Source: an optimization exercise on an open RTL-to-GDS flow (aim: small area and a short achievable clock period). Production flows keep margins and buffers that such runs may drop.
Where RTL was checked, it was by simulation tests only, not by an equivalence proof against the original.
Not every run is shown, and edits may drop behaviour that the tests do not exercise.
Only the layout flow was run in runs 12 and 13; the RTL was not checked for function there.

File: design.v
module ip_stride #(parameter IP_TRACKER_COUNT = 8)
(
	input   logic 			clk,
	input   logic 			rst,
	input   logic   [63:0]  addr_i,
	input 	logic 	[63:0]	ip_i,
	output 	logic 	[63:0]	pref_addr1_o,
	output 	logic 	        pref_valid1_o,
	output 	logic 	[63:0]	pref_addr2_o,
	output 	logic 	        pref_valid2_o,
	output 	logic 	[63:0]	pref_addr3_o,
	output 	logic 	        pref_valid3_o
);
localparam N = IP_TRACKER_COUNT;
localparam CW = 58;
logic [63:0]   ip       [N];
logic [CW-1:0] last_cla [N];
logic [CW-1:0] pred     [N];
logic [N-1:0]  vld;
logic [N-1:0]  lru;
logic          pref_valid1, pref_valid2, pref_valid3;
logic [CW-1:0] cla;
assign cla = addr_i[63:6];
logic          ip_zero;
logic [N-1:0]  ne, vmatch, match, sel, victim, wsel;
logic          hit;
logic ip_nz;
ips_nz64 u_zero (.a(ip_i), .nz(ip_nz));
assign ip_zero = ~ip_nz;
genvar gi;
generate
	for (gi = 0; gi < N; gi++) begin : g_cmp
		ips_ne64 u_ne (.a(ip[gi]), .b(ip_i), .ne(ne[gi]));
	end
endgenerate
logic nohit;
ips_match #(.N(N)) u_match (.ne(ne), .nvld(~vld), .ipz(ip_zero), .vmatch(vmatch), .match(match), .nohit(nohit));
assign hit = ~nohit;
always_comb begin
	sel = '0;
	for (int i = 0; i < N; i++) begin
		sel[i] = match[i];
		for (int j = i + 1; j < N; j++)
			if (match[j]) sel[i] = 1'b0;
	end
end
always_comb begin
	victim = '0;
	for (int i = 0; i < N; i++) begin
		victim[i] = ~lru[i];
		for (int j = 0; j < i; j++)
			if (~lru[j]) victim[i] = 1'b0;
	end
end
logic [N*CW-1:0] lc_flat, pr_flat;
always_comb begin
	for (int i = 0; i < N; i++) begin
		lc_flat[i*CW +: CW] = last_cla[i];
		pr_flat[i*CW +: CW] = pred[i];
	end
end
logic [CW-1:0] lsel, nlsel, rd_pred;
logic [CW-1:0] rd_cla;
ips_sel8 #(.W(CW)) u_lsel (.sel(vmatch), .d(lc_flat), .q(rd_cla));
generate
	for (gi = 0; gi < CW; gi++) begin : g_nl
		ips_aoi21 u (.a1(nohit), .a2(cla[gi]), .b1(rd_cla[gi]), .y(nlsel[gi]));
	end
endgenerate
assign lsel = ~nlsel;
ips_sel8 #(.W(CW)) u_psel (.sel(vmatch), .d(pr_flat), .q(rd_pred));
logic [CW-1:0] p1, p2, p3;
ips_pref #(.W(CW)) u_pref (.c(cla), .nl(nlsel), .p1(p1), .p2(p2), .p3(p3));
assign pref_addr1_o = {p1, 6'b000000};
assign pref_addr2_o = {p2, 6'b000000};
assign pref_addr3_o = {p3, 6'b000000};
assign pref_valid1_o = pref_valid1;
assign pref_valid2_o = pref_valid2;
assign pref_valid3_o = pref_valid3;
logic stride_nz, we, stride_match;
assign stride_nz    = (cla != lsel);
assign we           = ~hit | stride_nz;
assign wsel         = hit ? sel : victim;
assign stride_match = (cla == rd_pred);
logic [N-1:0] lru_set, lru_nxt;
assign lru_set = lru | wsel;
assign lru_nxt = (&lru_set) ? wsel : lru_set;
localparam TW = 64 + 2*CW;
logic [N-1:0] wen, nwen;
logic [TW-1:0] tr_q [N];
logic [TW-1:0] tr_d [N];
assign wen  = {N{we}} & wsel;
assign nwen = ~wen;
generate
	for (gi = 0; gi < N; gi++) begin : g_hold
		assign tr_q[gi] = {ip[gi], last_cla[gi], pred[gi]};
		ips_hold #(.W(TW)) u_hold (.en(wen[gi]), .nen(nwen[gi]), .d({ip_i, cla, p1}), .q(tr_q[gi]), .y(tr_d[gi]));
	end
endgenerate
always_ff @(posedge clk) begin
	for (int i = 0; i < N; i++)
		{ip[i], last_cla[i], pred[i]} <= tr_d[i];
end
always_ff @(posedge clk) begin
	if (rst) begin
		vld         <= '0;
		lru         <= '0;
		pref_valid1 <= 1'b0;
		pref_valid2 <= 1'b0;
		pref_valid3 <= 1'b0;
	end else if (we) begin
		vld <= vld | wsel;
		lru <= lru_nxt;
		if (hit) begin
			pref_valid1 <= stride_match & (p1[CW-1:6] == cla[CW-1:6]);
			pref_valid2 <= stride_match & (p2[CW-1:6] == cla[CW-1:6]);
			pref_valid3 <= stride_match & (p3[CW-1:6] == cla[CW-1:6]);
		end
	end
end
endmodule  
module ips_aoi21 (input logic a1, input logic a2, input logic b1, output logic y);
assign y = ~((a1 & a2) | b1);
endmodule
module ips_sel8 #(parameter W = 58)
(
	input  logic [7:0]     sel,
	input  logic [8*W-1:0] d,
	output logic [W-1:0]   q
);
always_comb begin
	q = '0;
	for (int i = 0; i < 8; i++)
		q = q | ({W{sel[i]}} & d[i*W +: W]);
end
endmodule
module ips_hold #(parameter W = 180)
(
	input  logic         en,
	input  logic         nen,
	input  logic [W-1:0] d,
	input  logic [W-1:0] q,
	output logic [W-1:0] y
);
assign y = ({W{en}} & d) | ({W{nen}} & q);
endmodule
module ips_match #(parameter N = 8)
(
	input  logic [N-1:0] ne,
	input  logic [N-1:0] nvld,
	input  logic         ipz,
	output logic [N-1:0] vmatch,
	output logic [N-1:0] match,
	output logic         nohit
);
assign vmatch = ~(ne | nvld);
assign match  = vmatch | (nvld & {N{ipz}});
assign nohit  = ~(|vmatch) & ~(ipz & (|nvld));
endmodule
module ips_xor2 (input logic a, input logic b, output logic y);
assign y = a ^ b;
endmodule
module ips_xnor2 (input logic a, input logic b, output logic y);
assign y = ~(a ^ b);
endmodule
module ips_and2 (input logic a, input logic b, output logic y);
assign y = a & b;
endmodule
module ips_nor2 (input logic a, input logic b, output logic y);
assign y = ~(a | b);
endmodule
module ips_nand2 (input logic a, input logic b, output logic y);
assign y = ~(a & b);
endmodule
module ips_ao21 (input logic g, input logic p, input logic x, output logic y);
assign y = g | (p & x);
endmodule
module ips_gp (input logic gh, input logic ph, input logic gl, input logic pl,
               output logic g, output logic p);
assign g = gh | (ph & gl);
assign p = ph & pl;
endmodule
module ips_pg (input logic a, input logic b, output logic p, output logic g);
assign p = a ^ b;
assign g = a & b;
endmodule
module ips_ne64
(
	input  logic [63:0] a,
	input  logic [63:0] b,
	output logic        ne
);
logic [63:0] d;
logic [31:0] e1;
logic [15:0] n2;
logic [7:0]  e3;
logic [3:0]  n4;
logic [1:0]  e5;
genvar i;
generate
	for (i = 0; i < 64; i++) begin : g_d
		ips_xor2 u (.a(a[i]), .b(b[i]), .y(d[i]));
	end
	for (i = 0; i < 32; i++) begin : g_e1
		ips_nor2 u (.a(d[2*i]), .b(d[2*i+1]), .y(e1[i]));
	end
	for (i = 0; i < 16; i++) begin : g_n2
		ips_nand2 u (.a(e1[2*i]), .b(e1[2*i+1]), .y(n2[i]));
	end
	for (i = 0; i < 8; i++) begin : g_e3
		ips_nor2 u (.a(n2[2*i]), .b(n2[2*i+1]), .y(e3[i]));
	end
	for (i = 0; i < 4; i++) begin : g_n4
		ips_nand2 u (.a(e3[2*i]), .b(e3[2*i+1]), .y(n4[i]));
	end
	for (i = 0; i < 2; i++) begin : g_e5
		ips_nor2 u (.a(n4[2*i]), .b(n4[2*i+1]), .y(e5[i]));
	end
endgenerate
ips_nand2 u_top (.a(e5[0]), .b(e5[1]), .y(ne));
endmodule
module ips_nz64
(
	input  logic [63:0] a,
	output logic        nz
);
logic [31:0] e1;
logic [15:0] n2;
logic [7:0]  e3;
logic [3:0]  n4;
logic [1:0]  e5;
genvar i;
generate
	for (i = 0; i < 32; i++) begin : g_e1
		ips_nor2 u (.a(a[2*i]), .b(a[2*i+1]), .y(e1[i]));
	end
	for (i = 0; i < 16; i++) begin : g_n2
		ips_nand2 u (.a(e1[2*i]), .b(e1[2*i+1]), .y(n2[i]));
	end
	for (i = 0; i < 8; i++) begin : g_e3
		ips_nor2 u (.a(n2[2*i]), .b(n2[2*i+1]), .y(e3[i]));
	end
	for (i = 0; i < 4; i++) begin : g_n4
		ips_nand2 u (.a(e3[2*i]), .b(e3[2*i+1]), .y(n4[i]));
	end
	for (i = 0; i < 2; i++) begin : g_e5
		ips_nor2 u (.a(n4[2*i]), .b(n4[2*i+1]), .y(e5[i]));
	end
endgenerate
ips_nand2 u_top (.a(e5[0]), .b(e5[1]), .y(nz));
endmodule
module ips_pref #(parameter W = 58)
(
	input  logic [W-1:0] c,
	input  logic [W-1:0] nl,
	output logic [W-1:0] p1,
	output logic [W-1:0] p2,
	output logic [W-1:0] p3
);
logic [W-1:0] nl2, c2, c4;
assign nl2 = {nl[W-2:0], 1'b1};
assign c2  = {c[W-2:0], 1'b0};
assign c4  = {c[W-3:0], 2'b00};
logic [W-1:0] t2, g2, s2, k2v;
logic [W-1:0] u3, h3, s3, k3v;
genvar i;
generate
	for (i = 0; i < W; i++) begin : g_csa
		ips_pg   u_t2 (.a(c[i]), .b(c2[i]), .p(t2[i]), .g(g2[i]));
		ips_xor2 u_s2 (.a(t2[i]), .b(nl2[i]), .y(s2[i]));
		ips_ao21 u_k2 (.g(g2[i]), .p(t2[i]), .x(nl2[i]), .y(k2v[i]));
		ips_pg   u_u3 (.a(nl[i]), .b(nl2[i]), .p(u3[i]), .g(h3[i]));
		ips_xor2 u_s3 (.a(u3[i]), .b(c4[i]), .y(s3[i]));
		ips_ao21 u_k3 (.g(h3[i]), .p(u3[i]), .x(c4[i]), .y(k3v[i]));
	end
endgenerate
logic [W-1:0] k2, k3;
assign k2 = {k2v[W-2:0], 1'b0};
assign k3 = {k3v[W-2:0], 1'b1};
ips_add u_add1 (.a(c2), .b(nl), .cin(1'b1), .s(p1));
ips_add u_add2 (.a(s2), .b(k2), .cin(1'b1), .s(p2));
ips_add u_add3 (.a(s3), .b(k3), .cin(1'b1), .s(p3));
endmodule
module ips_add
(
	input  logic [57:0] a,
	input  logic [57:0] b,
	input  logic        cin,
	output logic [57:0] s
);
logic [57:0] hp, hg;
genvar i;
generate
	for (i = 0; i < 58; i++) begin : g_pg
		ips_pg u (.a(a[i]), .b(b[i]), .p(hp[i]), .g(hg[i]));
	end
endgenerate
logic g0;
ips_ao21 u_g0 (.g(hg[0]), .p(hp[0]), .x(cin), .y(g0));
logic g1_1, g1_3, p1_3, g1_5, p1_5, g1_7, p1_7, g1_9, p1_9, g1_11, p1_11, g1_13, p1_13, g1_15, p1_15, g1_17, p1_17, g1_19, p1_19, g1_21, p1_21, g1_23, p1_23, g1_25, p1_25, g1_27, p1_27, g1_29, p1_29, g1_31, p1_31, g1_33, p1_33, g1_35, p1_35, g1_37, p1_37, g1_39, p1_39, g1_41, p1_41, g1_43, p1_43, g1_45, p1_45, g1_47, p1_47, g1_49, p1_49, g1_51, p1_51, g1_53, p1_53, g1_55, p1_55, g1_57, p1_57, g2_2, g2_3, g2_6, p2_6, g2_7, p2_7, g2_10, p2_10, g2_11, p2_11, g2_14, p2_14, g2_15, p2_15, g2_18, p2_18, g2_19, p2_19, g2_22, p2_22, g2_23, p2_23, g2_26, p2_26, g2_27, p2_27, g2_30, p2_30, g2_31, p2_31, g2_34, p2_34, g2_35, p2_35, g2_38, p2_38, g2_39, p2_39, g2_42, p2_42, g2_43, p2_43, g2_46, p2_46, g2_47, p2_47, g2_50, p2_50, g2_51, p2_51, g2_54, p2_54, g2_55, p2_55, g3_4, g3_5, g3_6, g3_7, g3_12, p3_12, g3_13, p3_13, g3_14, p3_14, g3_15, p3_15, g3_20, p3_20, g3_21, p3_21, g3_22, p3_22, g3_23, p3_23, g3_28, p3_28, g3_29, p3_29, g3_30, p3_30, g3_31, p3_31, g3_36, p3_36, g3_37, p3_37, g3_38, p3_38, g3_39, p3_39, g3_44, p3_44, g3_45, p3_45, g3_46, p3_46, g3_47, p3_47, g3_52, p3_52, g3_53, p3_53, g3_54, p3_54, g3_55, p3_55, g4_8, g4_9, g4_10, g4_11, g4_12, g4_13, g4_14, g4_15, g4_24, p4_24, g4_25, p4_25, g4_26, p4_26, g4_27, p4_27, g4_28, p4_28, g4_29, p4_29, g4_30, p4_30, g4_31, p4_31, g4_40, p4_40, g4_41, p4_41, g4_42, p4_42, g4_43, p4_43, g4_44, p4_44, g4_45, p4_45, g4_46, p4_46, g4_47, p4_47, g4_56, p4_56, g4_57, p4_57, g5_16, g5_17, g5_18, g5_19, g5_20, g5_21, g5_22, g5_23, g5_24, g5_25, g5_26, g5_27, g5_28, g5_29, g5_30, g5_31, g5_48, p5_48, g5_49, p5_49, g5_50, p5_50, g5_51, p5_51, g5_52, p5_52, g5_53, p5_53, g5_54, p5_54, g5_55, p5_55, g5_56, p5_56, g5_57, p5_57, g6_32, g6_33, g6_34, g6_35, g6_36, g6_37, g6_38, g6_39, g6_40, g6_41, g6_42, g6_43, g6_44, g6_45, g6_46, g6_47, g6_48, g6_49, g6_50, g6_51, g6_52, g6_53, g6_54, g6_55, g6_56, g6_57;
ips_nd00g u_n1_1 (.gh(hg[1]), .ph(hp[1]), .gl(g0), .y(g1_1));
ips_nd00f u_n1_3 (.gh(hg[3]), .ph(hp[3]), .gl(hg[2]), .pl(hp[2]), .yg(g1_3), .yp(p1_3));
ips_nd00f u_n1_5 (.gh(hg[5]), .ph(hp[5]), .gl(hg[4]), .pl(hp[4]), .yg(g1_5), .yp(p1_5));
ips_nd00f u_n1_7 (.gh(hg[7]), .ph(hp[7]), .gl(hg[6]), .pl(hp[6]), .yg(g1_7), .yp(p1_7));
ips_nd00f u_n1_9 (.gh(hg[9]), .ph(hp[9]), .gl(hg[8]), .pl(hp[8]), .yg(g1_9), .yp(p1_9));
ips_nd00f u_n1_11 (.gh(hg[11]), .ph(hp[11]), .gl(hg[10]), .pl(hp[10]), .yg(g1_11), .yp(p1_11));
ips_nd00f u_n1_13 (.gh(hg[13]), .ph(hp[13]), .gl(hg[12]), .pl(hp[12]), .yg(g1_13), .yp(p1_13));
ips_nd00f u_n1_15 (.gh(hg[15]), .ph(hp[15]), .gl(hg[14]), .pl(hp[14]), .yg(g1_15), .yp(p1_15));
ips_nd00f u_n1_17 (.gh(hg[17]), .ph(hp[17]), .gl(hg[16]), .pl(hp[16]), .yg(g1_17), .yp(p1_17));
ips_nd00f u_n1_19 (.gh(hg[19]), .ph(hp[19]), .gl(hg[18]), .pl(hp[18]), .yg(g1_19), .yp(p1_19));
ips_nd00f u_n1_21 (.gh(hg[21]), .ph(hp[21]), .gl(hg[20]), .pl(hp[20]), .yg(g1_21), .yp(p1_21));
ips_nd00f u_n1_23 (.gh(hg[23]), .ph(hp[23]), .gl(hg[22]), .pl(hp[22]), .yg(g1_23), .yp(p1_23));
ips_nd00f u_n1_25 (.gh(hg[25]), .ph(hp[25]), .gl(hg[24]), .pl(hp[24]), .yg(g1_25), .yp(p1_25));
ips_nd00f u_n1_27 (.gh(hg[27]), .ph(hp[27]), .gl(hg[26]), .pl(hp[26]), .yg(g1_27), .yp(p1_27));
ips_nd00f u_n1_29 (.gh(hg[29]), .ph(hp[29]), .gl(hg[28]), .pl(hp[28]), .yg(g1_29), .yp(p1_29));
ips_nd00f u_n1_31 (.gh(hg[31]), .ph(hp[31]), .gl(hg[30]), .pl(hp[30]), .yg(g1_31), .yp(p1_31));
ips_nd00f u_n1_33 (.gh(hg[33]), .ph(hp[33]), .gl(hg[32]), .pl(hp[32]), .yg(g1_33), .yp(p1_33));
ips_nd00f u_n1_35 (.gh(hg[35]), .ph(hp[35]), .gl(hg[34]), .pl(hp[34]), .yg(g1_35), .yp(p1_35));
ips_nd00f u_n1_37 (.gh(hg[37]), .ph(hp[37]), .gl(hg[36]), .pl(hp[36]), .yg(g1_37), .yp(p1_37));
ips_nd00f u_n1_39 (.gh(hg[39]), .ph(hp[39]), .gl(hg[38]), .pl(hp[38]), .yg(g1_39), .yp(p1_39));
ips_nd00f u_n1_41 (.gh(hg[41]), .ph(hp[41]), .gl(hg[40]), .pl(hp[40]), .yg(g1_41), .yp(p1_41));
ips_nd00f u_n1_43 (.gh(hg[43]), .ph(hp[43]), .gl(hg[42]), .pl(hp[42]), .yg(g1_43), .yp(p1_43));
ips_nd00f u_n1_45 (.gh(hg[45]), .ph(hp[45]), .gl(hg[44]), .pl(hp[44]), .yg(g1_45), .yp(p1_45));
ips_nd00f u_n1_47 (.gh(hg[47]), .ph(hp[47]), .gl(hg[46]), .pl(hp[46]), .yg(g1_47), .yp(p1_47));
ips_nd00f u_n1_49 (.gh(hg[49]), .ph(hp[49]), .gl(hg[48]), .pl(hp[48]), .yg(g1_49), .yp(p1_49));
ips_nd00f u_n1_51 (.gh(hg[51]), .ph(hp[51]), .gl(hg[50]), .pl(hp[50]), .yg(g1_51), .yp(p1_51));
ips_nd00f u_n1_53 (.gh(hg[53]), .ph(hp[53]), .gl(hg[52]), .pl(hp[52]), .yg(g1_53), .yp(p1_53));
ips_nd00f u_n1_55 (.gh(hg[55]), .ph(hp[55]), .gl(hg[54]), .pl(hp[54]), .yg(g1_55), .yp(p1_55));
ips_nd00f u_n1_57 (.gh(hg[57]), .ph(hp[57]), .gl(hg[56]), .pl(hp[56]), .yg(g1_57), .yp(p1_57));
ips_nd01g u_n2_2 (.gh(hg[2]), .ph(hp[2]), .gl(g1_1), .y(g2_2));
ips_nd11g u_n2_3 (.gh(g1_3), .ph(p1_3), .gl(g1_1), .y(g2_3));
ips_nd01f u_n2_6 (.gh(hg[6]), .ph(hp[6]), .gl(g1_5), .pl(p1_5), .yg(g2_6), .yp(p2_6));
ips_nd11f u_n2_7 (.gh(g1_7), .ph(p1_7), .gl(g1_5), .pl(p1_5), .yg(g2_7), .yp(p2_7));
ips_nd01f u_n2_10 (.gh(hg[10]), .ph(hp[10]), .gl(g1_9), .pl(p1_9), .yg(g2_10), .yp(p2_10));
ips_nd11f u_n2_11 (.gh(g1_11), .ph(p1_11), .gl(g1_9), .pl(p1_9), .yg(g2_11), .yp(p2_11));
ips_nd01f u_n2_14 (.gh(hg[14]), .ph(hp[14]), .gl(g1_13), .pl(p1_13), .yg(g2_14), .yp(p2_14));
ips_nd11f u_n2_15 (.gh(g1_15), .ph(p1_15), .gl(g1_13), .pl(p1_13), .yg(g2_15), .yp(p2_15));
ips_nd01f u_n2_18 (.gh(hg[18]), .ph(hp[18]), .gl(g1_17), .pl(p1_17), .yg(g2_18), .yp(p2_18));
ips_nd11f u_n2_19 (.gh(g1_19), .ph(p1_19), .gl(g1_17), .pl(p1_17), .yg(g2_19), .yp(p2_19));
ips_nd01f u_n2_22 (.gh(hg[22]), .ph(hp[22]), .gl(g1_21), .pl(p1_21), .yg(g2_22), .yp(p2_22));
ips_nd11f u_n2_23 (.gh(g1_23), .ph(p1_23), .gl(g1_21), .pl(p1_21), .yg(g2_23), .yp(p2_23));
ips_nd01f u_n2_26 (.gh(hg[26]), .ph(hp[26]), .gl(g1_25), .pl(p1_25), .yg(g2_26), .yp(p2_26));
ips_nd11f u_n2_27 (.gh(g1_27), .ph(p1_27), .gl(g1_25), .pl(p1_25), .yg(g2_27), .yp(p2_27));
ips_nd01f u_n2_30 (.gh(hg[30]), .ph(hp[30]), .gl(g1_29), .pl(p1_29), .yg(g2_30), .yp(p2_30));
ips_nd11f u_n2_31 (.gh(g1_31), .ph(p1_31), .gl(g1_29), .pl(p1_29), .yg(g2_31), .yp(p2_31));
ips_nd01f u_n2_34 (.gh(hg[34]), .ph(hp[34]), .gl(g1_33), .pl(p1_33), .yg(g2_34), .yp(p2_34));
ips_nd11f u_n2_35 (.gh(g1_35), .ph(p1_35), .gl(g1_33), .pl(p1_33), .yg(g2_35), .yp(p2_35));
ips_nd01f u_n2_38 (.gh(hg[38]), .ph(hp[38]), .gl(g1_37), .pl(p1_37), .yg(g2_38), .yp(p2_38));
ips_nd11f u_n2_39 (.gh(g1_39), .ph(p1_39), .gl(g1_37), .pl(p1_37), .yg(g2_39), .yp(p2_39));
ips_nd01f u_n2_42 (.gh(hg[42]), .ph(hp[42]), .gl(g1_41), .pl(p1_41), .yg(g2_42), .yp(p2_42));
ips_nd11f u_n2_43 (.gh(g1_43), .ph(p1_43), .gl(g1_41), .pl(p1_41), .yg(g2_43), .yp(p2_43));
ips_nd01f u_n2_46 (.gh(hg[46]), .ph(hp[46]), .gl(g1_45), .pl(p1_45), .yg(g2_46), .yp(p2_46));
ips_nd11f u_n2_47 (.gh(g1_47), .ph(p1_47), .gl(g1_45), .pl(p1_45), .yg(g2_47), .yp(p2_47));
ips_nd01f u_n2_50 (.gh(hg[50]), .ph(hp[50]), .gl(g1_49), .pl(p1_49), .yg(g2_50), .yp(p2_50));
ips_nd11f u_n2_51 (.gh(g1_51), .ph(p1_51), .gl(g1_49), .pl(p1_49), .yg(g2_51), .yp(p2_51));
ips_nd01f u_n2_54 (.gh(hg[54]), .ph(hp[54]), .gl(g1_53), .pl(p1_53), .yg(g2_54), .yp(p2_54));
ips_nd11f u_n2_55 (.gh(g1_55), .ph(p1_55), .gl(g1_53), .pl(p1_53), .yg(g2_55), .yp(p2_55));
ips_nd00g u_n3_4 (.gh(hg[4]), .ph(hp[4]), .gl(g2_3), .y(g3_4));
ips_nd10g u_n3_5 (.gh(g1_5), .ph(p1_5), .gl(g2_3), .y(g3_5));
ips_nd10g u_n3_6 (.gh(g2_6), .ph(p2_6), .gl(g2_3), .y(g3_6));
ips_nd00g u_n3_7 (.gh(g2_7), .ph(p2_7), .gl(g2_3), .y(g3_7));
ips_nd00f u_n3_12 (.gh(hg[12]), .ph(hp[12]), .gl(g2_11), .pl(p2_11), .yg(g3_12), .yp(p3_12));
ips_nd10f u_n3_13 (.gh(g1_13), .ph(p1_13), .gl(g2_11), .pl(p2_11), .yg(g3_13), .yp(p3_13));
ips_nd10f u_n3_14 (.gh(g2_14), .ph(p2_14), .gl(g2_11), .pl(p2_11), .yg(g3_14), .yp(p3_14));
ips_nd00f u_n3_15 (.gh(g2_15), .ph(p2_15), .gl(g2_11), .pl(p2_11), .yg(g3_15), .yp(p3_15));
ips_nd00f u_n3_20 (.gh(hg[20]), .ph(hp[20]), .gl(g2_19), .pl(p2_19), .yg(g3_20), .yp(p3_20));
ips_nd10f u_n3_21 (.gh(g1_21), .ph(p1_21), .gl(g2_19), .pl(p2_19), .yg(g3_21), .yp(p3_21));
ips_nd10f u_n3_22 (.gh(g2_22), .ph(p2_22), .gl(g2_19), .pl(p2_19), .yg(g3_22), .yp(p3_22));
ips_nd00f u_n3_23 (.gh(g2_23), .ph(p2_23), .gl(g2_19), .pl(p2_19), .yg(g3_23), .yp(p3_23));
ips_nd00f u_n3_28 (.gh(hg[28]), .ph(hp[28]), .gl(g2_27), .pl(p2_27), .yg(g3_28), .yp(p3_28));
ips_nd10f u_n3_29 (.gh(g1_29), .ph(p1_29), .gl(g2_27), .pl(p2_27), .yg(g3_29), .yp(p3_29));
ips_nd10f u_n3_30 (.gh(g2_30), .ph(p2_30), .gl(g2_27), .pl(p2_27), .yg(g3_30), .yp(p3_30));
ips_nd00f u_n3_31 (.gh(g2_31), .ph(p2_31), .gl(g2_27), .pl(p2_27), .yg(g3_31), .yp(p3_31));
ips_nd00f u_n3_36 (.gh(hg[36]), .ph(hp[36]), .gl(g2_35), .pl(p2_35), .yg(g3_36), .yp(p3_36));
ips_nd10f u_n3_37 (.gh(g1_37), .ph(p1_37), .gl(g2_35), .pl(p2_35), .yg(g3_37), .yp(p3_37));
ips_nd10f u_n3_38 (.gh(g2_38), .ph(p2_38), .gl(g2_35), .pl(p2_35), .yg(g3_38), .yp(p3_38));
ips_nd00f u_n3_39 (.gh(g2_39), .ph(p2_39), .gl(g2_35), .pl(p2_35), .yg(g3_39), .yp(p3_39));
ips_nd00f u_n3_44 (.gh(hg[44]), .ph(hp[44]), .gl(g2_43), .pl(p2_43), .yg(g3_44), .yp(p3_44));
ips_nd10f u_n3_45 (.gh(g1_45), .ph(p1_45), .gl(g2_43), .pl(p2_43), .yg(g3_45), .yp(p3_45));
ips_nd10f u_n3_46 (.gh(g2_46), .ph(p2_46), .gl(g2_43), .pl(p2_43), .yg(g3_46), .yp(p3_46));
ips_nd00f u_n3_47 (.gh(g2_47), .ph(p2_47), .gl(g2_43), .pl(p2_43), .yg(g3_47), .yp(p3_47));
ips_nd00f u_n3_52 (.gh(hg[52]), .ph(hp[52]), .gl(g2_51), .pl(p2_51), .yg(g3_52), .yp(p3_52));
ips_nd10f u_n3_53 (.gh(g1_53), .ph(p1_53), .gl(g2_51), .pl(p2_51), .yg(g3_53), .yp(p3_53));
ips_nd10f u_n3_54 (.gh(g2_54), .ph(p2_54), .gl(g2_51), .pl(p2_51), .yg(g3_54), .yp(p3_54));
ips_nd00f u_n3_55 (.gh(g2_55), .ph(p2_55), .gl(g2_51), .pl(p2_51), .yg(g3_55), .yp(p3_55));
ips_nd01g u_n4_8 (.gh(hg[8]), .ph(hp[8]), .gl(g3_7), .y(g4_8));
ips_nd11g u_n4_9 (.gh(g1_9), .ph(p1_9), .gl(g3_7), .y(g4_9));
ips_nd11g u_n4_10 (.gh(g2_10), .ph(p2_10), .gl(g3_7), .y(g4_10));
ips_nd01g u_n4_11 (.gh(g2_11), .ph(p2_11), .gl(g3_7), .y(g4_11));
ips_nd11g u_n4_12 (.gh(g3_12), .ph(p3_12), .gl(g3_7), .y(g4_12));
ips_nd01g u_n4_13 (.gh(g3_13), .ph(p3_13), .gl(g3_7), .y(g4_13));
ips_nd01g u_n4_14 (.gh(g3_14), .ph(p3_14), .gl(g3_7), .y(g4_14));
ips_nd11g u_n4_15 (.gh(g3_15), .ph(p3_15), .gl(g3_7), .y(g4_15));
ips_nd01f u_n4_24 (.gh(hg[24]), .ph(hp[24]), .gl(g3_23), .pl(p3_23), .yg(g4_24), .yp(p4_24));
ips_nd11f u_n4_25 (.gh(g1_25), .ph(p1_25), .gl(g3_23), .pl(p3_23), .yg(g4_25), .yp(p4_25));
ips_nd11f u_n4_26 (.gh(g2_26), .ph(p2_26), .gl(g3_23), .pl(p3_23), .yg(g4_26), .yp(p4_26));
ips_nd01f u_n4_27 (.gh(g2_27), .ph(p2_27), .gl(g3_23), .pl(p3_23), .yg(g4_27), .yp(p4_27));
ips_nd11f u_n4_28 (.gh(g3_28), .ph(p3_28), .gl(g3_23), .pl(p3_23), .yg(g4_28), .yp(p4_28));
ips_nd01f u_n4_29 (.gh(g3_29), .ph(p3_29), .gl(g3_23), .pl(p3_23), .yg(g4_29), .yp(p4_29));
ips_nd01f u_n4_30 (.gh(g3_30), .ph(p3_30), .gl(g3_23), .pl(p3_23), .yg(g4_30), .yp(p4_30));
ips_nd11f u_n4_31 (.gh(g3_31), .ph(p3_31), .gl(g3_23), .pl(p3_23), .yg(g4_31), .yp(p4_31));
ips_nd01f u_n4_40 (.gh(hg[40]), .ph(hp[40]), .gl(g3_39), .pl(p3_39), .yg(g4_40), .yp(p4_40));
ips_nd11f u_n4_41 (.gh(g1_41), .ph(p1_41), .gl(g3_39), .pl(p3_39), .yg(g4_41), .yp(p4_41));
ips_nd11f u_n4_42 (.gh(g2_42), .ph(p2_42), .gl(g3_39), .pl(p3_39), .yg(g4_42), .yp(p4_42));
ips_nd01f u_n4_43 (.gh(g2_43), .ph(p2_43), .gl(g3_39), .pl(p3_39), .yg(g4_43), .yp(p4_43));
ips_nd11f u_n4_44 (.gh(g3_44), .ph(p3_44), .gl(g3_39), .pl(p3_39), .yg(g4_44), .yp(p4_44));
ips_nd01f u_n4_45 (.gh(g3_45), .ph(p3_45), .gl(g3_39), .pl(p3_39), .yg(g4_45), .yp(p4_45));
ips_nd01f u_n4_46 (.gh(g3_46), .ph(p3_46), .gl(g3_39), .pl(p3_39), .yg(g4_46), .yp(p4_46));
ips_nd11f u_n4_47 (.gh(g3_47), .ph(p3_47), .gl(g3_39), .pl(p3_39), .yg(g4_47), .yp(p4_47));
ips_nd01f u_n4_56 (.gh(hg[56]), .ph(hp[56]), .gl(g3_55), .pl(p3_55), .yg(g4_56), .yp(p4_56));
ips_nd11f u_n4_57 (.gh(g1_57), .ph(p1_57), .gl(g3_55), .pl(p3_55), .yg(g4_57), .yp(p4_57));
ips_nd00g u_n5_16 (.gh(hg[16]), .ph(hp[16]), .gl(g4_15), .y(g5_16));
ips_nd10g u_n5_17 (.gh(g1_17), .ph(p1_17), .gl(g4_15), .y(g5_17));
ips_nd10g u_n5_18 (.gh(g2_18), .ph(p2_18), .gl(g4_15), .y(g5_18));
ips_nd00g u_n5_19 (.gh(g2_19), .ph(p2_19), .gl(g4_15), .y(g5_19));
ips_nd10g u_n5_20 (.gh(g3_20), .ph(p3_20), .gl(g4_15), .y(g5_20));
ips_nd00g u_n5_21 (.gh(g3_21), .ph(p3_21), .gl(g4_15), .y(g5_21));
ips_nd00g u_n5_22 (.gh(g3_22), .ph(p3_22), .gl(g4_15), .y(g5_22));
ips_nd10g u_n5_23 (.gh(g3_23), .ph(p3_23), .gl(g4_15), .y(g5_23));
ips_nd10g u_n5_24 (.gh(g4_24), .ph(p4_24), .gl(g4_15), .y(g5_24));
ips_nd00g u_n5_25 (.gh(g4_25), .ph(p4_25), .gl(g4_15), .y(g5_25));
ips_nd00g u_n5_26 (.gh(g4_26), .ph(p4_26), .gl(g4_15), .y(g5_26));
ips_nd10g u_n5_27 (.gh(g4_27), .ph(p4_27), .gl(g4_15), .y(g5_27));
ips_nd00g u_n5_28 (.gh(g4_28), .ph(p4_28), .gl(g4_15), .y(g5_28));
ips_nd10g u_n5_29 (.gh(g4_29), .ph(p4_29), .gl(g4_15), .y(g5_29));
ips_nd10g u_n5_30 (.gh(g4_30), .ph(p4_30), .gl(g4_15), .y(g5_30));
ips_nd00g u_n5_31 (.gh(g4_31), .ph(p4_31), .gl(g4_15), .y(g5_31));
ips_nd00f u_n5_48 (.gh(hg[48]), .ph(hp[48]), .gl(g4_47), .pl(p4_47), .yg(g5_48), .yp(p5_48));
ips_nd10f u_n5_49 (.gh(g1_49), .ph(p1_49), .gl(g4_47), .pl(p4_47), .yg(g5_49), .yp(p5_49));
ips_nd10f u_n5_50 (.gh(g2_50), .ph(p2_50), .gl(g4_47), .pl(p4_47), .yg(g5_50), .yp(p5_50));
ips_nd00f u_n5_51 (.gh(g2_51), .ph(p2_51), .gl(g4_47), .pl(p4_47), .yg(g5_51), .yp(p5_51));
ips_nd10f u_n5_52 (.gh(g3_52), .ph(p3_52), .gl(g4_47), .pl(p4_47), .yg(g5_52), .yp(p5_52));
ips_nd00f u_n5_53 (.gh(g3_53), .ph(p3_53), .gl(g4_47), .pl(p4_47), .yg(g5_53), .yp(p5_53));
ips_nd00f u_n5_54 (.gh(g3_54), .ph(p3_54), .gl(g4_47), .pl(p4_47), .yg(g5_54), .yp(p5_54));
ips_nd10f u_n5_55 (.gh(g3_55), .ph(p3_55), .gl(g4_47), .pl(p4_47), .yg(g5_55), .yp(p5_55));
ips_nd10f u_n5_56 (.gh(g4_56), .ph(p4_56), .gl(g4_47), .pl(p4_47), .yg(g5_56), .yp(p5_56));
ips_nd00f u_n5_57 (.gh(g4_57), .ph(p4_57), .gl(g4_47), .pl(p4_47), .yg(g5_57), .yp(p5_57));
ips_nd01g u_n6_32 (.gh(hg[32]), .ph(hp[32]), .gl(g5_31), .y(g6_32));
ips_nd11g u_n6_33 (.gh(g1_33), .ph(p1_33), .gl(g5_31), .y(g6_33));
ips_nd11g u_n6_34 (.gh(g2_34), .ph(p2_34), .gl(g5_31), .y(g6_34));
ips_nd01g u_n6_35 (.gh(g2_35), .ph(p2_35), .gl(g5_31), .y(g6_35));
ips_nd11g u_n6_36 (.gh(g3_36), .ph(p3_36), .gl(g5_31), .y(g6_36));
ips_nd01g u_n6_37 (.gh(g3_37), .ph(p3_37), .gl(g5_31), .y(g6_37));
ips_nd01g u_n6_38 (.gh(g3_38), .ph(p3_38), .gl(g5_31), .y(g6_38));
ips_nd11g u_n6_39 (.gh(g3_39), .ph(p3_39), .gl(g5_31), .y(g6_39));
ips_nd11g u_n6_40 (.gh(g4_40), .ph(p4_40), .gl(g5_31), .y(g6_40));
ips_nd01g u_n6_41 (.gh(g4_41), .ph(p4_41), .gl(g5_31), .y(g6_41));
ips_nd01g u_n6_42 (.gh(g4_42), .ph(p4_42), .gl(g5_31), .y(g6_42));
ips_nd11g u_n6_43 (.gh(g4_43), .ph(p4_43), .gl(g5_31), .y(g6_43));
ips_nd01g u_n6_44 (.gh(g4_44), .ph(p4_44), .gl(g5_31), .y(g6_44));
ips_nd11g u_n6_45 (.gh(g4_45), .ph(p4_45), .gl(g5_31), .y(g6_45));
ips_nd11g u_n6_46 (.gh(g4_46), .ph(p4_46), .gl(g5_31), .y(g6_46));
ips_nd01g u_n6_47 (.gh(g4_47), .ph(p4_47), .gl(g5_31), .y(g6_47));
ips_nd11g u_n6_48 (.gh(g5_48), .ph(p5_48), .gl(g5_31), .y(g6_48));
ips_nd01g u_n6_49 (.gh(g5_49), .ph(p5_49), .gl(g5_31), .y(g6_49));
ips_nd01g u_n6_50 (.gh(g5_50), .ph(p5_50), .gl(g5_31), .y(g6_50));
ips_nd11g u_n6_51 (.gh(g5_51), .ph(p5_51), .gl(g5_31), .y(g6_51));
ips_nd01g u_n6_52 (.gh(g5_52), .ph(p5_52), .gl(g5_31), .y(g6_52));
ips_nd11g u_n6_53 (.gh(g5_53), .ph(p5_53), .gl(g5_31), .y(g6_53));
ips_nd11g u_n6_54 (.gh(g5_54), .ph(p5_54), .gl(g5_31), .y(g6_54));
ips_nd01g u_n6_55 (.gh(g5_55), .ph(p5_55), .gl(g5_31), .y(g6_55));
ips_nd01g u_n6_56 (.gh(g5_56), .ph(p5_56), .gl(g5_31), .y(g6_56));
ips_nd11g u_n6_57 (.gh(g5_57), .ph(p5_57), .gl(g5_31), .y(g6_57));
ips_xor2 u_s0 (.a(hp[0]), .b(cin), .y(s[0]));
ips_xor2 u_s1 (.a(hp[1]), .b(g0), .y(s[1]));
ips_xnor2 u_s2 (.a(hp[2]), .b(g1_1), .y(s[2]));
ips_xnor2 u_s3 (.a(hp[3]), .b(g2_2), .y(s[3]));
ips_xor2 u_s4 (.a(hp[4]), .b(g2_3), .y(s[4]));
ips_xnor2 u_s5 (.a(hp[5]), .b(g3_4), .y(s[5]));
ips_xor2 u_s6 (.a(hp[6]), .b(g3_5), .y(s[6]));
ips_xor2 u_s7 (.a(hp[7]), .b(g3_6), .y(s[7]));
ips_xnor2 u_s8 (.a(hp[8]), .b(g3_7), .y(s[8]));
ips_xnor2 u_s9 (.a(hp[9]), .b(g4_8), .y(s[9]));
ips_xor2 u_s10 (.a(hp[10]), .b(g4_9), .y(s[10]));
ips_xor2 u_s11 (.a(hp[11]), .b(g4_10), .y(s[11]));
ips_xnor2 u_s12 (.a(hp[12]), .b(g4_11), .y(s[12]));
ips_xor2 u_s13 (.a(hp[13]), .b(g4_12), .y(s[13]));
ips_xnor2 u_s14 (.a(hp[14]), .b(g4_13), .y(s[14]));
ips_xnor2 u_s15 (.a(hp[15]), .b(g4_14), .y(s[15]));
ips_xor2 u_s16 (.a(hp[16]), .b(g4_15), .y(s[16]));
ips_xnor2 u_s17 (.a(hp[17]), .b(g5_16), .y(s[17]));
ips_xor2 u_s18 (.a(hp[18]), .b(g5_17), .y(s[18]));
ips_xor2 u_s19 (.a(hp[19]), .b(g5_18), .y(s[19]));
ips_xnor2 u_s20 (.a(hp[20]), .b(g5_19), .y(s[20]));
ips_xor2 u_s21 (.a(hp[21]), .b(g5_20), .y(s[21]));
ips_xnor2 u_s22 (.a(hp[22]), .b(g5_21), .y(s[22]));
ips_xnor2 u_s23 (.a(hp[23]), .b(g5_22), .y(s[23]));
ips_xor2 u_s24 (.a(hp[24]), .b(g5_23), .y(s[24]));
ips_xor2 u_s25 (.a(hp[25]), .b(g5_24), .y(s[25]));
ips_xnor2 u_s26 (.a(hp[26]), .b(g5_25), .y(s[26]));
ips_xnor2 u_s27 (.a(hp[27]), .b(g5_26), .y(s[27]));
ips_xor2 u_s28 (.a(hp[28]), .b(g5_27), .y(s[28]));
ips_xnor2 u_s29 (.a(hp[29]), .b(g5_28), .y(s[29]));
ips_xor2 u_s30 (.a(hp[30]), .b(g5_29), .y(s[30]));
ips_xor2 u_s31 (.a(hp[31]), .b(g5_30), .y(s[31]));
ips_xnor2 u_s32 (.a(hp[32]), .b(g5_31), .y(s[32]));
ips_xnor2 u_s33 (.a(hp[33]), .b(g6_32), .y(s[33]));
ips_xor2 u_s34 (.a(hp[34]), .b(g6_33), .y(s[34]));
ips_xor2 u_s35 (.a(hp[35]), .b(g6_34), .y(s[35]));
ips_xnor2 u_s36 (.a(hp[36]), .b(g6_35), .y(s[36]));
ips_xor2 u_s37 (.a(hp[37]), .b(g6_36), .y(s[37]));
ips_xnor2 u_s38 (.a(hp[38]), .b(g6_37), .y(s[38]));
ips_xnor2 u_s39 (.a(hp[39]), .b(g6_38), .y(s[39]));
ips_xor2 u_s40 (.a(hp[40]), .b(g6_39), .y(s[40]));
ips_xor2 u_s41 (.a(hp[41]), .b(g6_40), .y(s[41]));
ips_xnor2 u_s42 (.a(hp[42]), .b(g6_41), .y(s[42]));
ips_xnor2 u_s43 (.a(hp[43]), .b(g6_42), .y(s[43]));
ips_xor2 u_s44 (.a(hp[44]), .b(g6_43), .y(s[44]));
ips_xnor2 u_s45 (.a(hp[45]), .b(g6_44), .y(s[45]));
ips_xor2 u_s46 (.a(hp[46]), .b(g6_45), .y(s[46]));
ips_xor2 u_s47 (.a(hp[47]), .b(g6_46), .y(s[47]));
ips_xnor2 u_s48 (.a(hp[48]), .b(g6_47), .y(s[48]));
ips_xor2 u_s49 (.a(hp[49]), .b(g6_48), .y(s[49]));
ips_xnor2 u_s50 (.a(hp[50]), .b(g6_49), .y(s[50]));
ips_xnor2 u_s51 (.a(hp[51]), .b(g6_50), .y(s[51]));
ips_xor2 u_s52 (.a(hp[52]), .b(g6_51), .y(s[52]));
ips_xnor2 u_s53 (.a(hp[53]), .b(g6_52), .y(s[53]));
ips_xor2 u_s54 (.a(hp[54]), .b(g6_53), .y(s[54]));
ips_xor2 u_s55 (.a(hp[55]), .b(g6_54), .y(s[55]));
ips_xnor2 u_s56 (.a(hp[56]), .b(g6_55), .y(s[56]));
ips_xnor2 u_s57 (.a(hp[57]), .b(g6_56), .y(s[57]));
endmodule
module ips_nd00f (input logic gh, input logic ph, input logic gl, input logic pl,
                  output logic yg, output logic yp);
assign yg = ~(gh | (ph & gl));
assign yp = ~(ph & pl);
endmodule
module ips_nd00g (input logic gh, input logic ph, input logic gl, output logic y);
assign y = ~(gh | (ph & gl));
endmodule
module ips_nd01f (input logic gh, input logic ph, input logic gl, input logic pl,
                  output logic yg, output logic yp);
assign yg = ~(gh | (ph & ~gl));
assign yp = ~(ph & ~pl);
endmodule
module ips_nd01g (input logic gh, input logic ph, input logic gl, output logic y);
assign y = ~(gh | (ph & ~gl));
endmodule
module ips_nd10f (input logic gh, input logic ph, input logic gl, input logic pl,
                  output logic yg, output logic yp);
assign yg = (~gh | (~ph & gl));
assign yp = (~ph & pl);
endmodule
module ips_nd10g (input logic gh, input logic ph, input logic gl, output logic y);
assign y = (~gh | (~ph & gl));
endmodule
module ips_nd11f (input logic gh, input logic ph, input logic gl, input logic pl,
                  output logic yg, output logic yp);
assign yg = (~gh | (~ph & ~gl));
assign yp = (~ph & ~pl);
endmodule
module ips_nd11g (input logic gh, input logic ph, input logic gl, output logic y);
assign y = (~gh | (~ph & ~gl));
endmodule
File: flow/run.sh
#!/bin/bash
# Layout flow: the standard flow (standard synthesis unchanged), with
#  - a setup margin for the resizer's timing repair,
#  - plain buffers (instead of the default delay-cell buffers) on the ports,
#  - a clock tree of mid-size clock buffers over larger sink clusters,
#    without dummy loads.
# Each tool's full output goes to the ORFS logs under orfs/logs; make's own
# output goes to standard.log.
set -euo pipefail
MARGIN=${MARGIN:-7}
bash standard.sh \
  SETUP_SLACK_MARGIN=$MARGIN \
  "BUFFER_PORTS_ARGS=-buffer_cell sky130_fd_sc_hd__buf_2" \
  "CTS_ARGS=-sink_clustering_enable -repair_clock_nets -dont_use_dummy_load -buf_list sky130_fd_sc_hd__clkbuf_8 -sink_clustering_size 16 -sink_clustering_max_diameter 50" \
  finish > standard.log 2>&1
File: standard.sh
#!/bin/bash
# synth_recipe.tcl (not shown) runs the flow's synth.tcl, then flattens the netlist and writes it again
# the make line also repeats each setting of config.mk as NAME=value (left out here)
make -C /OpenROAD-flow-scripts/flow DESIGN_CONFIG=/design/flow/config.mk WORK_HOME=/design/flow/orfs CLKGATE_MAP_FILE= SYNTH_SCRIPT=/design/flow/synth_recipe.tcl "${@:-finish}"
File: config.mk
export PLATFORM = sky130hd
export DESIGN_NAME = ip_stride
export DESIGN_NICKNAME = ip_stride
export VERILOG_FILES = /design/flow/design.v
export SDC_FILE = /design/flow/constraint.sdc
export NUM_CORES = 4
export LEC_CHECK = 0
export CAP_MARGIN = 20
export CORE_MARGIN = 2
export CORE_UTILIZATION = 40
export SETUP_SLACK_MARGIN = 5
export SLEW_MARGIN = 20
export SYNTH_HIERARCHICAL = 1
File: constraint.sdc
create_clock -name core_clock -period 20.0 [get_ports {clk}]
set_input_delay 4.0000 -clock core_clock [delete_from_list [all_inputs] [get_ports {clk}]]
set_output_delay 4.0000 -clock core_clock [all_outputs]
set_load 0.01 [all_outputs]
Figure 1. Register map, names as in the netlist (run 1).
Scale: 1 px per µm. Other sequential cells in the stronger grey, the rest of the logic in the fainter grey.
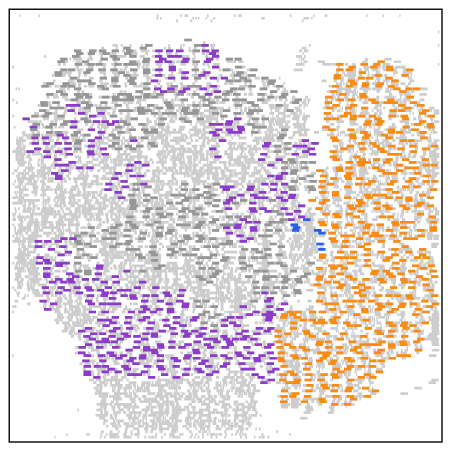
- orange: ip (flops 512)
- blue: vld (flops 8)
- purple: last_cla (flops 464)

Figure 2. Cell density map (run 1).
22 x 22 tiles, from black (low) to pale yellow (high), 0 to 100% covered.
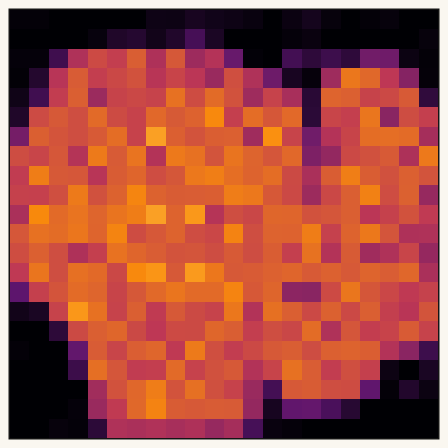
- nearly empty tiles: 14%
- fullest tile: 79%
- tiles over 75% full: 1.4%
- mean over tiles: 44%

Figure 3. Wires after detailed routing (run 1).
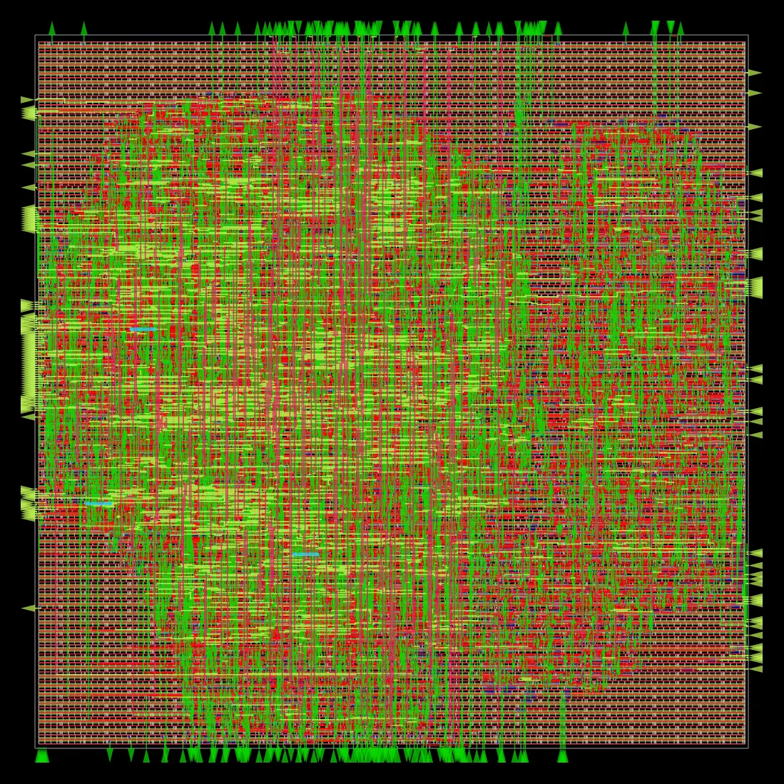
WL final: 282000 µm
Top Metal Used: met5
met3 WL: 25100 µm
routed vias: 61600
Avg WL per Cell: 28.1 µm

Figure 4. Port wiring (run 1).
Scale: 1 px per µm.
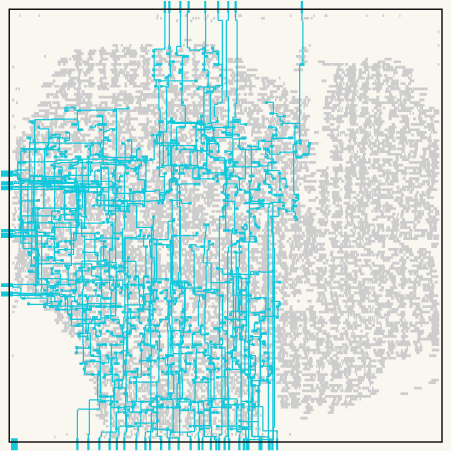
- cyan: addr_i (direction input; end cells 1020; buffers 71; wire 20.4 mm)

==> run 1: state kept, by name (all words and copies together), names as in the netlist <==
| name | flops |
|---|---|
| lru | 8 |
| ip | 512 |
| pref_valid2 | 1 |
| pref_valid3 | 1 |
| pref_valid1 | 1 |
| pred | 464 |
| vld | 8 |
| last_cla | 464 |
==> run 1: modules after synthesis (local to each module, per instance), excerpt <==
module,area [µm²],cells,copies in the design,flip-flops and latches
ips_nd01g,12.5,2,54,0
ips_nd01f,18.8,3,66,0
ips_nand2,3.75,1,189,0
ips_pg,12.5,1,290,0
ips_nd10g,12.5,2,30,0
ips_nd11g,5.00,1,51,0
ips_aoi21,8.76,1,58,0
ips_nd00g,8.76,1,33,0
ips_ao21,7.51,1,117,0
ips_nd00f,12.5,2,129,0
ips_xnor2,8.76,1,87,0
ips_nor2,3.75,1,378,0
==> run 1: layer usage <==
metal  up-vias  part of all wire, %  GRT usage [%]
met3       768                  8.9           5.86
met1     30300                   40           36.8
met5         -                0.015              0
li1      27300                    -              -
met2      3287                   44           43.6
met4         6                  7.3           18.0
==> impl_metrics.toml, run 1 <==
[outcome]
status = "finished clean"

[timing]
hold-worst-slack_ns = 0.469
fin_crit_sh_pct = 65.1
finalSetupViolCount = 0
period_needed_ns = 13.02
finalMaxSlewViolations = 0
fin_ws_ns = 6.98

[hold_path]
hold_path_depth = 1
hp-class = "reg -> reg"

[logic_synthesis]
ys_ff_latch = 1459
yosys.area_share.adder_pct = 4.97
syn_area_mm2 = 0.0730
muxShareOfSynthArea_pct = 0.0137
synth.avg_cell_area_um2 = 10.0
synth_common_cells = "1459 x dfxtp_1, 1440 x a22o_1, 892 x xor2_1, 465 x a22oi_1, 450 x nor2_1"
synth_cells = 7283
synthFlopType = "dfxtp_1"
yosysMostFrequentCell = "dfxtp_1"
synth_top_cell_by_area = "dfxtp_1"
ys_seq_area_share_pct = 40.0
synth_xor_area_share_pct = 12.9

[clock_tree]
postCtsSetupBuffers = 141
cts_tree = "done"
clock-sinks = 1459
clockRootBuffer = "clkbuf_8"
ctsHoldBuffers = 0
clock_latency_ns = 0.94
clk_path_buf_depth = 3
htree_num_levels = 4

[setup_path]
r2r-end = "pref_valid2"
cp-start-kind = "primary input"
cp-end-kind = "output port"
timing.rr.start = "ip[1][62]"
path_max_fanout = 17

[global_routing]
overflow = 0
first_global_vias = 57900
grt_use_total_pct = 28.6

[final_layout]
final_cell_mix = "1459 x dfxtp_1, 1440 x a22o_1, 805 x xor2_1"
final_area_mm2 = 0.0856
regArea_mm2 = 0.0292
largest_class = "multi-input combinational cells"

[placed_design]
gp_congestion = 0.928
preCtsSetupSlack_ns = 5.01
numPortBuffers = 300

[floorplan]
die_h_um = 431
taps = 2370
==> run 1 -> run 2 <==
--- a/config.mk
+++ b/config.mk
@@ -7,7 +7,8 @@
 export LEC_CHECK = 0
 export CAP_MARGIN = 20
 export CORE_MARGIN = 2
-export CORE_UTILIZATION = 40
+export CORE_UTILIZATION = 50
+export PLACE_DENSITY = 0.75
 export SETUP_SLACK_MARGIN = 5
 export SLEW_MARGIN = 20
 export SYNTH_HIERARCHICAL = 1
Figure 5. Clock network drawn from the DEF (run 2).
Scale: 1.5 px per µm.
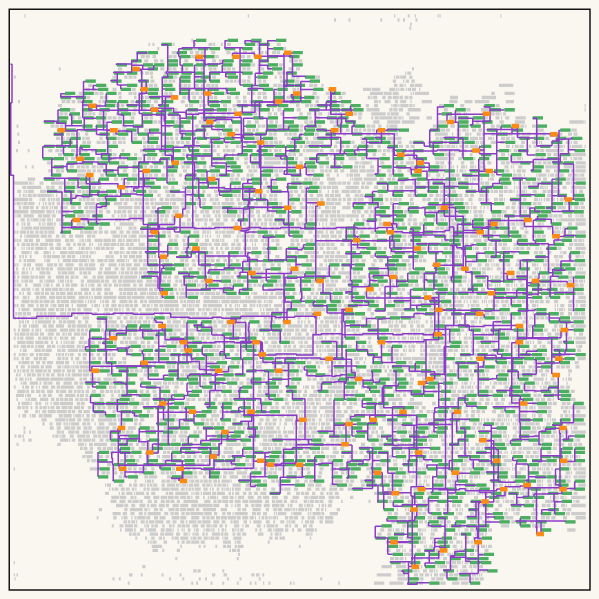
- orange: clock-net drivers (count 138)
- purple: clock wires (length 16500 µm)
- green: flip-flops (count 1459)
- routed clock nets: 139
- flops lie: all over the die
Clock Skew: 0.131 ns
Skew-Pair Late Insertion Delay: 0.95 ns

Figure 6. Cell density map (run 2).
Scale: 1 px per µm. 39 x 39 tiles, from black (low) to pale yellow (high), 0 to 100% covered.
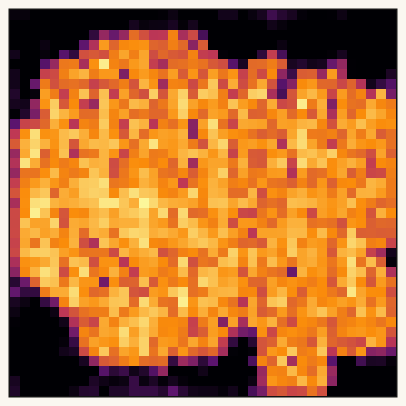
- nearly empty tiles: 17%
- fullest tile: 98%
- tiles over 75% full: 38%
- mean over tiles: 56%
core area: 0.145 mm²
initial core utilization: 50.2%
Final Util: 59.0%

==> run 2 against run 1 <==
Effect of this change: die area decreased by 20%; final cell count decreased by 4.1%; first-iteration DRC count increased by 22%; worst hold slack improved by 0.0043 ns; sequential share of layout area decreased by 0.081 points.
==> impl_metrics.toml, run 2 <==
[hold_path]
hold_path_depth = 1
hp-class = "reg -> reg"

[logic_synthesis]
synth_common_cells = "1459 x dfxtp_1, 1440 x a22o_1, 892 x xor2_1, 465 x a22oi_1, 450 x nor2_1"
synth_top_cell_by_area = "dfxtp_1"
syn_area_mm2 = 0.0730
synthFlopType = "dfxtp_1"
synth.avg_cell_area_um2 = 10.0
synth_cells = 7283

[global_routing]
overflow = 0
first_global_vias = 60400
grt_use_total_pct = 33.9

[clock_tree]
cts_tree = "done"
clock-sinks = 1459
clockRootBuffer = "clkbuf_8"
htree_num_levels = 4
clk_path_buf_depth = 3

[final_layout]
largest_register_ffs = 512
final_cell_mix = "1459 x dfxtp_1, 1440 x a22o_1, 785 x xor2_1"
final_area_mm2 = 0.0858

[setup_path]
path_max_fanout = 26
cp-end-kind = "output port"
r2r-end = "pred[2][20]"
cp-start-kind = "primary input"

[outcome]
status = "finished clean"

[placed_design]
preCtsSetupSlack_ns = 4.52

[route]
wl_per_cell_um = 28.3
vias = 63900
routed_wl_um = 273000

[floorplan]
die_h_um = 386

[timing]
period_needed_ns = 13.08
fin_crit_sh_pct = 65.4
finalMaxSlewViolations = 0
fin_ws_ns = 6.92
[run 2: routing by layer]
layer  track usage, %  vias up  part of all wire [%]
li1                 -    27300                     -
met1             41.8    31000                    37
met2             51.3     4405                    43
met3             10.8     1143                    13
met4             20.9       16                   7.4
met5                0        -                 0.048
[run 2: area by class of cell]
cell class,count,area share (%)
well taps,1917,2.80
clock buffers,138,2.21
multi-input cells,5141,51.0
inverters,227,1.07
repair buffers,738,8.83
diodes,9,0.0263
flip-flops and latches,1459,34.1
[run 2: critical path: cells and delay by family]
kind,cells,cell delay [ns]
buffers and inverters,9,1.59
AO/OA/AOI/OAI,8,1.51
AND/OR/NAND/NOR,9,1.29
XOR/XNOR,2,0.32
adder cells (fa/ha/maj),1,0.30
[run 2: what timing repair did]
item	4_1_cts	5_1_grt
setup buffers	186	128
pin swaps	123	137
endpoints found under the setup margin	165	131
cloned	25	22
gates resized for setup	522	235
==> run 2 -> run 3 <==
--- a/config.mk
+++ b/config.mk
@@ -7,8 +7,8 @@
 export LEC_CHECK = 0
 export CAP_MARGIN = 20
 export CORE_MARGIN = 2
-export CORE_UTILIZATION = 50
-export PLACE_DENSITY = 0.75
+export CORE_UTILIZATION = 40
 export SETUP_SLACK_MARGIN = 5
 export SLEW_MARGIN = 20
 export SYNTH_HIERARCHICAL = 1
+export TNS_END_PERCENT = 5
Figure 7. Wires after detailed routing (run 3).
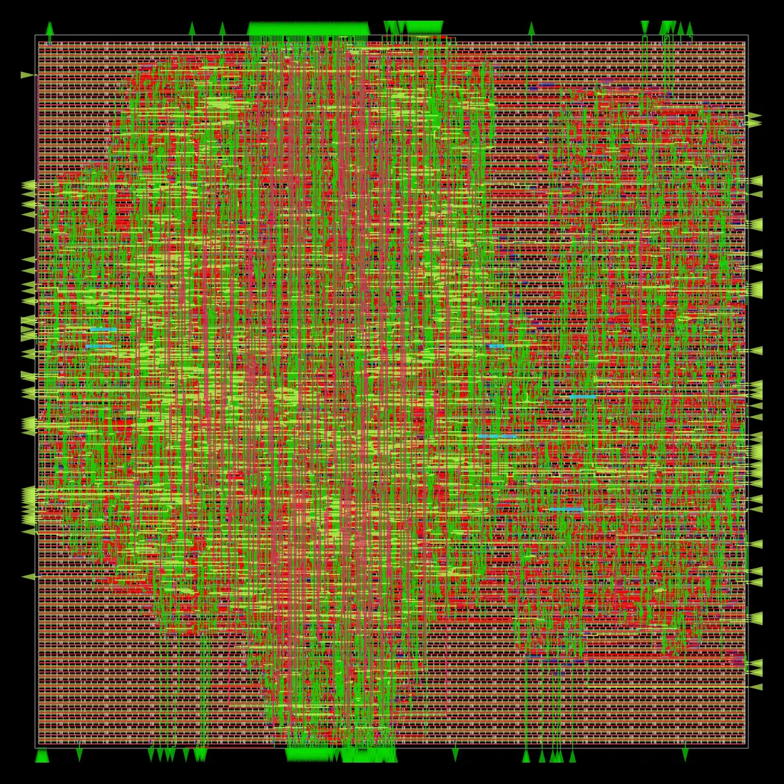
met1 wire length: 114000 µm
routed vias: 61300
met2 wire length: 122000 µm

Figure 8. Clock network drawn from the DEF (run 3).
Scale: 1.5 px per µm.
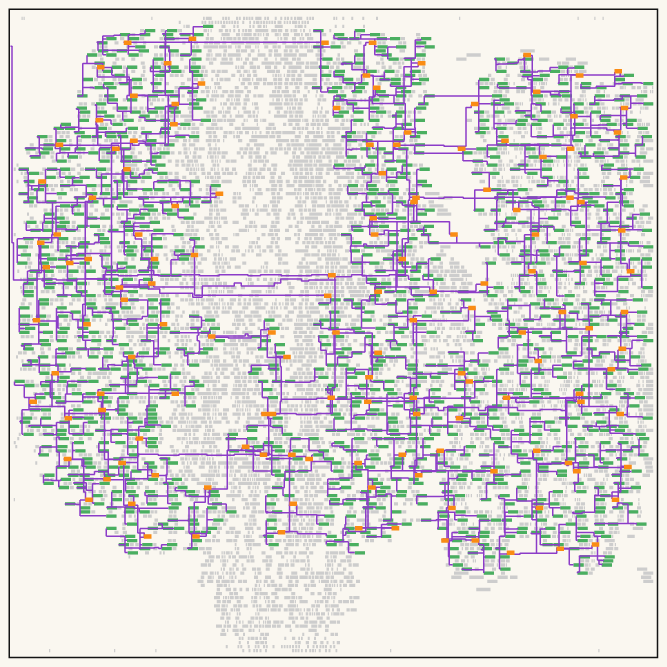
- purple: clock wires (length 17900 µm)
- green: flip-flops (count 1459)
- orange: clock-net drivers (count 145)
- flops lie: all over the die
- routed clock nets: 146

==> run 3 against run 2 <==
Effect of this change: core utilization is 12 points lower; highest routed layer unchanged; area after synthesis stayed put; sequential share of layout area is 0.61 points higher; still clean on timing, DRC and antenna; global-route usage is 5.2 points lower; routed wire length is 4.0% higher.
==> impl_metrics.toml, run 3 <==
[outcome]
status = "finished clean"

[setup_path]
timing.rr.start = "ip[7][8]"
cp.depth = 31
cp-end-kind = "output port"
crit_family = "buffers and inverters"
cp-start-kind = "primary input"
path_max_fanout = 17

[floorplan]
taps = 2370
start_util_pct = 40.3
die_h_um = 431
coreArea_mm2 = 0.181

[clock_tree]
post_cts_resized = 493
htree_num_levels = 4
clock-sinks = 1459
clk_path_buf_depth = 3
clock_latency_ns = 1.01
ctsHoldBuffers = 0
cts_tree = "done"

[global_routing]
overflow = 0
grt_use_total_pct = 28.6

[final_layout]
buffers = 653
multi_input_area_share_pct = 50.8
largest_class = "multi-input combinational cells"
seq_area_share_pct = 34.7
antenna_cells = 17
postLayoutCoreUtil_pct = 46.5
regArea_mm2 = 0.0292
inv_count = 227
bufAreaShareNonClock_pct = 7.54
final_cell_mix = "1459 x dfxtp_1, 1440 x a22o_1, 829 x xor2_1"

[logic_synthesis]
synthFlopType = "dfxtp_1"
syn_area_mm2 = 0.0730
synth_xor_area_share_pct = 12.9
synth_common_cells = "1459 x dfxtp_1, 1440 x a22o_1, 892 x xor2_1, 465 x a22oi_1, 450 x nor2_1"
synth_top_cell_by_area = "dfxtp_1"
ys_ff_latch = 1459
ys_seq_area_share_pct = 40.0

[route]
wl_per_cell_um = 28.3
routed_wl_um = 284000

[placed_design]
numPortBuffers = 300

[timing]
finalMaxSlewViolations = 0
period_needed_ns = 13.20
run 3: cell count changes in the layout (fill, tap and decap cells not counted), moves of 16 or more:
cell and delta:
buf_2 +16, buf_4 -83, nand2_2 -16, xnor2_2 -34
o21ai_1 +19, buf_16 -19, xor2_2 -35, xnor2_1 +37
xor2_1 +44
run 3: metal layers:
| layer | GRT usage [%] | vias to the layer above | part of all wire (%) |
|---|---|---|---|
| li1 | - | 27300 | - |
| met1 | 35.9 | 30300 | 40 |
| met2 | 43.4 | 3034 | 43 |
| met3 | 5.99 | 766 | 8.6 |
| met4 | 20.9 | 14 | 8.3 |
| met5 | 0 | - | 0.030 |
run 3: metrics by stage:
step                      setup WS, ns  area (µm²)
final                             6.80       84300
after detailed placement          4.39       75800
after floorplan                   5.32       73700
after global placement            4.43       75800
after global routing              6.70       84200
after CTS                         6.79       82000
run 3: logic make-up after synthesis:
| group | count (synthesis) |
|---|---|
| AOI/OAI and AO/OA | 2606 |
| DFF | 1459 |
| and+or+nand+nor | 1131 |
| xor gates and xnor gates | 1074 |
| buffers and inverters | 719 |
| adders and majority gates | 290 |
| other | 3 |
| muxes | 1 |
==> run 3 -> run 4 <==
--- a/flow/run.sh
+++ b/flow/run.sh
@@ -7,7 +7,7 @@
 # Each tool's full output goes to the ORFS logs under orfs/logs; make's own
 # output goes to standard.log.
 set -euo pipefail
-MARGIN=${MARGIN:-7}
+MARGIN=${MARGIN:-6.5}
 bash standard.sh \
   SETUP_SLACK_MARGIN=$MARGIN \
   "BUFFER_PORTS_ARGS=-buffer_cell sky130_fd_sc_hd__buf_2" \
Figure 9. Port wiring (run 4).
Scale: 1 px per µm.
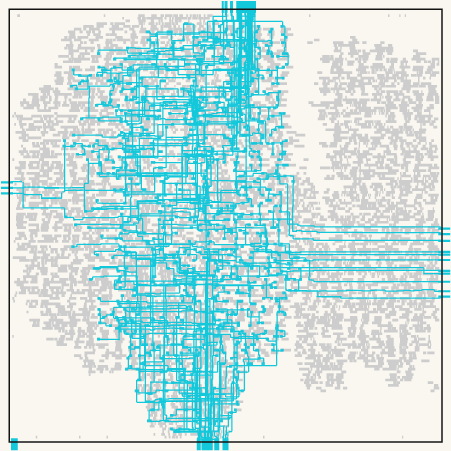
- cyan: addr_i (direction input; end cells 1020; buffers 72; wire 25.4 mm)

Figure 10. Cell density map (run 4).
22 x 22 tiles, from black (low) to pale yellow (high), 0 to 100% covered.
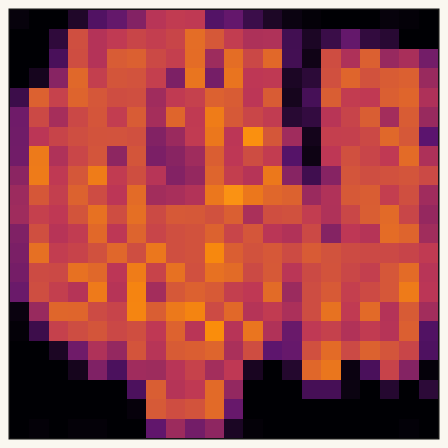
- fullest tile: 76%
- nearly empty tiles: 14%
- emptiest ninth of the die: lower left
- tiles over 75% full: 0.60%
- mean over tiles: 42%
Final Util: 44.9%
core area: 0.181 mm²
initial core utilization: 40.3%

==> run 4 against run 3 <==
Effect of this change: still clean; critical endpoint is now pref_addr3_o[38]; largest cell class unchanged; die area unchanged; critical path depth down 4; highest routed layer unchanged.
==> impl_metrics.toml, run 4 <==
[timing]
period_needed_ns = 13.53
finalSetupViolCount = 0
hold-worst-slack_ns = 0.466
finalMaxSlewViolations = 0

[final_layout]
final_cell_mix = "1459 x dfxtp_1, 1440 x a22o_1, 846 x xor2_1"
largest_register_ffs = 512

[logic_synthesis]
syn_area_mm2 = 0.0730
synth_top_cell_by_area = "dfxtp_1"
synth_cells = 7283
synth_common_cells = "1459 x dfxtp_1, 1440 x a22o_1, 892 x xor2_1, 465 x a22oi_1, 450 x nor2_1"
yosysMostFrequentCell = "dfxtp_1"

[global_routing]
grtUsageMet3_pct = 5.35
overflow = 0
first_global_vias = 58100

[hold_path]
hp-class = "reg -> reg"

[clock_tree]
postCtsSetupBuffers = 53
htree_num_levels = 4
clock_latency_ns = 0.95
clock-sinks = 1459

[outcome]
status = "finished clean"

[placed_design]
preCtsSetupSlack_ns = 4.39

[setup_path]
worst-path-buf-inv = 7

[route]
wl_met3_um = 21400
routed_wl_um = 273000
highest_layer = "met5"
==> run 4: worst paths after layout <==
kind	start	to	slack (ns)	cells past startpoint
worst max register to register	ip[1][3]	last_cla[1][9]	11.35	25
worst min-delay path	last_cla[1][12]	last_cla[1][12]	0.47	1
worst min register to register	last_cla[1][12]	last_cla[1][12]	0.47	1
worst max-delay path	ip_i[5]	pref_addr3_o[38]	6.47	27
==> run 4: cells by family after synthesis <==
family	synth area share, %
flip-flops	40.0
multiplexers	0.0137
XOR/XNOR	12.9
AND/OR/NAND/NOR	7.06
other	0.0154
AO/OA/AOI/OAI	29.3
buffers and inverters	5.72
adder cells (fa/ha/maj)	4.97
==> run 4: layout make-up <==
cell class / count / area [µm²]
antenna: 17 / 42.5
clock buffer: 145 / 2000
fill: 17100 / 99800
inverter: 227 / 912
multi-input combinational: 5141 / 41900
sequential: 1459 / 29200
tap: 2370 / 2970
timing repair buffer: 511 / 4300
==> run 4 -> run 5 <==
--- a/flow/run.sh
+++ b/flow/run.sh
@@ -7,7 +7,7 @@
 # Each tool's full output goes to the ORFS logs under orfs/logs; make's own
 # output goes to standard.log.
 set -euo pipefail
-MARGIN=${MARGIN:-6.5}
+MARGIN=${MARGIN:-7}
 bash standard.sh \
   SETUP_SLACK_MARGIN=$MARGIN \
   "BUFFER_PORTS_ARGS=-buffer_cell sky130_fd_sc_hd__buf_2" \
--- a/config.mk
+++ b/config.mk
@@ -5,10 +5,9 @@
 export SDC_FILE = /design/flow/constraint.sdc
 export NUM_CORES = 4
 export LEC_CHECK = 0
-export CAP_MARGIN = 20
+export CAP_MARGIN = 5
 export CORE_MARGIN = 2
 export CORE_UTILIZATION = 40
 export SETUP_SLACK_MARGIN = 5
-export SLEW_MARGIN = 20
+export SLEW_MARGIN = 5
 export SYNTH_HIERARCHICAL = 1
-export TNS_END_PERCENT = 5
Figure 11. Wires after detailed routing (run 5).
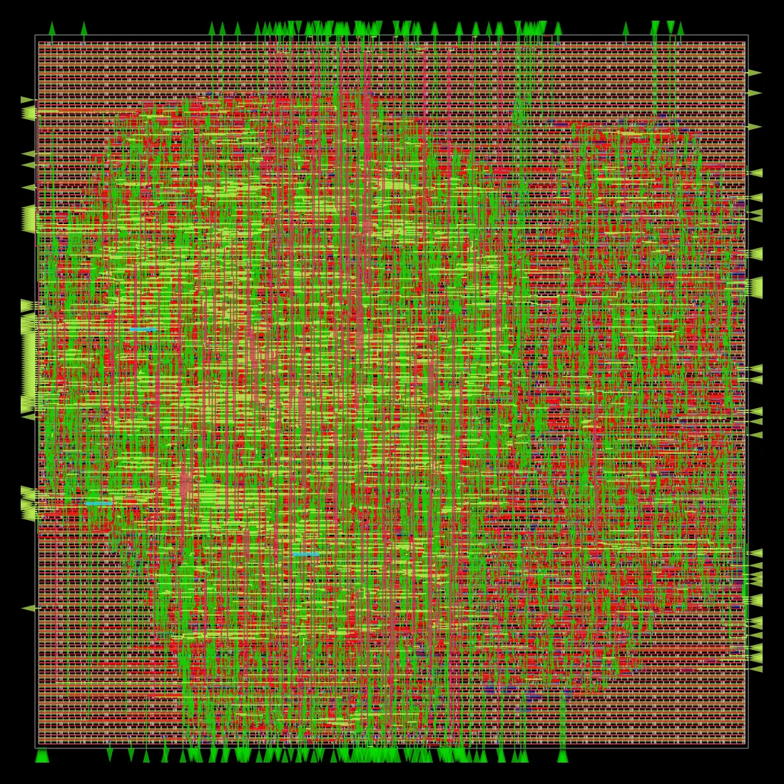
Avg WL per Cell: 28.1 µm
met3 WL: 24800 µm
met2 wire length: 123000 µm

Figure 12. Register map, names as in the netlist (run 5).
Scale: 1 px per µm. Other sequential cells in the stronger grey, the rest of the logic in the fainter grey.
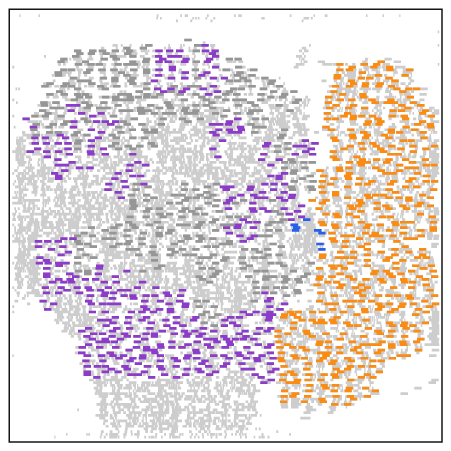
- blue: vld (flops 8)
- orange: ip (flops 512)
- purple: last_cla (flops 464)
- not coloured: 475

==> run 5 against run 4 <==
Effect of this change: die area is the same; final cell count rose by 1.7%; core utilization increased by 2.3 points; worst hold slack better by 0.0040 ns; cell area up 5.0%; global-route usage grew 0.60 points; flip-flop and latch count stayed put.
==> impl_metrics.toml, run 5 <==
[global_routing]
met2_usage_pct = 43.6
grt_busiest_layer = "met2"
first_global_vias = 57900
grtUsageMet3_pct = 5.86
overflow = 0

[hold_path]
hold_end = "last_cla[3][53]"
min-delay-start = "last_cla[3][53]"

[logic_synthesis]
synthFlopType = "dfxtp_1"
synth_cells = 7283
synth_top_family_by_area = "compound AO/OA/AOI/OAI gates"
synthSimpleGateAreaFrac_pct = 7.06
ys_seq_area_share_pct = 40.0
syn_area_mm2 = 0.0730

[setup_path]
crit_family = "compound AO/OA/AOI/OAI gates"
worst-path-buf-inv = 7
cp-end-kind = "output port"
path_max_fanout = 17
timing.rr.start = "ip[7][43]"

[clock_tree]
htree_num_levels = 4
clock_latency_ns = 0.95
clk_path_buf_depth = 3

[final_layout]
multiInputGateArea_mm2 = 0.0434
postLayoutCoreUtil_pct = 47.1
regArea_mm2 = 0.0292

[floorplan]
coreArea_mm2 = 0.181

[timing]
period_needed_ns = 13.00
finalMaxSlewViolations = 0
finalSetupViolCount = 0

[placed_design]
gp_congestion = 0.928

[route]
met1_length_um = 114000
routed_wl_um = 282000
highest_layer = "met5"

[outcome]
status = "finished clean"
run 5: cell counts after synthesis:
Identical to the previous run, type by type.
run 5: worst max-delay path by stage:
stage / from / to / cells past startpoint
2_1_floorplan: ip_i[52] / pref_addr3_o[39] / 22
3_3_place_gp: ip_i[63] / pref_addr3_o[41] / 25
3_5_place_dp: ip_i[63] / pref_addr3_o[41] / 26
4_1_cts: ip_i[57] / pref_addr3_o[41] / 27
5_1_grt: ip_i[41] / pref_addr3_o[40] / 30
6_report: ip_i[31] / pref_addr3_o[23] / 26
run 5: final cells by class:
class,instances,area share [%]
Multi-Input combinational cell,5144,50.8
Sequential cell,1459,34.2
Timing Repair Buffer,673,8.07
Tap cell,2370,3.47
Clock buffer,144,2.32
Inverter,227,1.07
Antenna cell,16,0.0469
run 5: metrics by stage:
step	setup WS [ns]	hold WS, ns
4_1_cts	6.98	0.469
6_report	7.00	0.470
5_1_grt	6.91	0.474
3_3_place_gp	5.04	0.452
3_5_place_dp	5.01	0.453
2_1_floorplan	5.34	0.440
run 5: what timing repair did:
action,4_1_cts,5_1_grt
hold buffers,0,0
hold endpoints to repair,0,0
gates cloned,30,9
resized for setup,504,191
pin swaps,118,113
setup endpoints to repair,164,118
setup buffers,141,122
==> run 5 -> run 6 <==
--- a/flow/run.sh
+++ b/flow/run.sh
@@ -7,9 +7,9 @@
 # Each tool's full output goes to the ORFS logs under orfs/logs; make's own
 # output goes to standard.log.
 set -euo pipefail
-MARGIN=${MARGIN:-7}
+MARGIN=${MARGIN:-7.5}
 bash standard.sh \
   SETUP_SLACK_MARGIN=$MARGIN \
-  "BUFFER_PORTS_ARGS=-buffer_cell sky130_fd_sc_hd__buf_2" \
+  "BUFFER_PORTS_ARGS=-buffer_cell sky130_fd_sc_hd__buf_1" \
   "CTS_ARGS=-sink_clustering_enable -repair_clock_nets -dont_use_dummy_load -buf_list sky130_fd_sc_hd__clkbuf_8 -sink_clustering_size 16 -sink_clustering_max_diameter 50" \
   finish > standard.log 2>&1
--- a/config.mk
+++ b/config.mk
@@ -5,9 +5,10 @@
 export SDC_FILE = /design/flow/constraint.sdc
 export NUM_CORES = 4
 export LEC_CHECK = 0
-export CAP_MARGIN = 5
+export CAP_MARGIN = 20
 export CORE_MARGIN = 2
 export CORE_UTILIZATION = 40
 export SETUP_SLACK_MARGIN = 5
-export SLEW_MARGIN = 5
+export SLEW_MARGIN = 20
 export SYNTH_HIERARCHICAL = 1
+export TNS_END_PERCENT = 5
Figure 13. Wires after detailed routing (run 6).
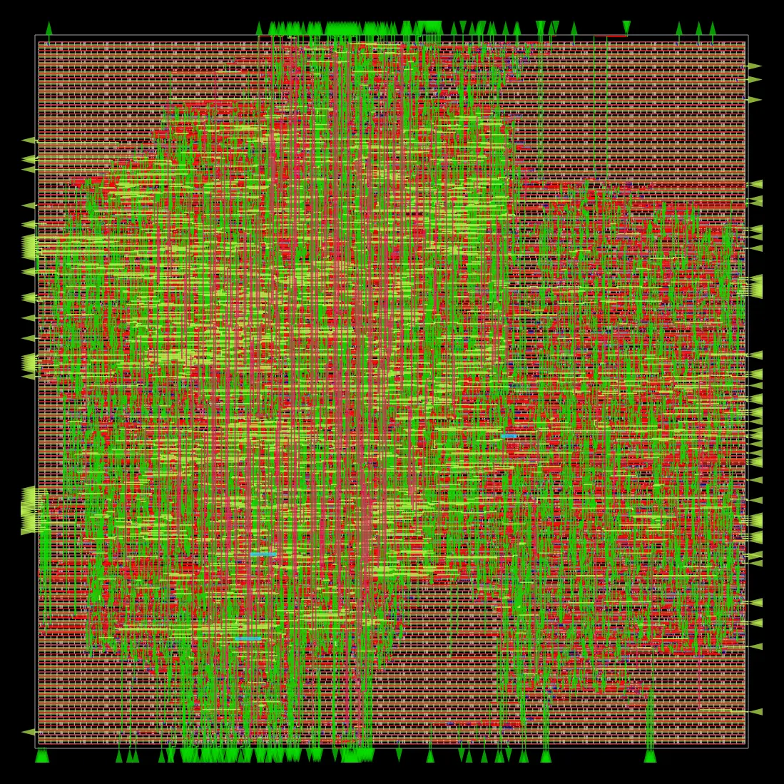
met1 wire length: 113000 µm
met3 WL: 23900 µm
WL final: 282000 µm

Figure 14. Clock network drawn from the DEF (run 6).
Scale: 1.5 px per µm.
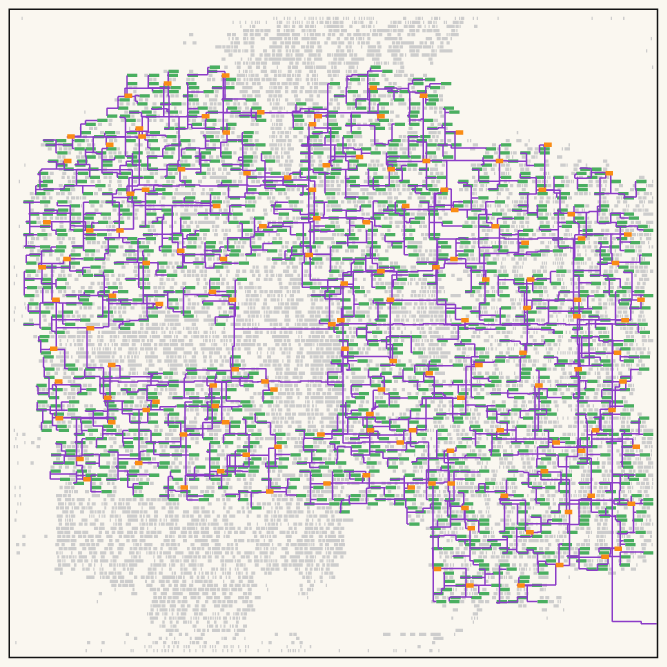
- green: flip-flops (count 1459)
- purple: clock wires (length 17600 µm)
- orange: clock-net drivers (count 139)
- routed clock nets: 140

==> run 6 against run 5 <==
Effect of this change: count of clock-buffer cells in the layout decreased by 5; core utilization about the same; worst setup slack got worse by 0.18 ns; critical path depth increased by 2.
==> impl_metrics.toml, run 6 <==
[timing]
period_needed_ns = 13.18
finalMaxSlewViolations = 0
fin_ws_ns = 6.82
fin_skew_ns = 0.115

[placed_design]
place_area_mm2 = 0.0763

[setup_path]
worst-path-buf-inv = 8
path_max_fanout = 7
r2r-end = "last_cla[4][41]"

[clock_tree]
postCtsSetupBuffers = 278
cts_tree = "done"
post_cts_resized = 514

[final_layout]
regArea_mm2 = 0.0292
multiInputGateArea_mm2 = 0.0429
final_area_mm2 = 0.0854

[logic_synthesis]
synth_compound_area_share_pct = 29.3
ys_seq_area_share_pct = 40.0
synth_common_cells = "1459 x dfxtp_1, 1440 x a22o_1, 892 x xor2_1, 465 x a22oi_1, 450 x nor2_1"

[floorplan]
start_util_pct = 40.3
coreArea_mm2 = 0.181

[outcome]
status = "finished clean"

[route]
vias = 62300
## run 6: cell counts after synthesis
Identical to the previous run, type by type.
## run 6: per-layer routing
metal,vias to the layer above,wire length [µm],track usage (%)
met5,-,34,0
met4,6,20800,19.4
met3,735,23900,6.49
met2,3036,124000,44.1
met1,30800,113000,36.4
li1,27700,-,-
## run 6: worst max path at each step
| stage | cells after the start | to | slack (ns) |
|---|---|---|---|
| 2_1_floorplan | 22 | pref_addr3_o[39] | 5.33 |
| 3_3_place_gp | 23 | pref_addr1_o[61] | 4.27 |
| 3_5_place_dp | 23 | pref_addr1_o[61] | 4.25 |
| 4_1_cts | 31 | pref_addr3_o[57] | 6.81 |
| 5_1_grt | 32 | pref_addr3_o[57] | 6.66 |
| 6_report | 28 | pref_addr3_o[23] | 6.82 |
## run 6: layout make-up
cell class                      count  area share (%)
Inverter                          227            1.07
Sequential cell                  1459            34.2
Antenna cell                        9          0.0264
Clock buffer                      139            2.24
Tap cell                         2370            3.47
Multi-Input combinational cell   5147            50.3
Timing Repair Buffer              892            8.75
==> run 6 -> run 7 <==
==> flow/run.sh (replaced) <==
#!/bin/bash
# Layout flow: the standard flow (standard synthesis unchanged), with
#  - a setup margin for the resizer's timing repair,
#  - plain buffers (instead of the default delay-cell buffers) on the ports,
#  - a clock tree of mid-size clock buffers over larger sink clusters,
#    without dummy loads.
# Each tool's full output goes to the ORFS logs under orfs/logs; make's own
# output goes to standard.log.
set -euo pipefail
MARGIN=${MARGIN:-7}
bash standard.sh \
  SETUP_SLACK_MARGIN=$MARGIN \
  "BUFFER_PORTS_ARGS=-buffer_cell sky130_fd_sc_hd__buf_2" \
  "CTS_ARGS=-sink_clustering_enable -repair_clock_nets -dont_use_dummy_load -buf_list sky130_fd_sc_hd__clkbuf_4 -sink_clustering_size 10 -sink_clustering_max_diameter 40" \
  finish > standard.log 2>&1
Figure 15. Port wiring (run 7).
Scale: 1 px per µm.
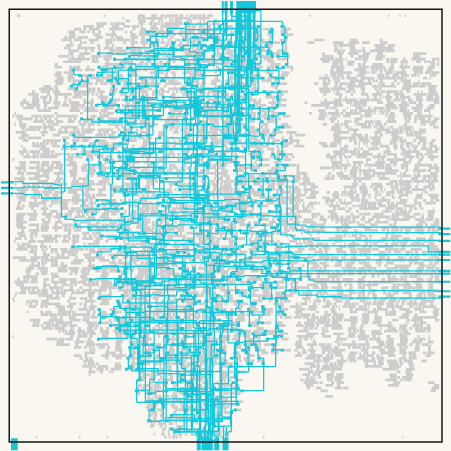
- cyan: addr_i (direction input; end cells 1020; buffers 72; wire 25.2 mm)

Figure 16. Register map, names as in the netlist (run 7).
Scale: 1 px per µm. Other sequential cells in the stronger grey, the rest of the logic in the fainter grey.
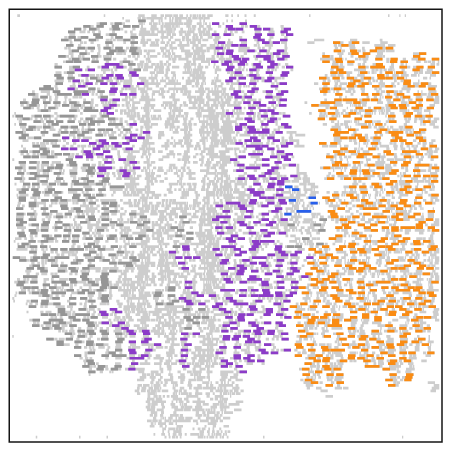
- purple: last_cla (flops 464)
- orange: ip (flops 512; where a column on the right)
- blue: vld (flops 8)
Final Util: 45.8%
Seq/total area: 35.2%

==> run 7 against run 6 <==
Effect of this change: critical endpoint is now pref_addr3_o[44]; clock skew rose by 0.042 ns; via count fell by 1.6%; worst hold slack improved by 0.0049 ns; still clean; die area did not move; synthesized cell count did not move; first-iteration DRC count fell by 11%; critical path depth rose by 2; register-to-register slack got worse by 0.50 ns; final cell count fell by 2.1%.
==> impl_metrics.toml, run 7 <==
[outcome]
status = "finished clean"

[timing]
period_needed_ns = 13.14
fin_skew_ns = 0.157
finalSetupViolCount = 0
finalMaxSlewViolations = 0

[clock_tree]
clockRootBuffer = "clkbuf_4"
ctsHoldBuffers = 0
clock_latency_ns = 1.34
clock-sinks = 1459
htree_num_levels = 4
post_cts_resized = 387
clk_path_buf_depth = 3

[route]
highest_layer = "met5"
vias = 61300
wl_met3_um = 23400
wl_met2_um = 120000
wl_per_cell_um = 27.9

[logic_synthesis]
synth_common_cells = "1459 x dfxtp_1, 1440 x a22o_1, 892 x xor2_1, 465 x a22oi_1, 450 x nor2_1"
ys_ff_latch = 1459
yosysMostFrequentCell = "dfxtp_1"
synth_cells = 7283
synth_compound_area_share_pct = 29.3
synth_top_family_by_area = "compound AO/OA/AOI/OAI gates"
muxShareOfSynthArea_pct = 0.0137
synth.avg_cell_area_um2 = 10.0
ys_seq_area_share_pct = 40.0
synth_xor_area_share_pct = 12.9
synthSimpleGateAreaFrac_pct = 7.06
yosys.area_share.adder_pct = 4.97

[setup_path]
cp-end-kind = "output port"
cp.depth = 30
path_max_fanout = 17
cp-start-kind = "primary input"
endpoint = "pref_addr3_o[44]"
r2r-end = "pred[1][18]"
worst-path-buf-inv = 9
crit_family = "buffers and inverters"
timing.critical_path.from = "ip_i[2]"

[final_layout]
regArea_mm2 = 0.0292
largest_register_ffs = 512
fill_cells = 17000

[hold_path]
min-delay-start = "pred[1][48]"

[floorplan]
start_util_pct = 40.3
die_h_um = 431

[global_routing]
grt_use_total_pct = 28.4
met2_usage_pct = 42.6
overflow = 0
grtUsageMet3_pct = 6.09
first_global_vias = 58900
grt_busiest_layer = "met2"

[placed_design]
gp_congestion = 1.02
numPortBuffers = 300
## run 7: area by class of cell
type / count / area share, %
inverters: 227 / 1.10
diodes: 18 / 0.0543
repair buffers: 604 / 6.71
flip-flops and latches: 1459 / 35.2
well taps: 2370 / 3.57
multi-input cells: 5143 / 51.5
clock buffers: 203 / 1.84
## run 7: modules after synthesis, one instance, submodules excluded, excerpt
| module | copies in the design | cells |
|---|---|---|
| ips_nd01g | 54 | 2 |
| ips_nand2 | 189 | 1 |
| ips_nd11g | 51 | 1 |
| ips_xor2 | 715 | 1 |
| ips_aoi21 | 58 | 1 |
| ips_nd01f | 66 | 3 |
| ips_nd10g | 30 | 2 |
| ips_xnor2 | 87 | 1 |
## run 7: per-stage QoR
step / std cells / setup slack [ns] / hold slack [ns]
6_report: 10000 / 6.86 / 0.470
5_1_grt: 10000 / 6.72 / 0.483
4_1_cts: 9894 / 6.69 / 0.472
3_5_place_dp: 9593 / 4.39 / 0.453
3_3_place_gp: 9593 / 4.43 / 0.452
2_1_floorplan: 7315 / 5.32 / 0.440
==> run 7 -> run 8 <==
--- a/flow/run.sh
+++ b/flow/run.sh
@@ -2,7 +2,7 @@
 # Layout flow: the standard flow (standard synthesis unchanged), with
 #  - a setup margin for the resizer's timing repair,
 #  - plain buffers (instead of the default delay-cell buffers) on the ports,
-#  - a clock tree of mid-size clock buffers over larger sink clusters,
+#  - a clock tree of small clock buffers over small sink clusters,
 #    without dummy loads.
 # Each tool's full output goes to the ORFS logs under orfs/logs; make's own
 # output goes to standard.log.
Figure 17. Cell density map (run 8).
22 x 22 tiles, from black (low) to pale yellow (high), 0 to 100% covered.
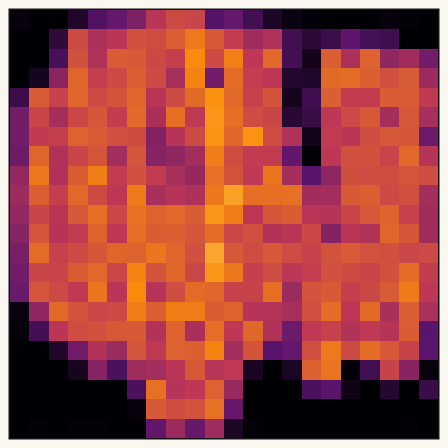
- tiles over 75% full: 1.7%
- emptiest ninth of the die: lower left
- nearly empty tiles: 15%
- fullest tile: 81%
- mean over tiles: 43%

Figure 18. Wires after detailed routing (run 8).
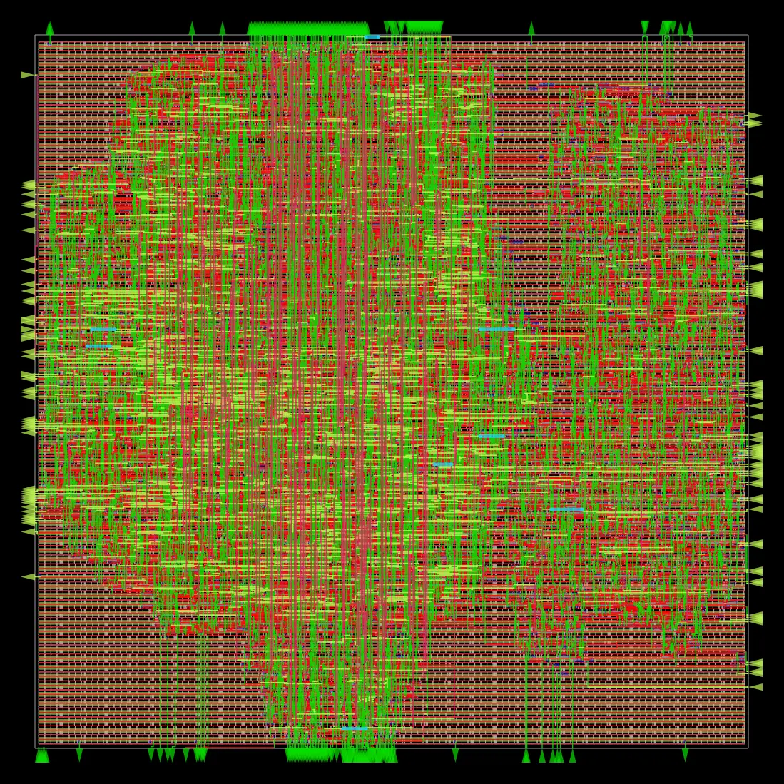
Avg WL per Cell: 27.9 µm
met3 WL: 23400 µm
GRT Util Overall: 28.4%
met2 wire length: 120000 µm

==> run 8 against run 7 <==
Effect of this change: flip-flop and latch count stayed put; cell area stayed put; area after synthesis unchanged; die area is the same; via count is the same; highest routed layer unchanged.
==> impl_metrics.toml, run 8 <==
[outcome]
status = "finished clean"

[final_layout]
final_cell_mix = "1459 x dfxtp_1, 1440 x a22o_1, 829 x xor2_1"
multiInputGateArea_mm2 = 0.0427
final_area_mm2 = 0.0830
nMultiInputCombCells = 5143
fill_cells = 17000
clkbuf_count = 203
postLayoutCoreUtil_pct = 45.8
inv_count = 227
seq_area_share_pct = 35.2
bufAreaShareNonClock_pct = 6.71
clk_share_pct = 1.84
regArea_mm2 = 0.0292

[global_routing]
grt.met1_usage_pct = 35.7
met2_usage_pct = 42.6
grtUsageMet3_pct = 6.09

[setup_path]
cp.depth = 30
cp-start-kind = "primary input"
reg2reg_slack_ns = 11.57
endpoint = "pref_addr3_o[44]"

[hold_path]
min-delay-start = "pred[1][48]"
hold_path_depth = 1
hp-class = "reg -> reg"

[logic_synthesis]
synth_cells = 7283
synth.avg_cell_area_um2 = 10.0
yosysMostFrequentCell = "dfxtp_1"

[route]
met1_length_um = 113000
routed_wl_um = 280000

[placed_design]
preCtsSetupSlack_ns = 4.39
numPortBuffers = 300

[clock_tree]
clk_path_buf_depth = 3
clock_latency_ns = 1.34
ctsHoldBuffers = 0

[timing]
fin_crit_sh_pct = 65.7
fin_skew_ns = 0.157
## run 8: cell counts after synthesis
No cell type changed its count.
## run 8: cells by family (layout without fill, tap and decap cells)
| kind of cell | after synthesis | after routing | share of synthesized area, % |
|---|---|---|---|
| AOI/OAI and AO/OA | 2606 | 2611 | 29.3 |
| xor gates and xnor gates | 1074 | 1074 | 12.9 |
| adders and majority gates | 290 | 290 | 4.97 |
| buffers and inverters | 719 | 1034 | 5.72 |
| DFF | 1459 | 1459 | 40.0 |
| muxes | 1 | 1 | 0.0137 |
| other | 3 | 53 | 0.0154 |
| and+or+nand+nor | 1131 | 1132 | 7.06 |
## run 8: modules after synthesis (local to each module, per instance), a selection
module	area (µm²)	flip-flops and latches
ips_nor2	3.75	0
ips_nd00f	12.5	0
ips_aoi21	8.76	0
ips_nd10g	12.5	0
ips_ao21	7.51	0
ips_nd10f	15.0	0
ips_nd00g	8.76	0
## run 8: timing repair
| item | in CTS | in global routing |
|---|---|---|
| pin swaps | 66 | 65 |
| resized for setup | 387 | 244 |
| buffers inserted | 83 | 98 |
| gates cloned | 15 | 12 |
| endpoints found under the setup margin | 170 | 138 |
==> run 8 -> run 9 <==
--- a/flow/run.sh
+++ b/flow/run.sh
@@ -7,7 +7,7 @@
 # Each tool's full output goes to the ORFS logs under orfs/logs; make's own
 # output goes to standard.log.
 set -euo pipefail
-MARGIN=${MARGIN:-7}
+MARGIN=${MARGIN:-6.5}
 bash standard.sh \
   SETUP_SLACK_MARGIN=$MARGIN \
   "BUFFER_PORTS_ARGS=-buffer_cell sky130_fd_sc_hd__buf_2" \
Figure 19. Register map, names as in the netlist (run 9).
Scale: 1 px per µm. Other sequential cells in the stronger grey, the rest of the logic in the fainter grey.
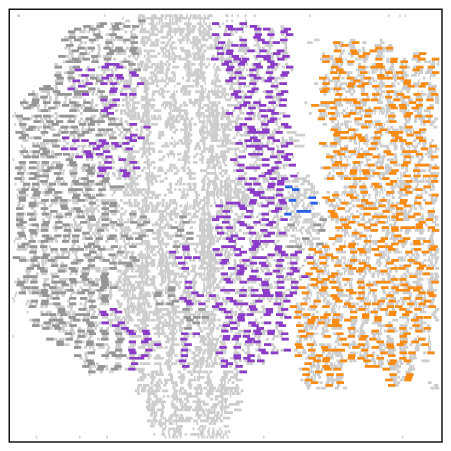
- orange: ip (flops 512; where a column on the right)
- blue: vld (flops 8)
- purple: last_cla (flops 464)
- not coloured: 475

Figure 20. Wires after detailed routing (run 9).
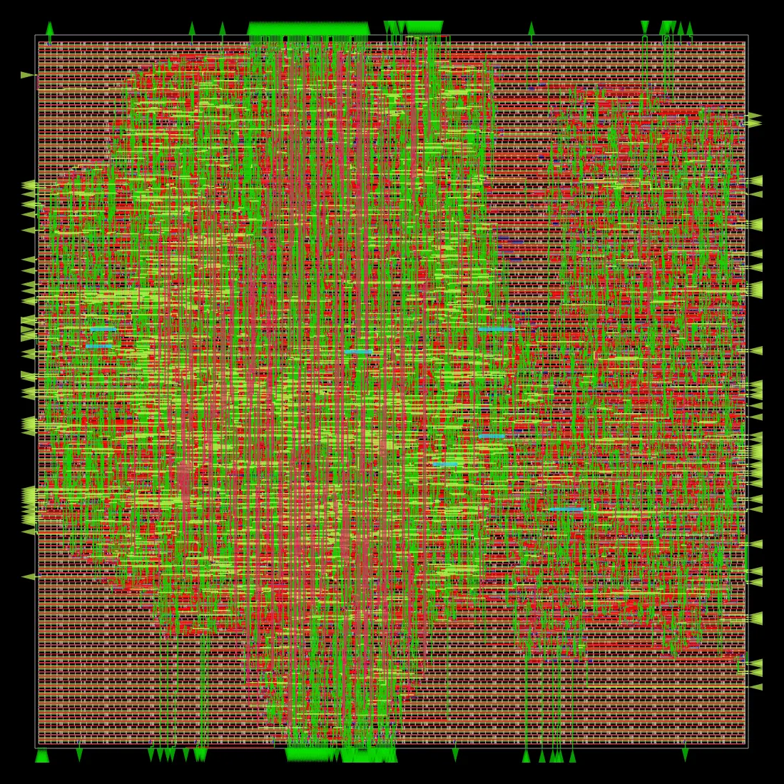
met2 wire length: 119000 µm
met1 wire length: 112000 µm
WL final: 274000 µm
routed vias: 60500
GRT Util Overall: 28.1%

==> run 9 against run 8 <==
Effect of this change: first-iteration DRC count fell by 4.8%; critical path depth fell by 3; flip-flop and latch count did not move; final cell count fell by 0.93%; global-route usage fell by 0.29 points; register-to-register slack got worse by 0.32 ns; synthesized cell count did not move; worst hold slack got worse by 0.00072 ns; via count fell by 1.3%; critical endpoint is now pref_addr3_o[38]; largest cell class unchanged.
==> impl_metrics.toml, run 9 <==
[hold_path]
min-delay-start = "pred[1][48]"
hold_end = "pred[1][48]"
hp-class = "reg -> reg"

[clock_tree]
clock_latency_ns = 1.36
postCtsSetupBuffers = 43
cts_tree = "done"
htree_num_levels = 4
clk_path_buf_depth = 3
clockRootBuffer = "clkbuf_4"
clock-sinks = 1459
ctsHoldBuffers = 0
post_cts_resized = 286

[global_routing]
grtUsageMet3_pct = 6.14
overflow = 0
grt_busiest_layer = "met2"

[route]
highest_layer = "met5"
wl_met3_um = 22600
wl_per_cell_um = 27.6

[outcome]
status = "finished clean"

[setup_path]
worst-path-buf-inv = 7
reg2reg_depth = 25
cp.depth = 27
crit_family = "simple AND/OR/NAND/NOR gates"
reg2reg_slack_ns = 11.25
cp-end-kind = "output port"
cp-start-kind = "primary input"
timing.critical_path.from = "ip_i[5]"
timing.rr.start = "ip[1][1]"

[timing]
period_needed_ns = 13.52
finalMaxSlewViolations = 0
finalSetupViolCount = 0
fin_crit_sh_pct = 67.6
fin_skew_ns = 0.160

[final_layout]
multiInputGateArea_mm2 = 0.0419
fill_cells = 17200
largest_register_ffs = 512
final_cell_mix = "1459 x dfxtp_1, 1440 x a22o_1, 846 x xor2_1"
regArea_mm2 = 0.0292

[logic_synthesis]
synth_top_cell_by_area = "dfxtp_1"
syn_area_mm2 = 0.0730
synthFlopType = "dfxtp_1"
synth_cells = 7283

[floorplan]
coreArea_mm2 = 0.181
## run 9: cell counts after synthesis
Identical to the previous run, type by type.
## run 9: area by class of cell
type | instances | area share, %
multi-input cells | 5143 | 51.9
flip-flops and latches | 1459 | 36.2
repair buffers | 507 | 5.20
well taps | 2370 | 3.67
clock buffers | 203 | 1.89
inverters | 227 | 1.13
diodes | 22 | 0.0681
## run 9: metrics by stage
step	util, %	setup slack [ns]	cells	hold WS, ns
5_1_grt	44.6	6.38	9922	0.483
2_1_floorplan	-	5.32	7315	0.440
3_5_place_dp	41.8	4.39	9593	0.453
6_report	44.6	6.48	9931	0.469
3_3_place_gp	41.8	4.43	9593	0.452
4_1_cts	43.9	6.46	9849	0.472
## run 9: cells by family after synthesis
group | count (synthesis) | share of synthesized area [%]
other | 3 | 0.0154
buffers and inverters | 719 | 5.72
muxes | 1 | 0.0137
AOI/OAI and AO/OA | 2606 | 29.3
adders and majority gates | 290 | 4.97
DFF | 1459 | 40.0
and+or+nand+nor | 1131 | 7.06
xor gates and xnor gates | 1074 | 12.9
==> run 9 -> run 10 <==
--- a/flow/run.sh
+++ b/flow/run.sh
@@ -7,9 +7,9 @@
 # Each tool's full output goes to the ORFS logs under orfs/logs; make's own
 # output goes to standard.log.
 set -euo pipefail
-MARGIN=${MARGIN:-6.5}
+MARGIN=${MARGIN:-6}
 bash standard.sh \
   SETUP_SLACK_MARGIN=$MARGIN \
   "BUFFER_PORTS_ARGS=-buffer_cell sky130_fd_sc_hd__buf_2" \
-  "CTS_ARGS=-sink_clustering_enable -repair_clock_nets -dont_use_dummy_load -buf_list sky130_fd_sc_hd__clkbuf_4 -sink_clustering_size 10 -sink_clustering_max_diameter 40" \
+  "CTS_ARGS=-sink_clustering_enable -repair_clock_nets -dont_use_dummy_load -buf_list sky130_fd_sc_hd__clkbuf_4 -sink_clustering_size 8 -sink_clustering_max_diameter 35" \
   finish > standard.log 2>&1
Figure 21. Wires after detailed routing (run 10).
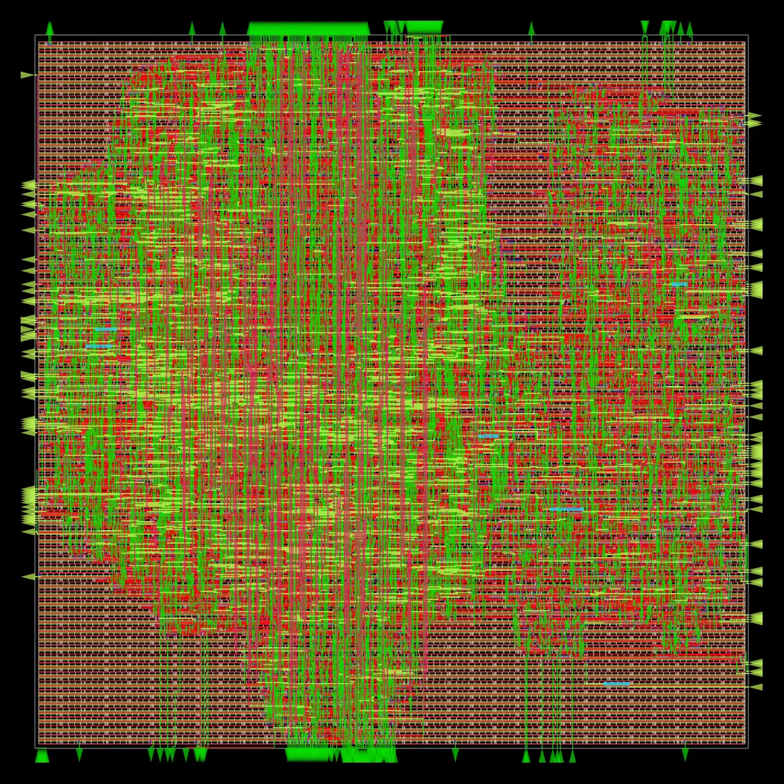
routed vias: 60400
GRT Util Overall: 28.0%

Figure 22. Cell density map (run 10).
22 x 22 tiles, from black (low) to pale yellow (high), 0 to 100% covered.
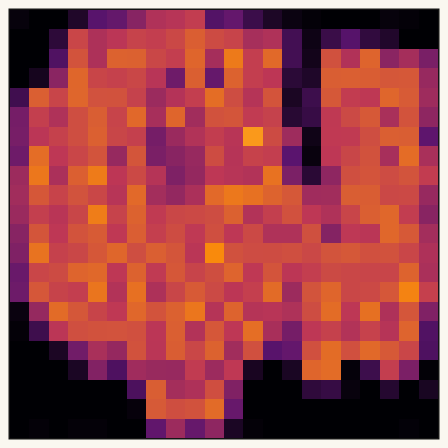
- mean over tiles: 41%
- fullest tile: 78%
- tiles over 75% full: 0.20%

==> run 10 against run 9 <==
Effect of this change: highest routed layer unchanged; worst hold slack worse by 0.0043 ns; global-route usage shrank 0.15 points; flip-flop and latch count stayed put; via count fell by 0.18%; worst setup slack worse by 0.46 ns; maximum frequency shrank 3.3%.
==> impl_metrics.toml, run 10 <==
[logic_synthesis]
synth_compound_area_share_pct = 29.3
synth.avg_cell_area_um2 = 10.0
synth_cells = 7283
synth_top_cell_by_area = "dfxtp_1"
yosysMostFrequentCell = "dfxtp_1"
synth_top_family_by_area = "compound AO/OA/AOI/OAI gates"
synth_common_cells = "1459 x dfxtp_1, 1440 x a22o_1, 892 x xor2_1, 465 x a22oi_1, 450 x nor2_1"
muxShareOfSynthArea_pct = 0.0137
synthFlopType = "dfxtp_1"

[timing]
fin_skew_ns = 0.116
fin_ws_ns = 6.02
finalMaxSlewViolations = 0
period_needed_ns = 13.98

[route]
wl_met3_um = 21700
wl_per_cell_um = 27.2
highest_layer = "met5"
routed_wl_um = 271000

[final_layout]
antenna_cells = 24
inv_count = 227
clk_share_pct = 2.69
multi_input_area_share_pct = 51.8
final_cell_mix = "1459 x dfxtp_1, 1440 x a22o_1, 862 x xor2_1"
clkbuf_count = 285
postLayoutCoreUtil_pct = 43.9
seq_area_share_pct = 36.8
buffers = 436
bufAreaShareNonClock_pct = 3.84
final_area_mm2 = 0.0795

[floorplan]
coreArea_mm2 = 0.181
start_util_pct = 40.3
die_h_um = 431
taps = 2370

[placed_design]
preCtsSetupSlack_ns = 4.39
numPortBuffers = 300
post-place-cells = 9593
place_area_mm2 = 0.0758
gp_congestion = 1.02

[clock_tree]
clockRootBuffer = "clkbuf_4"
ctsHoldBuffers = 0
clock-sinks = 1459
cts_tree = "done"
clock_latency_ns = 1.40
post_cts_resized = 134
clk_path_buf_depth = 4

[global_routing]
grt_busiest_layer = "met2"
first_global_vias = 58700
grt.met1_usage_pct = 35.2
overflow = 0

[setup_path]
cp-end-kind = "output port"
crit_family = "buffers and inverters"
worst-path-buf-inv = 7

[hold_path]
hp-class = "reg -> reg"

[outcome]
status = "finished clean"
run 10: modules after synthesis (local to each module, per instance), a selection:
module,cells inside,flip-flops and latches,copies in the design,area [µm²]
ips_nd01f,3,0,66,18.8
ips_nd10f,3,0,51,15.0
ips_nd10g,2,0,30,12.5
ips_nd01g,2,0,54,12.5
ips_pg,1,0,290,12.5
ips_aoi21,1,0,58,8.76
ips_xnor2,1,0,87,8.76
ips_xor2,1,0,715,8.76
ips_nd11f,2,0,63,8.76
ips_nd00g,1,0,33,8.76
ips_ao21,1,0,117,7.51
ips_nd11g,1,0,51,5.00
ips_nand2,1,0,189,3.75
ips_nor2,1,0,378,3.75
run 10: path summary, 6_finish.rpt:
path,start,cells after the start,slack [ns],to
min reg2reg,pred[1][48],1,0.47,pred[1][48]
max reg2reg,ip[1][2],24,11.23,pred[1][12]
max,ip_i[1],28,6.02,pref_addr3_o[35]
min,pred[1][48],1,0.47,pred[1][48]
==> run 10 -> run 11 <==
--- a/flow/run.sh
+++ b/flow/run.sh
@@ -7,7 +7,7 @@
 # Each tool's full output goes to the ORFS logs under orfs/logs; make's own
 # output goes to standard.log.
 set -euo pipefail
-MARGIN=${MARGIN:-6}
+MARGIN=${MARGIN:-6.5}
 bash standard.sh \
   SETUP_SLACK_MARGIN=$MARGIN \
   "BUFFER_PORTS_ARGS=-buffer_cell sky130_fd_sc_hd__buf_2" \
Figure 23. Register map, names as in the netlist (run 11).
Scale: 1 px per µm. Other sequential cells in the stronger grey, the rest of the logic in the fainter grey.
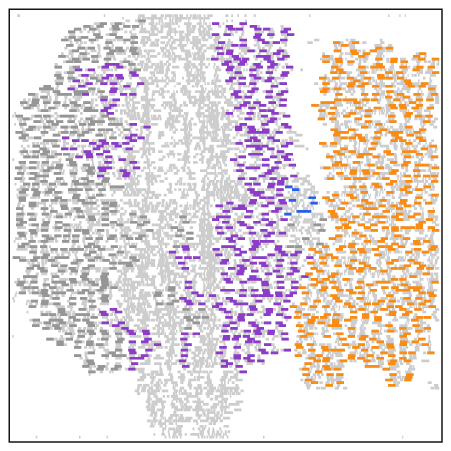
- purple: last_cla (flops 464)
- blue: vld (flops 8)
- orange: ip (flops 512; where a column on the right)

Figure 24. Port wiring (run 11).
Scale: 1 px per µm.
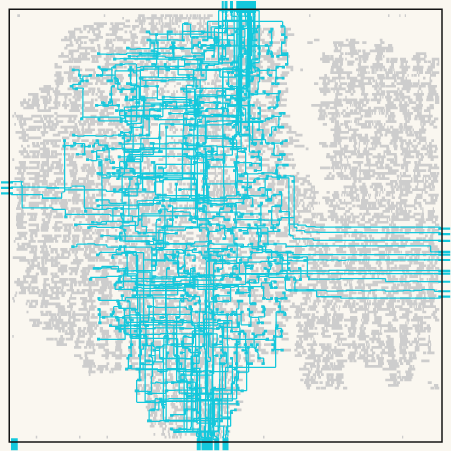
- cyan: addr_i (direction input; end cells 1020; buffers 72; wire 25.4 mm)

==> run 11 against run 10 <==
Effect of this change: worst setup slack better by 0.40 ns; largest cell class unchanged; synthesized cell count stayed put; worst hold slack better by 0.00054 ns; register-to-register slack better by 0.13 ns; routed wire length is 1.5% higher; cell area is 2.3% higher; die area stayed put; area after synthesis stayed put.
==> impl_metrics.toml, run 11 <==
[logic_synthesis]
synth_top_cell_by_area = "dfxtp_1"
ys_seq_area_share_pct = 40.0
synth_common_cells = "1459 x dfxtp_1, 1440 x a22o_1, 892 x xor2_1, 465 x a22oi_1, 450 x nor2_1"
ys_ff_latch = 1459
synth.avg_cell_area_um2 = 10.0
synthFlopType = "dfxtp_1"

[setup_path]
cp.depth = 28
cp-end-kind = "output port"
reg2reg_depth = 25
reg2reg_slack_ns = 11.36
path_max_fanout = 36
r2r-end = "pred[1][9]"
worst-path-buf-inv = 7

[floorplan]
start_util_pct = 40.3

[final_layout]
fill_cells = 17200
final_area_mm2 = 0.0813
multiInputGateArea_mm2 = 0.0420
regArea_mm2 = 0.0292

[global_routing]
first_global_vias = 58900
grt_use_total_pct = 28.2
met2_usage_pct = 42.6
grtUsageMet3_pct = 6.15

[route]
highest_layer = "met5"
met1_length_um = 112000
wl_per_cell_um = 27.5
wl_met2_um = 119000
vias = 61000
routed_wl_um = 275000

[timing]
period_needed_ns = 13.58
fin_crit_sh_pct = 67.9
finalMaxSlewViolations = 0
fin_ws_ns = 6.42
hold-worst-slack_ns = 0.466

[placed_design]
gp_congestion = 1.02
post-place-cells = 9593
preCtsSetupSlack_ns = 4.39

[hold_path]
hp-class = "reg -> reg"
hold_path_depth = 1
min-delay-start = "pred[1][48]"

[clock_tree]
cts_tree = "done"
postCtsSetupBuffers = 43
clk_path_buf_depth = 4
htree_num_levels = 5
clock-sinks = 1459

[outcome]
status = "finished clean"
-- run 11: cells by family (layout without fill, tap and decap cells) --
| family | Yosys count | in the layout | synth area share [%] |
|---|---|---|---|
| AO/OA/AOI/OAI | 2606 | 2610 | 29.3 |
| XOR/XNOR | 1074 | 1074 | 12.9 |
| adder cells (fa/ha/maj) | 290 | 290 | 4.97 |
| buffers and inverters | 719 | 1014 | 5.72 |
| flip-flops | 1459 | 1459 | 40.0 |
| multiplexers | 1 | 1 | 0.0137 |
| other | 3 | 56 | 0.0154 |
| AND/OR/NAND/NOR | 1131 | 1132 | 7.06 |
-- run 11: cell type report --
| class | instances | area share (%) |
|---|---|---|
| Clock buffer | 285 | 2.63 |
| Inverter | 227 | 1.12 |
| Multi-Input combinational cell | 5142 | 51.6 |
| Tap cell | 2370 | 3.65 |
| Antenna cell | 21 | 0.0646 |
| Sequential cell | 1459 | 35.9 |
| Timing Repair Buffer | 502 | 5.03 |
==> run 11 -> run 12 <==
--- a/design.v
+++ b/design.v
@@ -61,14 +61,22 @@
 end
 logic [CW-1:0] lsel, nlsel, rd_pred;
 logic [CW-1:0] rd_cla;
-ips_sel8 #(.W(CW)) u_lsel (.sel(vmatch), .d(lc_flat), .q(rd_cla));
+logic [N-1:0]  vm_l, vm_p;
+ips_vm #(.N(N)) u_vm_l (.ne(ne), .nvld(~vld), .vm(vm_l));
+ips_vm #(.N(N)) u_vm_p (.ne(ne), .nvld(~vld), .vm(vm_p));
+ips_sel8 #(.W(CW)) u_lsel (.sel(vm_l), .d(lc_flat), .q(rd_cla));
+localparam NG = 4;
+logic [NG-1:0] nohit_d;
 generate
+	for (gi = 0; gi < NG; gi++) begin : g_nh
+		ips_nohit #(.N(N)) u (.ne(ne), .nvld(~vld), .ipz(ip_zero), .nohit(nohit_d[gi]));
+	end
 	for (gi = 0; gi < CW; gi++) begin : g_nl
-		ips_aoi21 u (.a1(nohit), .a2(cla[gi]), .b1(rd_cla[gi]), .y(nlsel[gi]));
+		ips_aoi21 u (.a1(nohit_d[gi * NG / CW]), .a2(cla[gi]), .b1(rd_cla[gi]), .y(nlsel[gi]));
 	end
 endgenerate
 assign lsel = ~nlsel;
-ips_sel8 #(.W(CW)) u_psel (.sel(vmatch), .d(pr_flat), .q(rd_pred));
+ips_sel8 #(.W(CW)) u_psel (.sel(vm_p), .d(pr_flat), .q(rd_pred));
 logic [CW-1:0] p1, p2, p3;
 ips_pref #(.W(CW)) u_pref (.c(cla), .nl(nlsel), .p1(p1), .p2(p2), .p3(p3));
 assign pref_addr1_o = {p1, 6'b000000};
@@ -157,6 +165,23 @@
 assign match  = vmatch | (nvld & {N{ipz}});
 assign nohit  = ~(|vmatch) & ~(ipz & (|nvld));
 endmodule
+module ips_vm #(parameter N = 8)
+(
+	input  logic [N-1:0] ne,
+	input  logic [N-1:0] nvld,
+	output logic [N-1:0] vm
+);
+assign vm = ~(ne | nvld);
+endmodule
+module ips_nohit #(parameter N = 8)
+(
+	input  logic [N-1:0] ne,
+	input  logic [N-1:0] nvld,
+	input  logic         ipz,
+	output logic         nohit
+);
+assign nohit = ~(|(~(ne | nvld))) & ~(ipz & (|nvld));
+endmodule
 module ips_xor2 (input logic a, input logic b, output logic y);
 assign y = a ^ b;
 endmodule
@@ -181,8 +206,8 @@
 assign p = ph & pl;
 endmodule
 module ips_pg (input logic a, input logic b, output logic p, output logic g);
-assign p = a ^ b;
-assign g = a & b;
+ips_xor2 u_p (.a(a), .b(b), .y(p));
+ips_and2 u_g (.a(a), .b(b), .y(g));
 endmodule
 module ips_ne64
 (
==> flow/run.sh (replaced) <==
#!/bin/bash
# Layout flow: the standard flow (standard synthesis unchanged), with
#  - a setup margin for the resizer's timing repair,
#  - plain buffers (instead of the default delay-cell buffers) on the ports,
#  - a clock tree of mid-size clock buffers over larger sink clusters,
#    without dummy loads.
# Each tool's full output goes to the ORFS logs under orfs/logs; make's own
# output goes to standard.log.
set -euo pipefail
MARGIN=${MARGIN:-7}
bash standard.sh \
  SETUP_SLACK_MARGIN=$MARGIN \
  "BUFFER_PORTS_ARGS=-buffer_cell sky130_fd_sc_hd__buf_2" \
  "CTS_ARGS=-sink_clustering_enable -repair_clock_nets -dont_use_dummy_load -buf_list sky130_fd_sc_hd__clkbuf_8 -sink_clustering_size 16 -sink_clustering_max_diameter 50" \
  finish > standard.log 2>&1
--- a/config.mk
+++ b/config.mk
@@ -11,4 +11,3 @@
 export SETUP_SLACK_MARGIN = 5
 export SLEW_MARGIN = 20
 export SYNTH_HIERARCHICAL = 1
-export TNS_END_PERCENT = 5
Figure 25. Clock network drawn from the DEF (run 12).
Scale: 1.5 px per µm.
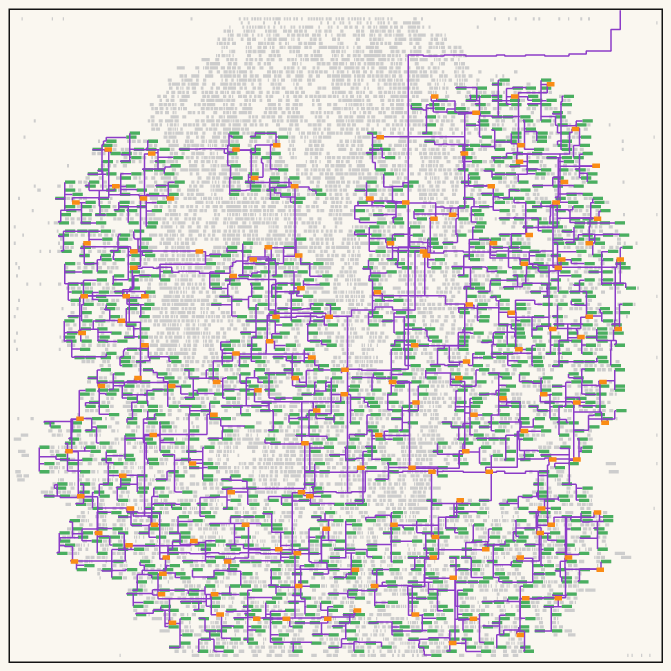
- purple: clock wires (length 17600 µm)
- green: flip-flops (count 1459)
- orange: clock-net drivers (count 149)
- routed clock nets: 150
- flops lie: all over the die

Figure 26. Port wiring (run 12).
Scale: 1 px per µm.
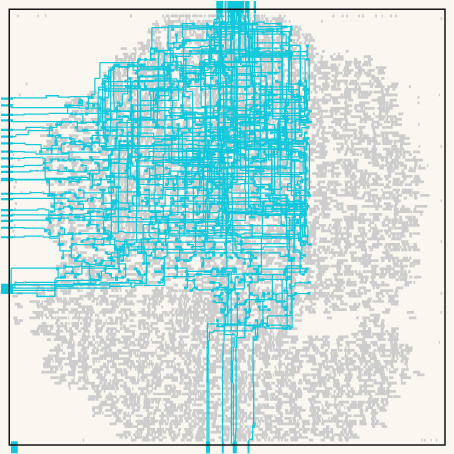
- cyan: addr_i (direction input; end cells 1137; buffers 85; wire 31.5 mm)

==> run 12 against run 11 <==
Effect of this change: die area is 1.4% higher; still clean; highest routed layer unchanged; critical path type unchanged; cell area rose by 5.1%; worst hold slack better by 0.0067 ns.
==> impl_metrics.toml, run 12 <==
[hold_path]
hold_end = "pred[5][48]"
hp-class = "reg -> reg"
hold_path_depth = 1
min-delay-start = "pred[5][48]"

[placed_design]
post-place-cells = 10100
place_area_mm2 = 0.0769

[setup_path]
cp-end-kind = "output port"
path_max_fanout = 17
endpoint = "pref_addr3_o[56]"
cp-start-kind = "primary input"
timing.critical_path.from = "ip_i[61]"
reg2reg_slack_ns = 12.82
reg2reg_depth = 23

[timing]
fin_ws_ns = 7.04
finalSetupViolCount = 0
finalMaxSlewViolations = 0
fin_skew_ns = 0.0935
fin_crit_sh_pct = 64.8
period_needed_ns = 12.96

[floorplan]
die_h_um = 434
start_util_pct = 40.4
taps = 2464
coreArea_mm2 = 0.183

[clock_tree]
clock_latency_ns = 0.94
cts_tree = "done"
clk_path_buf_depth = 3
clockRootBuffer = "clkbuf_8"
ctsHoldBuffers = 0
post_cts_resized = 443
htree_num_levels = 4
postCtsSetupBuffers = 169
clock-sinks = 1459

[final_layout]
final_area_mm2 = 0.0855
inv_count = 229
clkbuf_count = 149
final_cell_mix = "1459 x dfxtp_1, 1440 x a22o_1, 1014 x xor2_1"
fill_cells = 17100
seq_area_share_pct = 34.2
flops_and_latches = 1459
regArea_mm2 = 0.0292
multiInputGateArea_mm2 = 0.0439
nMultiInputCombCells = 5503
largest_class = "multi-input combinational cells"
finalNonFillerCells = 10600
multi_input_area_share_pct = 51.3

[logic_synthesis]
synth_cells = 7637
synth.avg_cell_area_um2 = 9.70

[global_routing]
overflow = 0
grt_use_total_pct = 28.3
first_global_vias = 60100

[route]
routed_wl_um = 283000
wl_per_cell_um = 26.8

[outcome]
status = "finished clean"

[pwr]
run 12: changes by cell type in the layout (fill, tap and decap cells not counted), sizes merged, moves of 10 or more:
| cell | delta |
|---|---|
| nor2 | +19 |
| buf | +228 |
| nand4 | +14 |
| xor2 | +283 |
| clkbuf | -133 |
| diode | -10 |
| o22ai | +18 |
| ha | -290 |
| and2 | +283 |
run 12: per-layer routing:
| metal | global-route usage [%] | vias up | wire length [µm] |
|---|---|---|---|
| met5 | 0 | - | 182 |
| met2 | 42.8 | 3296 | 121000 |
| met4 | 16.1 | 28 | 18800 |
| li1 | - | 28200 | - |
| met3 | 6.47 | 889 | 27300 |
| met1 | 37.1 | 31400 | 115000 |
run 12: per-stage QoR:
stage,util (%),hold WS (ns)
floorplan,-,0.440
global placement,41.9,0.452
detailed placement,41.9,0.453
CTS,45.2,0.471
global route,46.6,0.478
finish,46.6,0.472
run 12: critical path, delay by kind of cell:
kind,cells,cell delay (ns)
XOR/XNOR,3,0.57
buffers and inverters,9,1.38
AO/OA/AOI/OAI,10,1.68
AND/OR/NAND/NOR,8,1.27
==> run 12 -> run 13 <==
--- a/design.v
+++ b/design.v
@@ -216,63 +216,53 @@
 	output logic        ne
 );
 logic [63:0] d;
-logic [31:0] e1;
-logic [15:0] n2;
-logic [7:0]  e3;
-logic [3:0]  n4;
-logic [1:0]  e5;
 genvar i;
 generate
 	for (i = 0; i < 64; i++) begin : g_d
 		ips_xor2 u (.a(a[i]), .b(b[i]), .y(d[i]));
 	end
-	for (i = 0; i < 32; i++) begin : g_e1
-		ips_nor2 u (.a(d[2*i]), .b(d[2*i+1]), .y(e1[i]));
-	end
-	for (i = 0; i < 16; i++) begin : g_n2
-		ips_nand2 u (.a(e1[2*i]), .b(e1[2*i+1]), .y(n2[i]));
-	end
-	for (i = 0; i < 8; i++) begin : g_e3
-		ips_nor2 u (.a(n2[2*i]), .b(n2[2*i+1]), .y(e3[i]));
-	end
-	for (i = 0; i < 4; i++) begin : g_n4
-		ips_nand2 u (.a(e3[2*i]), .b(e3[2*i+1]), .y(n4[i]));
-	end
-	for (i = 0; i < 2; i++) begin : g_e5
-		ips_nor2 u (.a(n4[2*i]), .b(n4[2*i+1]), .y(e5[i]));
-	end
 endgenerate
-ips_nand2 u_top (.a(e5[0]), .b(e5[1]), .y(ne));
+ips_or64t u_t (.d(d), .y(ne));
 endmodule
 module ips_nz64
 (
 	input  logic [63:0] a,
 	output logic        nz
 );
-logic [31:0] e1;
-logic [15:0] n2;
-logic [7:0]  e3;
-logic [3:0]  n4;
-logic [1:0]  e5;
+ips_or64t u_t (.d(a), .y(nz));
+endmodule
+module ips_or64t
+(
+	input  logic [63:0] d,
+	output logic        y
+);
+logic [21:0] e1;
+logic [7:0]  n2;
+logic [2:0]  e3;
 genvar i;
 generate
-	for (i = 0; i < 32; i++) begin : g_e1
-		ips_nor2 u (.a(a[2*i]), .b(a[2*i+1]), .y(e1[i]));
-	end
-	for (i = 0; i < 16; i++) begin : g_n2
-		ips_nand2 u (.a(e1[2*i]), .b(e1[2*i+1]), .y(n2[i]));
-	end
-	for (i = 0; i < 8; i++) begin : g_e3
-		ips_nor2 u (.a(n2[2*i]), .b(n2[2*i+1]), .y(e3[i]));
+	for (i = 0; i < 20; i++) begin : g_e1
+		ips_nor3 u (.a(d[3*i]), .b(d[3*i+1]), .c(d[3*i+2]), .y(e1[i]));
 	end
-	for (i = 0; i < 4; i++) begin : g_n4
-		ips_nand2 u (.a(e3[2*i]), .b(e3[2*i+1]), .y(n4[i]));
-	end
-	for (i = 0; i < 2; i++) begin : g_e5
-		ips_nor2 u (.a(n4[2*i]), .b(n4[2*i+1]), .y(e5[i]));
+	ips_nor2 u_e1_20 (.a(d[60]), .b(d[61]), .y(e1[20]));
+	ips_nor2 u_e1_21 (.a(d[62]), .b(d[63]), .y(e1[21]));
+	for (i = 0; i < 6; i++) begin : g_n2
+		ips_nand3 u (.a(e1[3*i]), .b(e1[3*i+1]), .c(e1[3*i+2]), .y(n2[i]));
+	end
+	ips_nand2 u_n2_6 (.a(e1[18]), .b(e1[19]), .y(n2[6]));
+	ips_nand2 u_n2_7 (.a(e1[20]), .b(e1[21]), .y(n2[7]));
+	for (i = 0; i < 2; i++) begin : g_e3
+		ips_nor3 u (.a(n2[3*i]), .b(n2[3*i+1]), .c(n2[3*i+2]), .y(e3[i]));
 	end
+	ips_nor2 u_e3_2 (.a(n2[6]), .b(n2[7]), .y(e3[2]));
 endgenerate
-ips_nand2 u_top (.a(e5[0]), .b(e5[1]), .y(nz));
+ips_nand3 u_top (.a(e3[0]), .b(e3[1]), .c(e3[2]), .y(y));
+endmodule
+module ips_nor3 (input logic a, input logic b, input logic c, output logic y);
+assign y = ~(a | b | c);
+endmodule
+module ips_nand3 (input logic a, input logic b, input logic c, output logic y);
+assign y = ~(a & b & c);
 endmodule
 module ips_pref #(parameter W = 58)
 (
Figure 27. Clock network drawn from the DEF (run 13).
Scale: 1 px per µm.
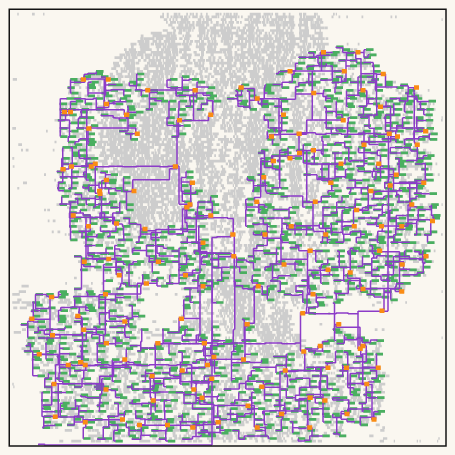
- green: flip-flops (count 1459)
- orange: clock-net drivers (count 149)
- purple: clock wires (length 17900 µm)
- routed clock nets: 150

Figure 28. Cell density map (run 13).
22 x 22 tiles, from black (low) to pale yellow (high), 0 to 100% covered.
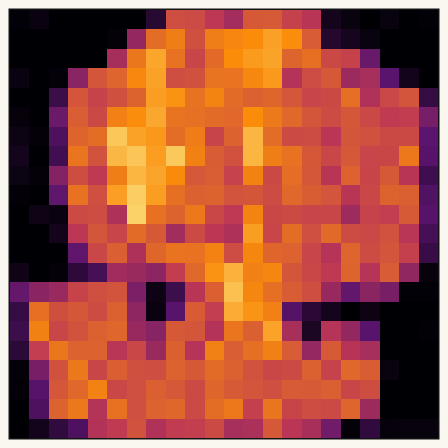
- emptiest ninth of the die: lower right
- tiles over 75% full: 7.2%
- nearly empty tiles: 15%
initial core utilization: 40.2%
core area: 0.185 mm²

==> run 13 against run 12 <==
Effect of this change: still clean on timing, DRC and antenna; count of clock-buffer cells in the layout unchanged; area after synthesis up 0.46%; global-route usage down 0.48 points; core utilization up 1.4 points; critical path type unchanged.
==> impl_metrics.toml, run 13 <==
[outcome]
status = "finished clean"

[timing]
fin_skew_ns = 0.140
finalSetupViolCount = 0
finalMaxSlewViolations = 0

[clock_tree]
htree_num_levels = 4
clock-sinks = 1459
clock_latency_ns = 0.94
clockRootBuffer = "clkbuf_8"
clk_path_buf_depth = 3
cts_tree = "done"

[global_routing]
grtUsageMet3_pct = 5.86
grt_busiest_layer = "met2"
grt.met1_usage_pct = 35.9
first_global_vias = 60400
grt_use_total_pct = 27.9

[route]
routed_wl_um = 289000
wl_met2_um = 126000
wl_per_cell_um = 27.7
wl_met3_um = 26600
highest_layer = "met5"

[placed_design]
gp_congestion = 0.948
numPortBuffers = 300
place_area_mm2 = 0.0772

[final_layout]
nMultiInputCombCells = 5238
largest_class = "multi-input combinational cells"
regArea_mm2 = 0.0292
seq_area_share_pct = 32.9
inv_count = 229
final_area_mm2 = 0.0888
clk_share_pct = 2.31

[setup_path]
cp-end-kind = "output port"
endpoint = "pref_addr3_o[59]"
reg2reg_depth = 21
path_max_fanout = 17
reg2reg_slack_ns = 12.31
cp.depth = 26
cp-start-kind = "primary input"
timing.rr.start = "ip[7][2]"
crit_family = "simple AND/OR/NAND/NOR gates"
timing.critical_path.from = "ip_i[25]"
r2r-end = "pred[6][42]"

[floorplan]
taps = 2480

[hold_path]
min-delay-start = "last_cla[7][36]"

[logic_synthesis]
synth_cells = 7376
syn_area_mm2 = 0.0744
[run 13: cell count changes in the layout (fill, tap and decap cells not counted), sizes merged, moves of 4 or more]
cell / previous run / this run
bufbuf: 5 / 1
nand3: 1 / 64
buf: 722 / 871
nand2: 336 / 165
diode: 11 / 4
clkbuf: 157 / 181
nor3: 3 / 201
a21oi: 364 / 360
nor2: 472 / 122
[run 13: what timing repair did]
item | CTS | global route
endpoints found under the hold margin | 0 | 0
pin swaps | 114 | 186
gates resized for setup | 435 | 435
gates cloned | 6 | 33
endpoints found under the setup margin | 167 | 111
hold buffers | 0 | 0
buffers inserted | 207 | 230
[run 13: per-stage QoR]
stage	setup WS, ns	instances	hold slack (ns)
finish	6.79	10500	0.470
global route	6.74	10500	0.479
CTS	6.84	10200	0.469
detailed placement	4.11	9834	0.453
global placement	4.10	9834	0.452
floorplan	7.11	7413	0.440

==> layout pictures side by side <==
Clock network drawn from the DEF.
Scale: 1.5 px per µm.
(a)
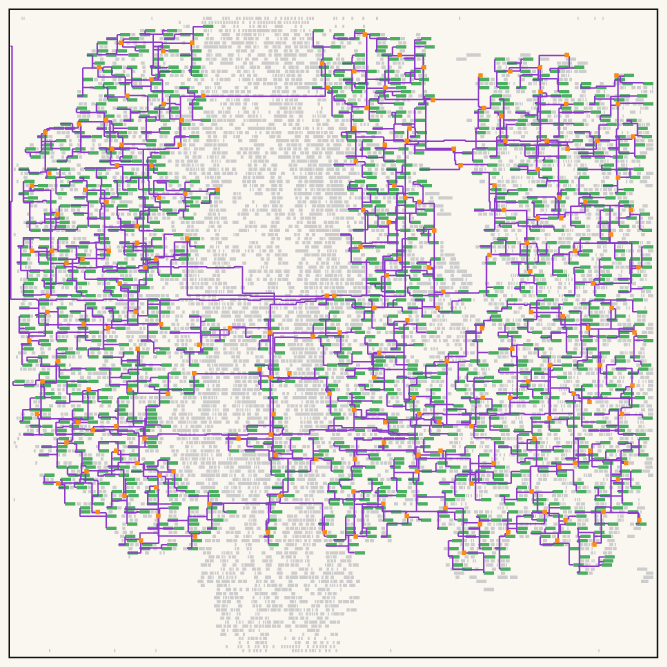
(b)
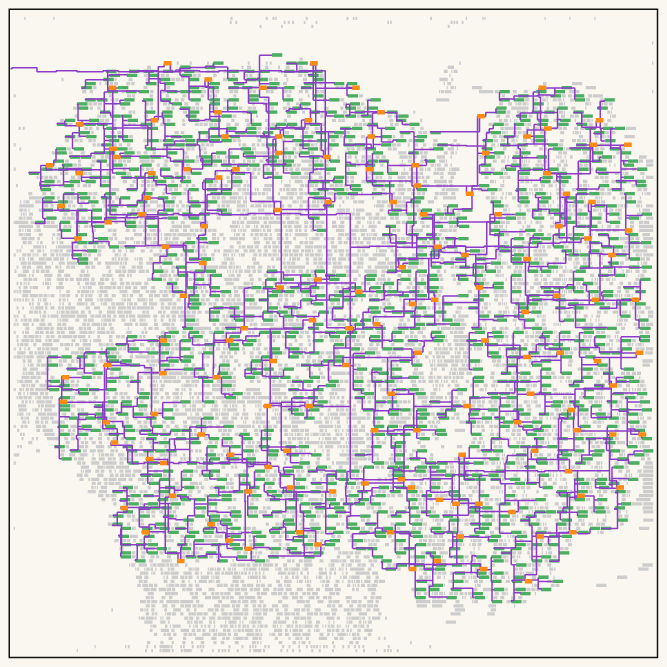
| from | picture |
|---|---|
| run 7 | (a) |
| run 1 | (b) |

Key to (a):
- purple: clock wires (length 18700 µm)
- orange: clock-net drivers (count 203)
- green: flip-flops (count 1459)
- routed clock nets: 204


==> notes/layouts.md <==
Pictures saved along the way, in no particular order.

Wires after detailed routing.
picture 1
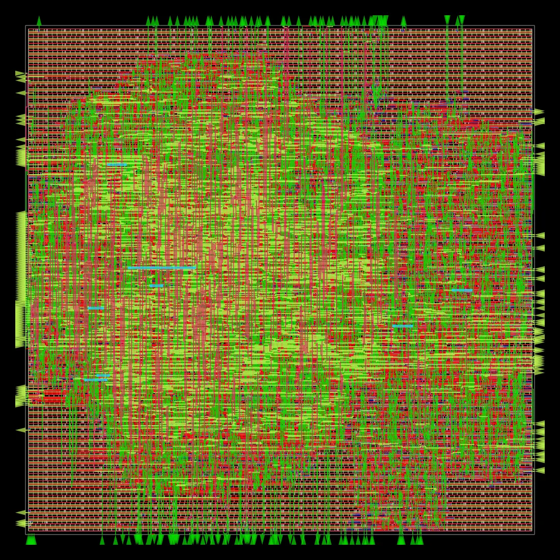
picture 2
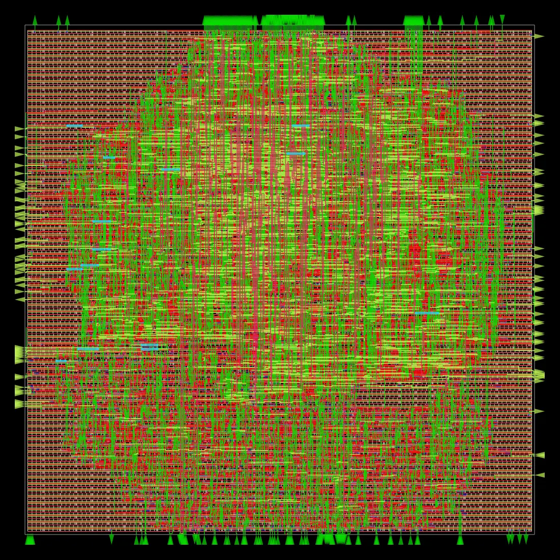
picture 3
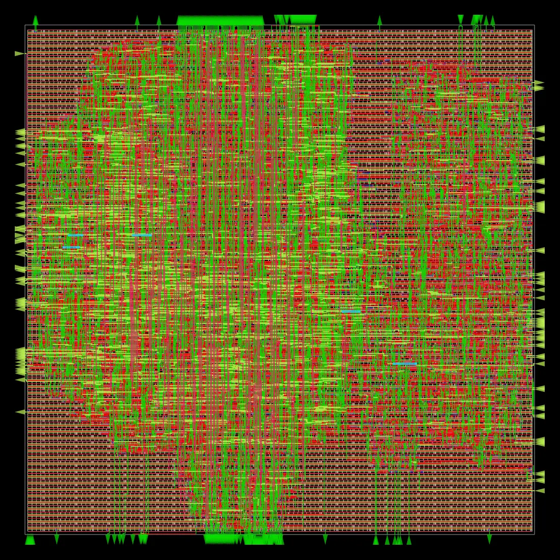
For run 11, see picture 3.
For run 12, see picture 2.
For run 2, see picture 1.
The one with the highest track usage is picture 1.

separate check: timing with driven ports:
Ports are ideal in the flow. The routed layouts listed here were re-timed in OpenROAD. Step 1 (the two cells are an assumption about what drives the block):
set clk [get_ports {clk}]
set_driving_cell -lib_cell sky130_fd_sc_hd__clkbuf_16 $clk
set_driving_cell -lib_cell sky130_fd_sc_hd__buf_2 [delete_from_list [all_inputs] $clk]
Step 2 moves the port delays by t, midway between the first and last clock arrival at a register: inputs arrive t later, outputs are due t later. That takes back most of the time a late clock gives input paths. a / b / c = ideal ports / drivers / drivers and shift; a / b = the first two.
run | t (ns) | setup WS [ns] | hold slack, ns
run 1 | 0.982 | 6.979 / 6.864 / 6.864 | 0.469 / 0.469 / 0.469
run 2 | 0.986 | 6.919 / 6.806 / 6.806 | 0.473 / 0.473 / 0.473
run 3 | 1.020 | 6.797 / 6.712 / 6.712 | 0.467 / 0.467 / 0.467
run 4 | 0.974 | 6.469 / 6.419 / 6.419 | 0.466 / 0.466 / 0.466
run 5 | 0.987 | 6.998 / 6.898 / 6.898 | 0.470 / 0.470 / 0.470
run 6 | 0.968 | 6.820 / 6.799 / 6.799 | 0.465 / 0.465 / 0.465
run 7 | 1.341 | 6.861 / 6.778 / 6.778 | 0.470 / 0.470 / 0.470
run 8 | 1.341 | 6.861 / 6.778 / 6.778 | 0.470 / 0.470 / 0.470
run 9 | 1.372 | 6.482 / 6.409 / 6.409 | 0.469 / 0.469 / 0.469
run 10 | 1.423 | 6.024 / 5.976 / 5.976 | 0.465 / 0.465 / 0.465
run 11 | 1.395 | 6.421 / 6.371 / 6.371 | 0.466 / 0.466 / 0.466
run 12 | 0.980 | 7.039 / 6.954 / 6.954 | 0.472 / 0.472 / 0.472
run 13 | 0.949 | 6.791 / 6.740 / 6.740 | 0.470 / 0.470 / 0.470
After both steps setup and hold are still met in every run listed. The setup slack of run 1, which loses most, moves by -0.115 ns with the drivers and by -0.115 ns with both steps.
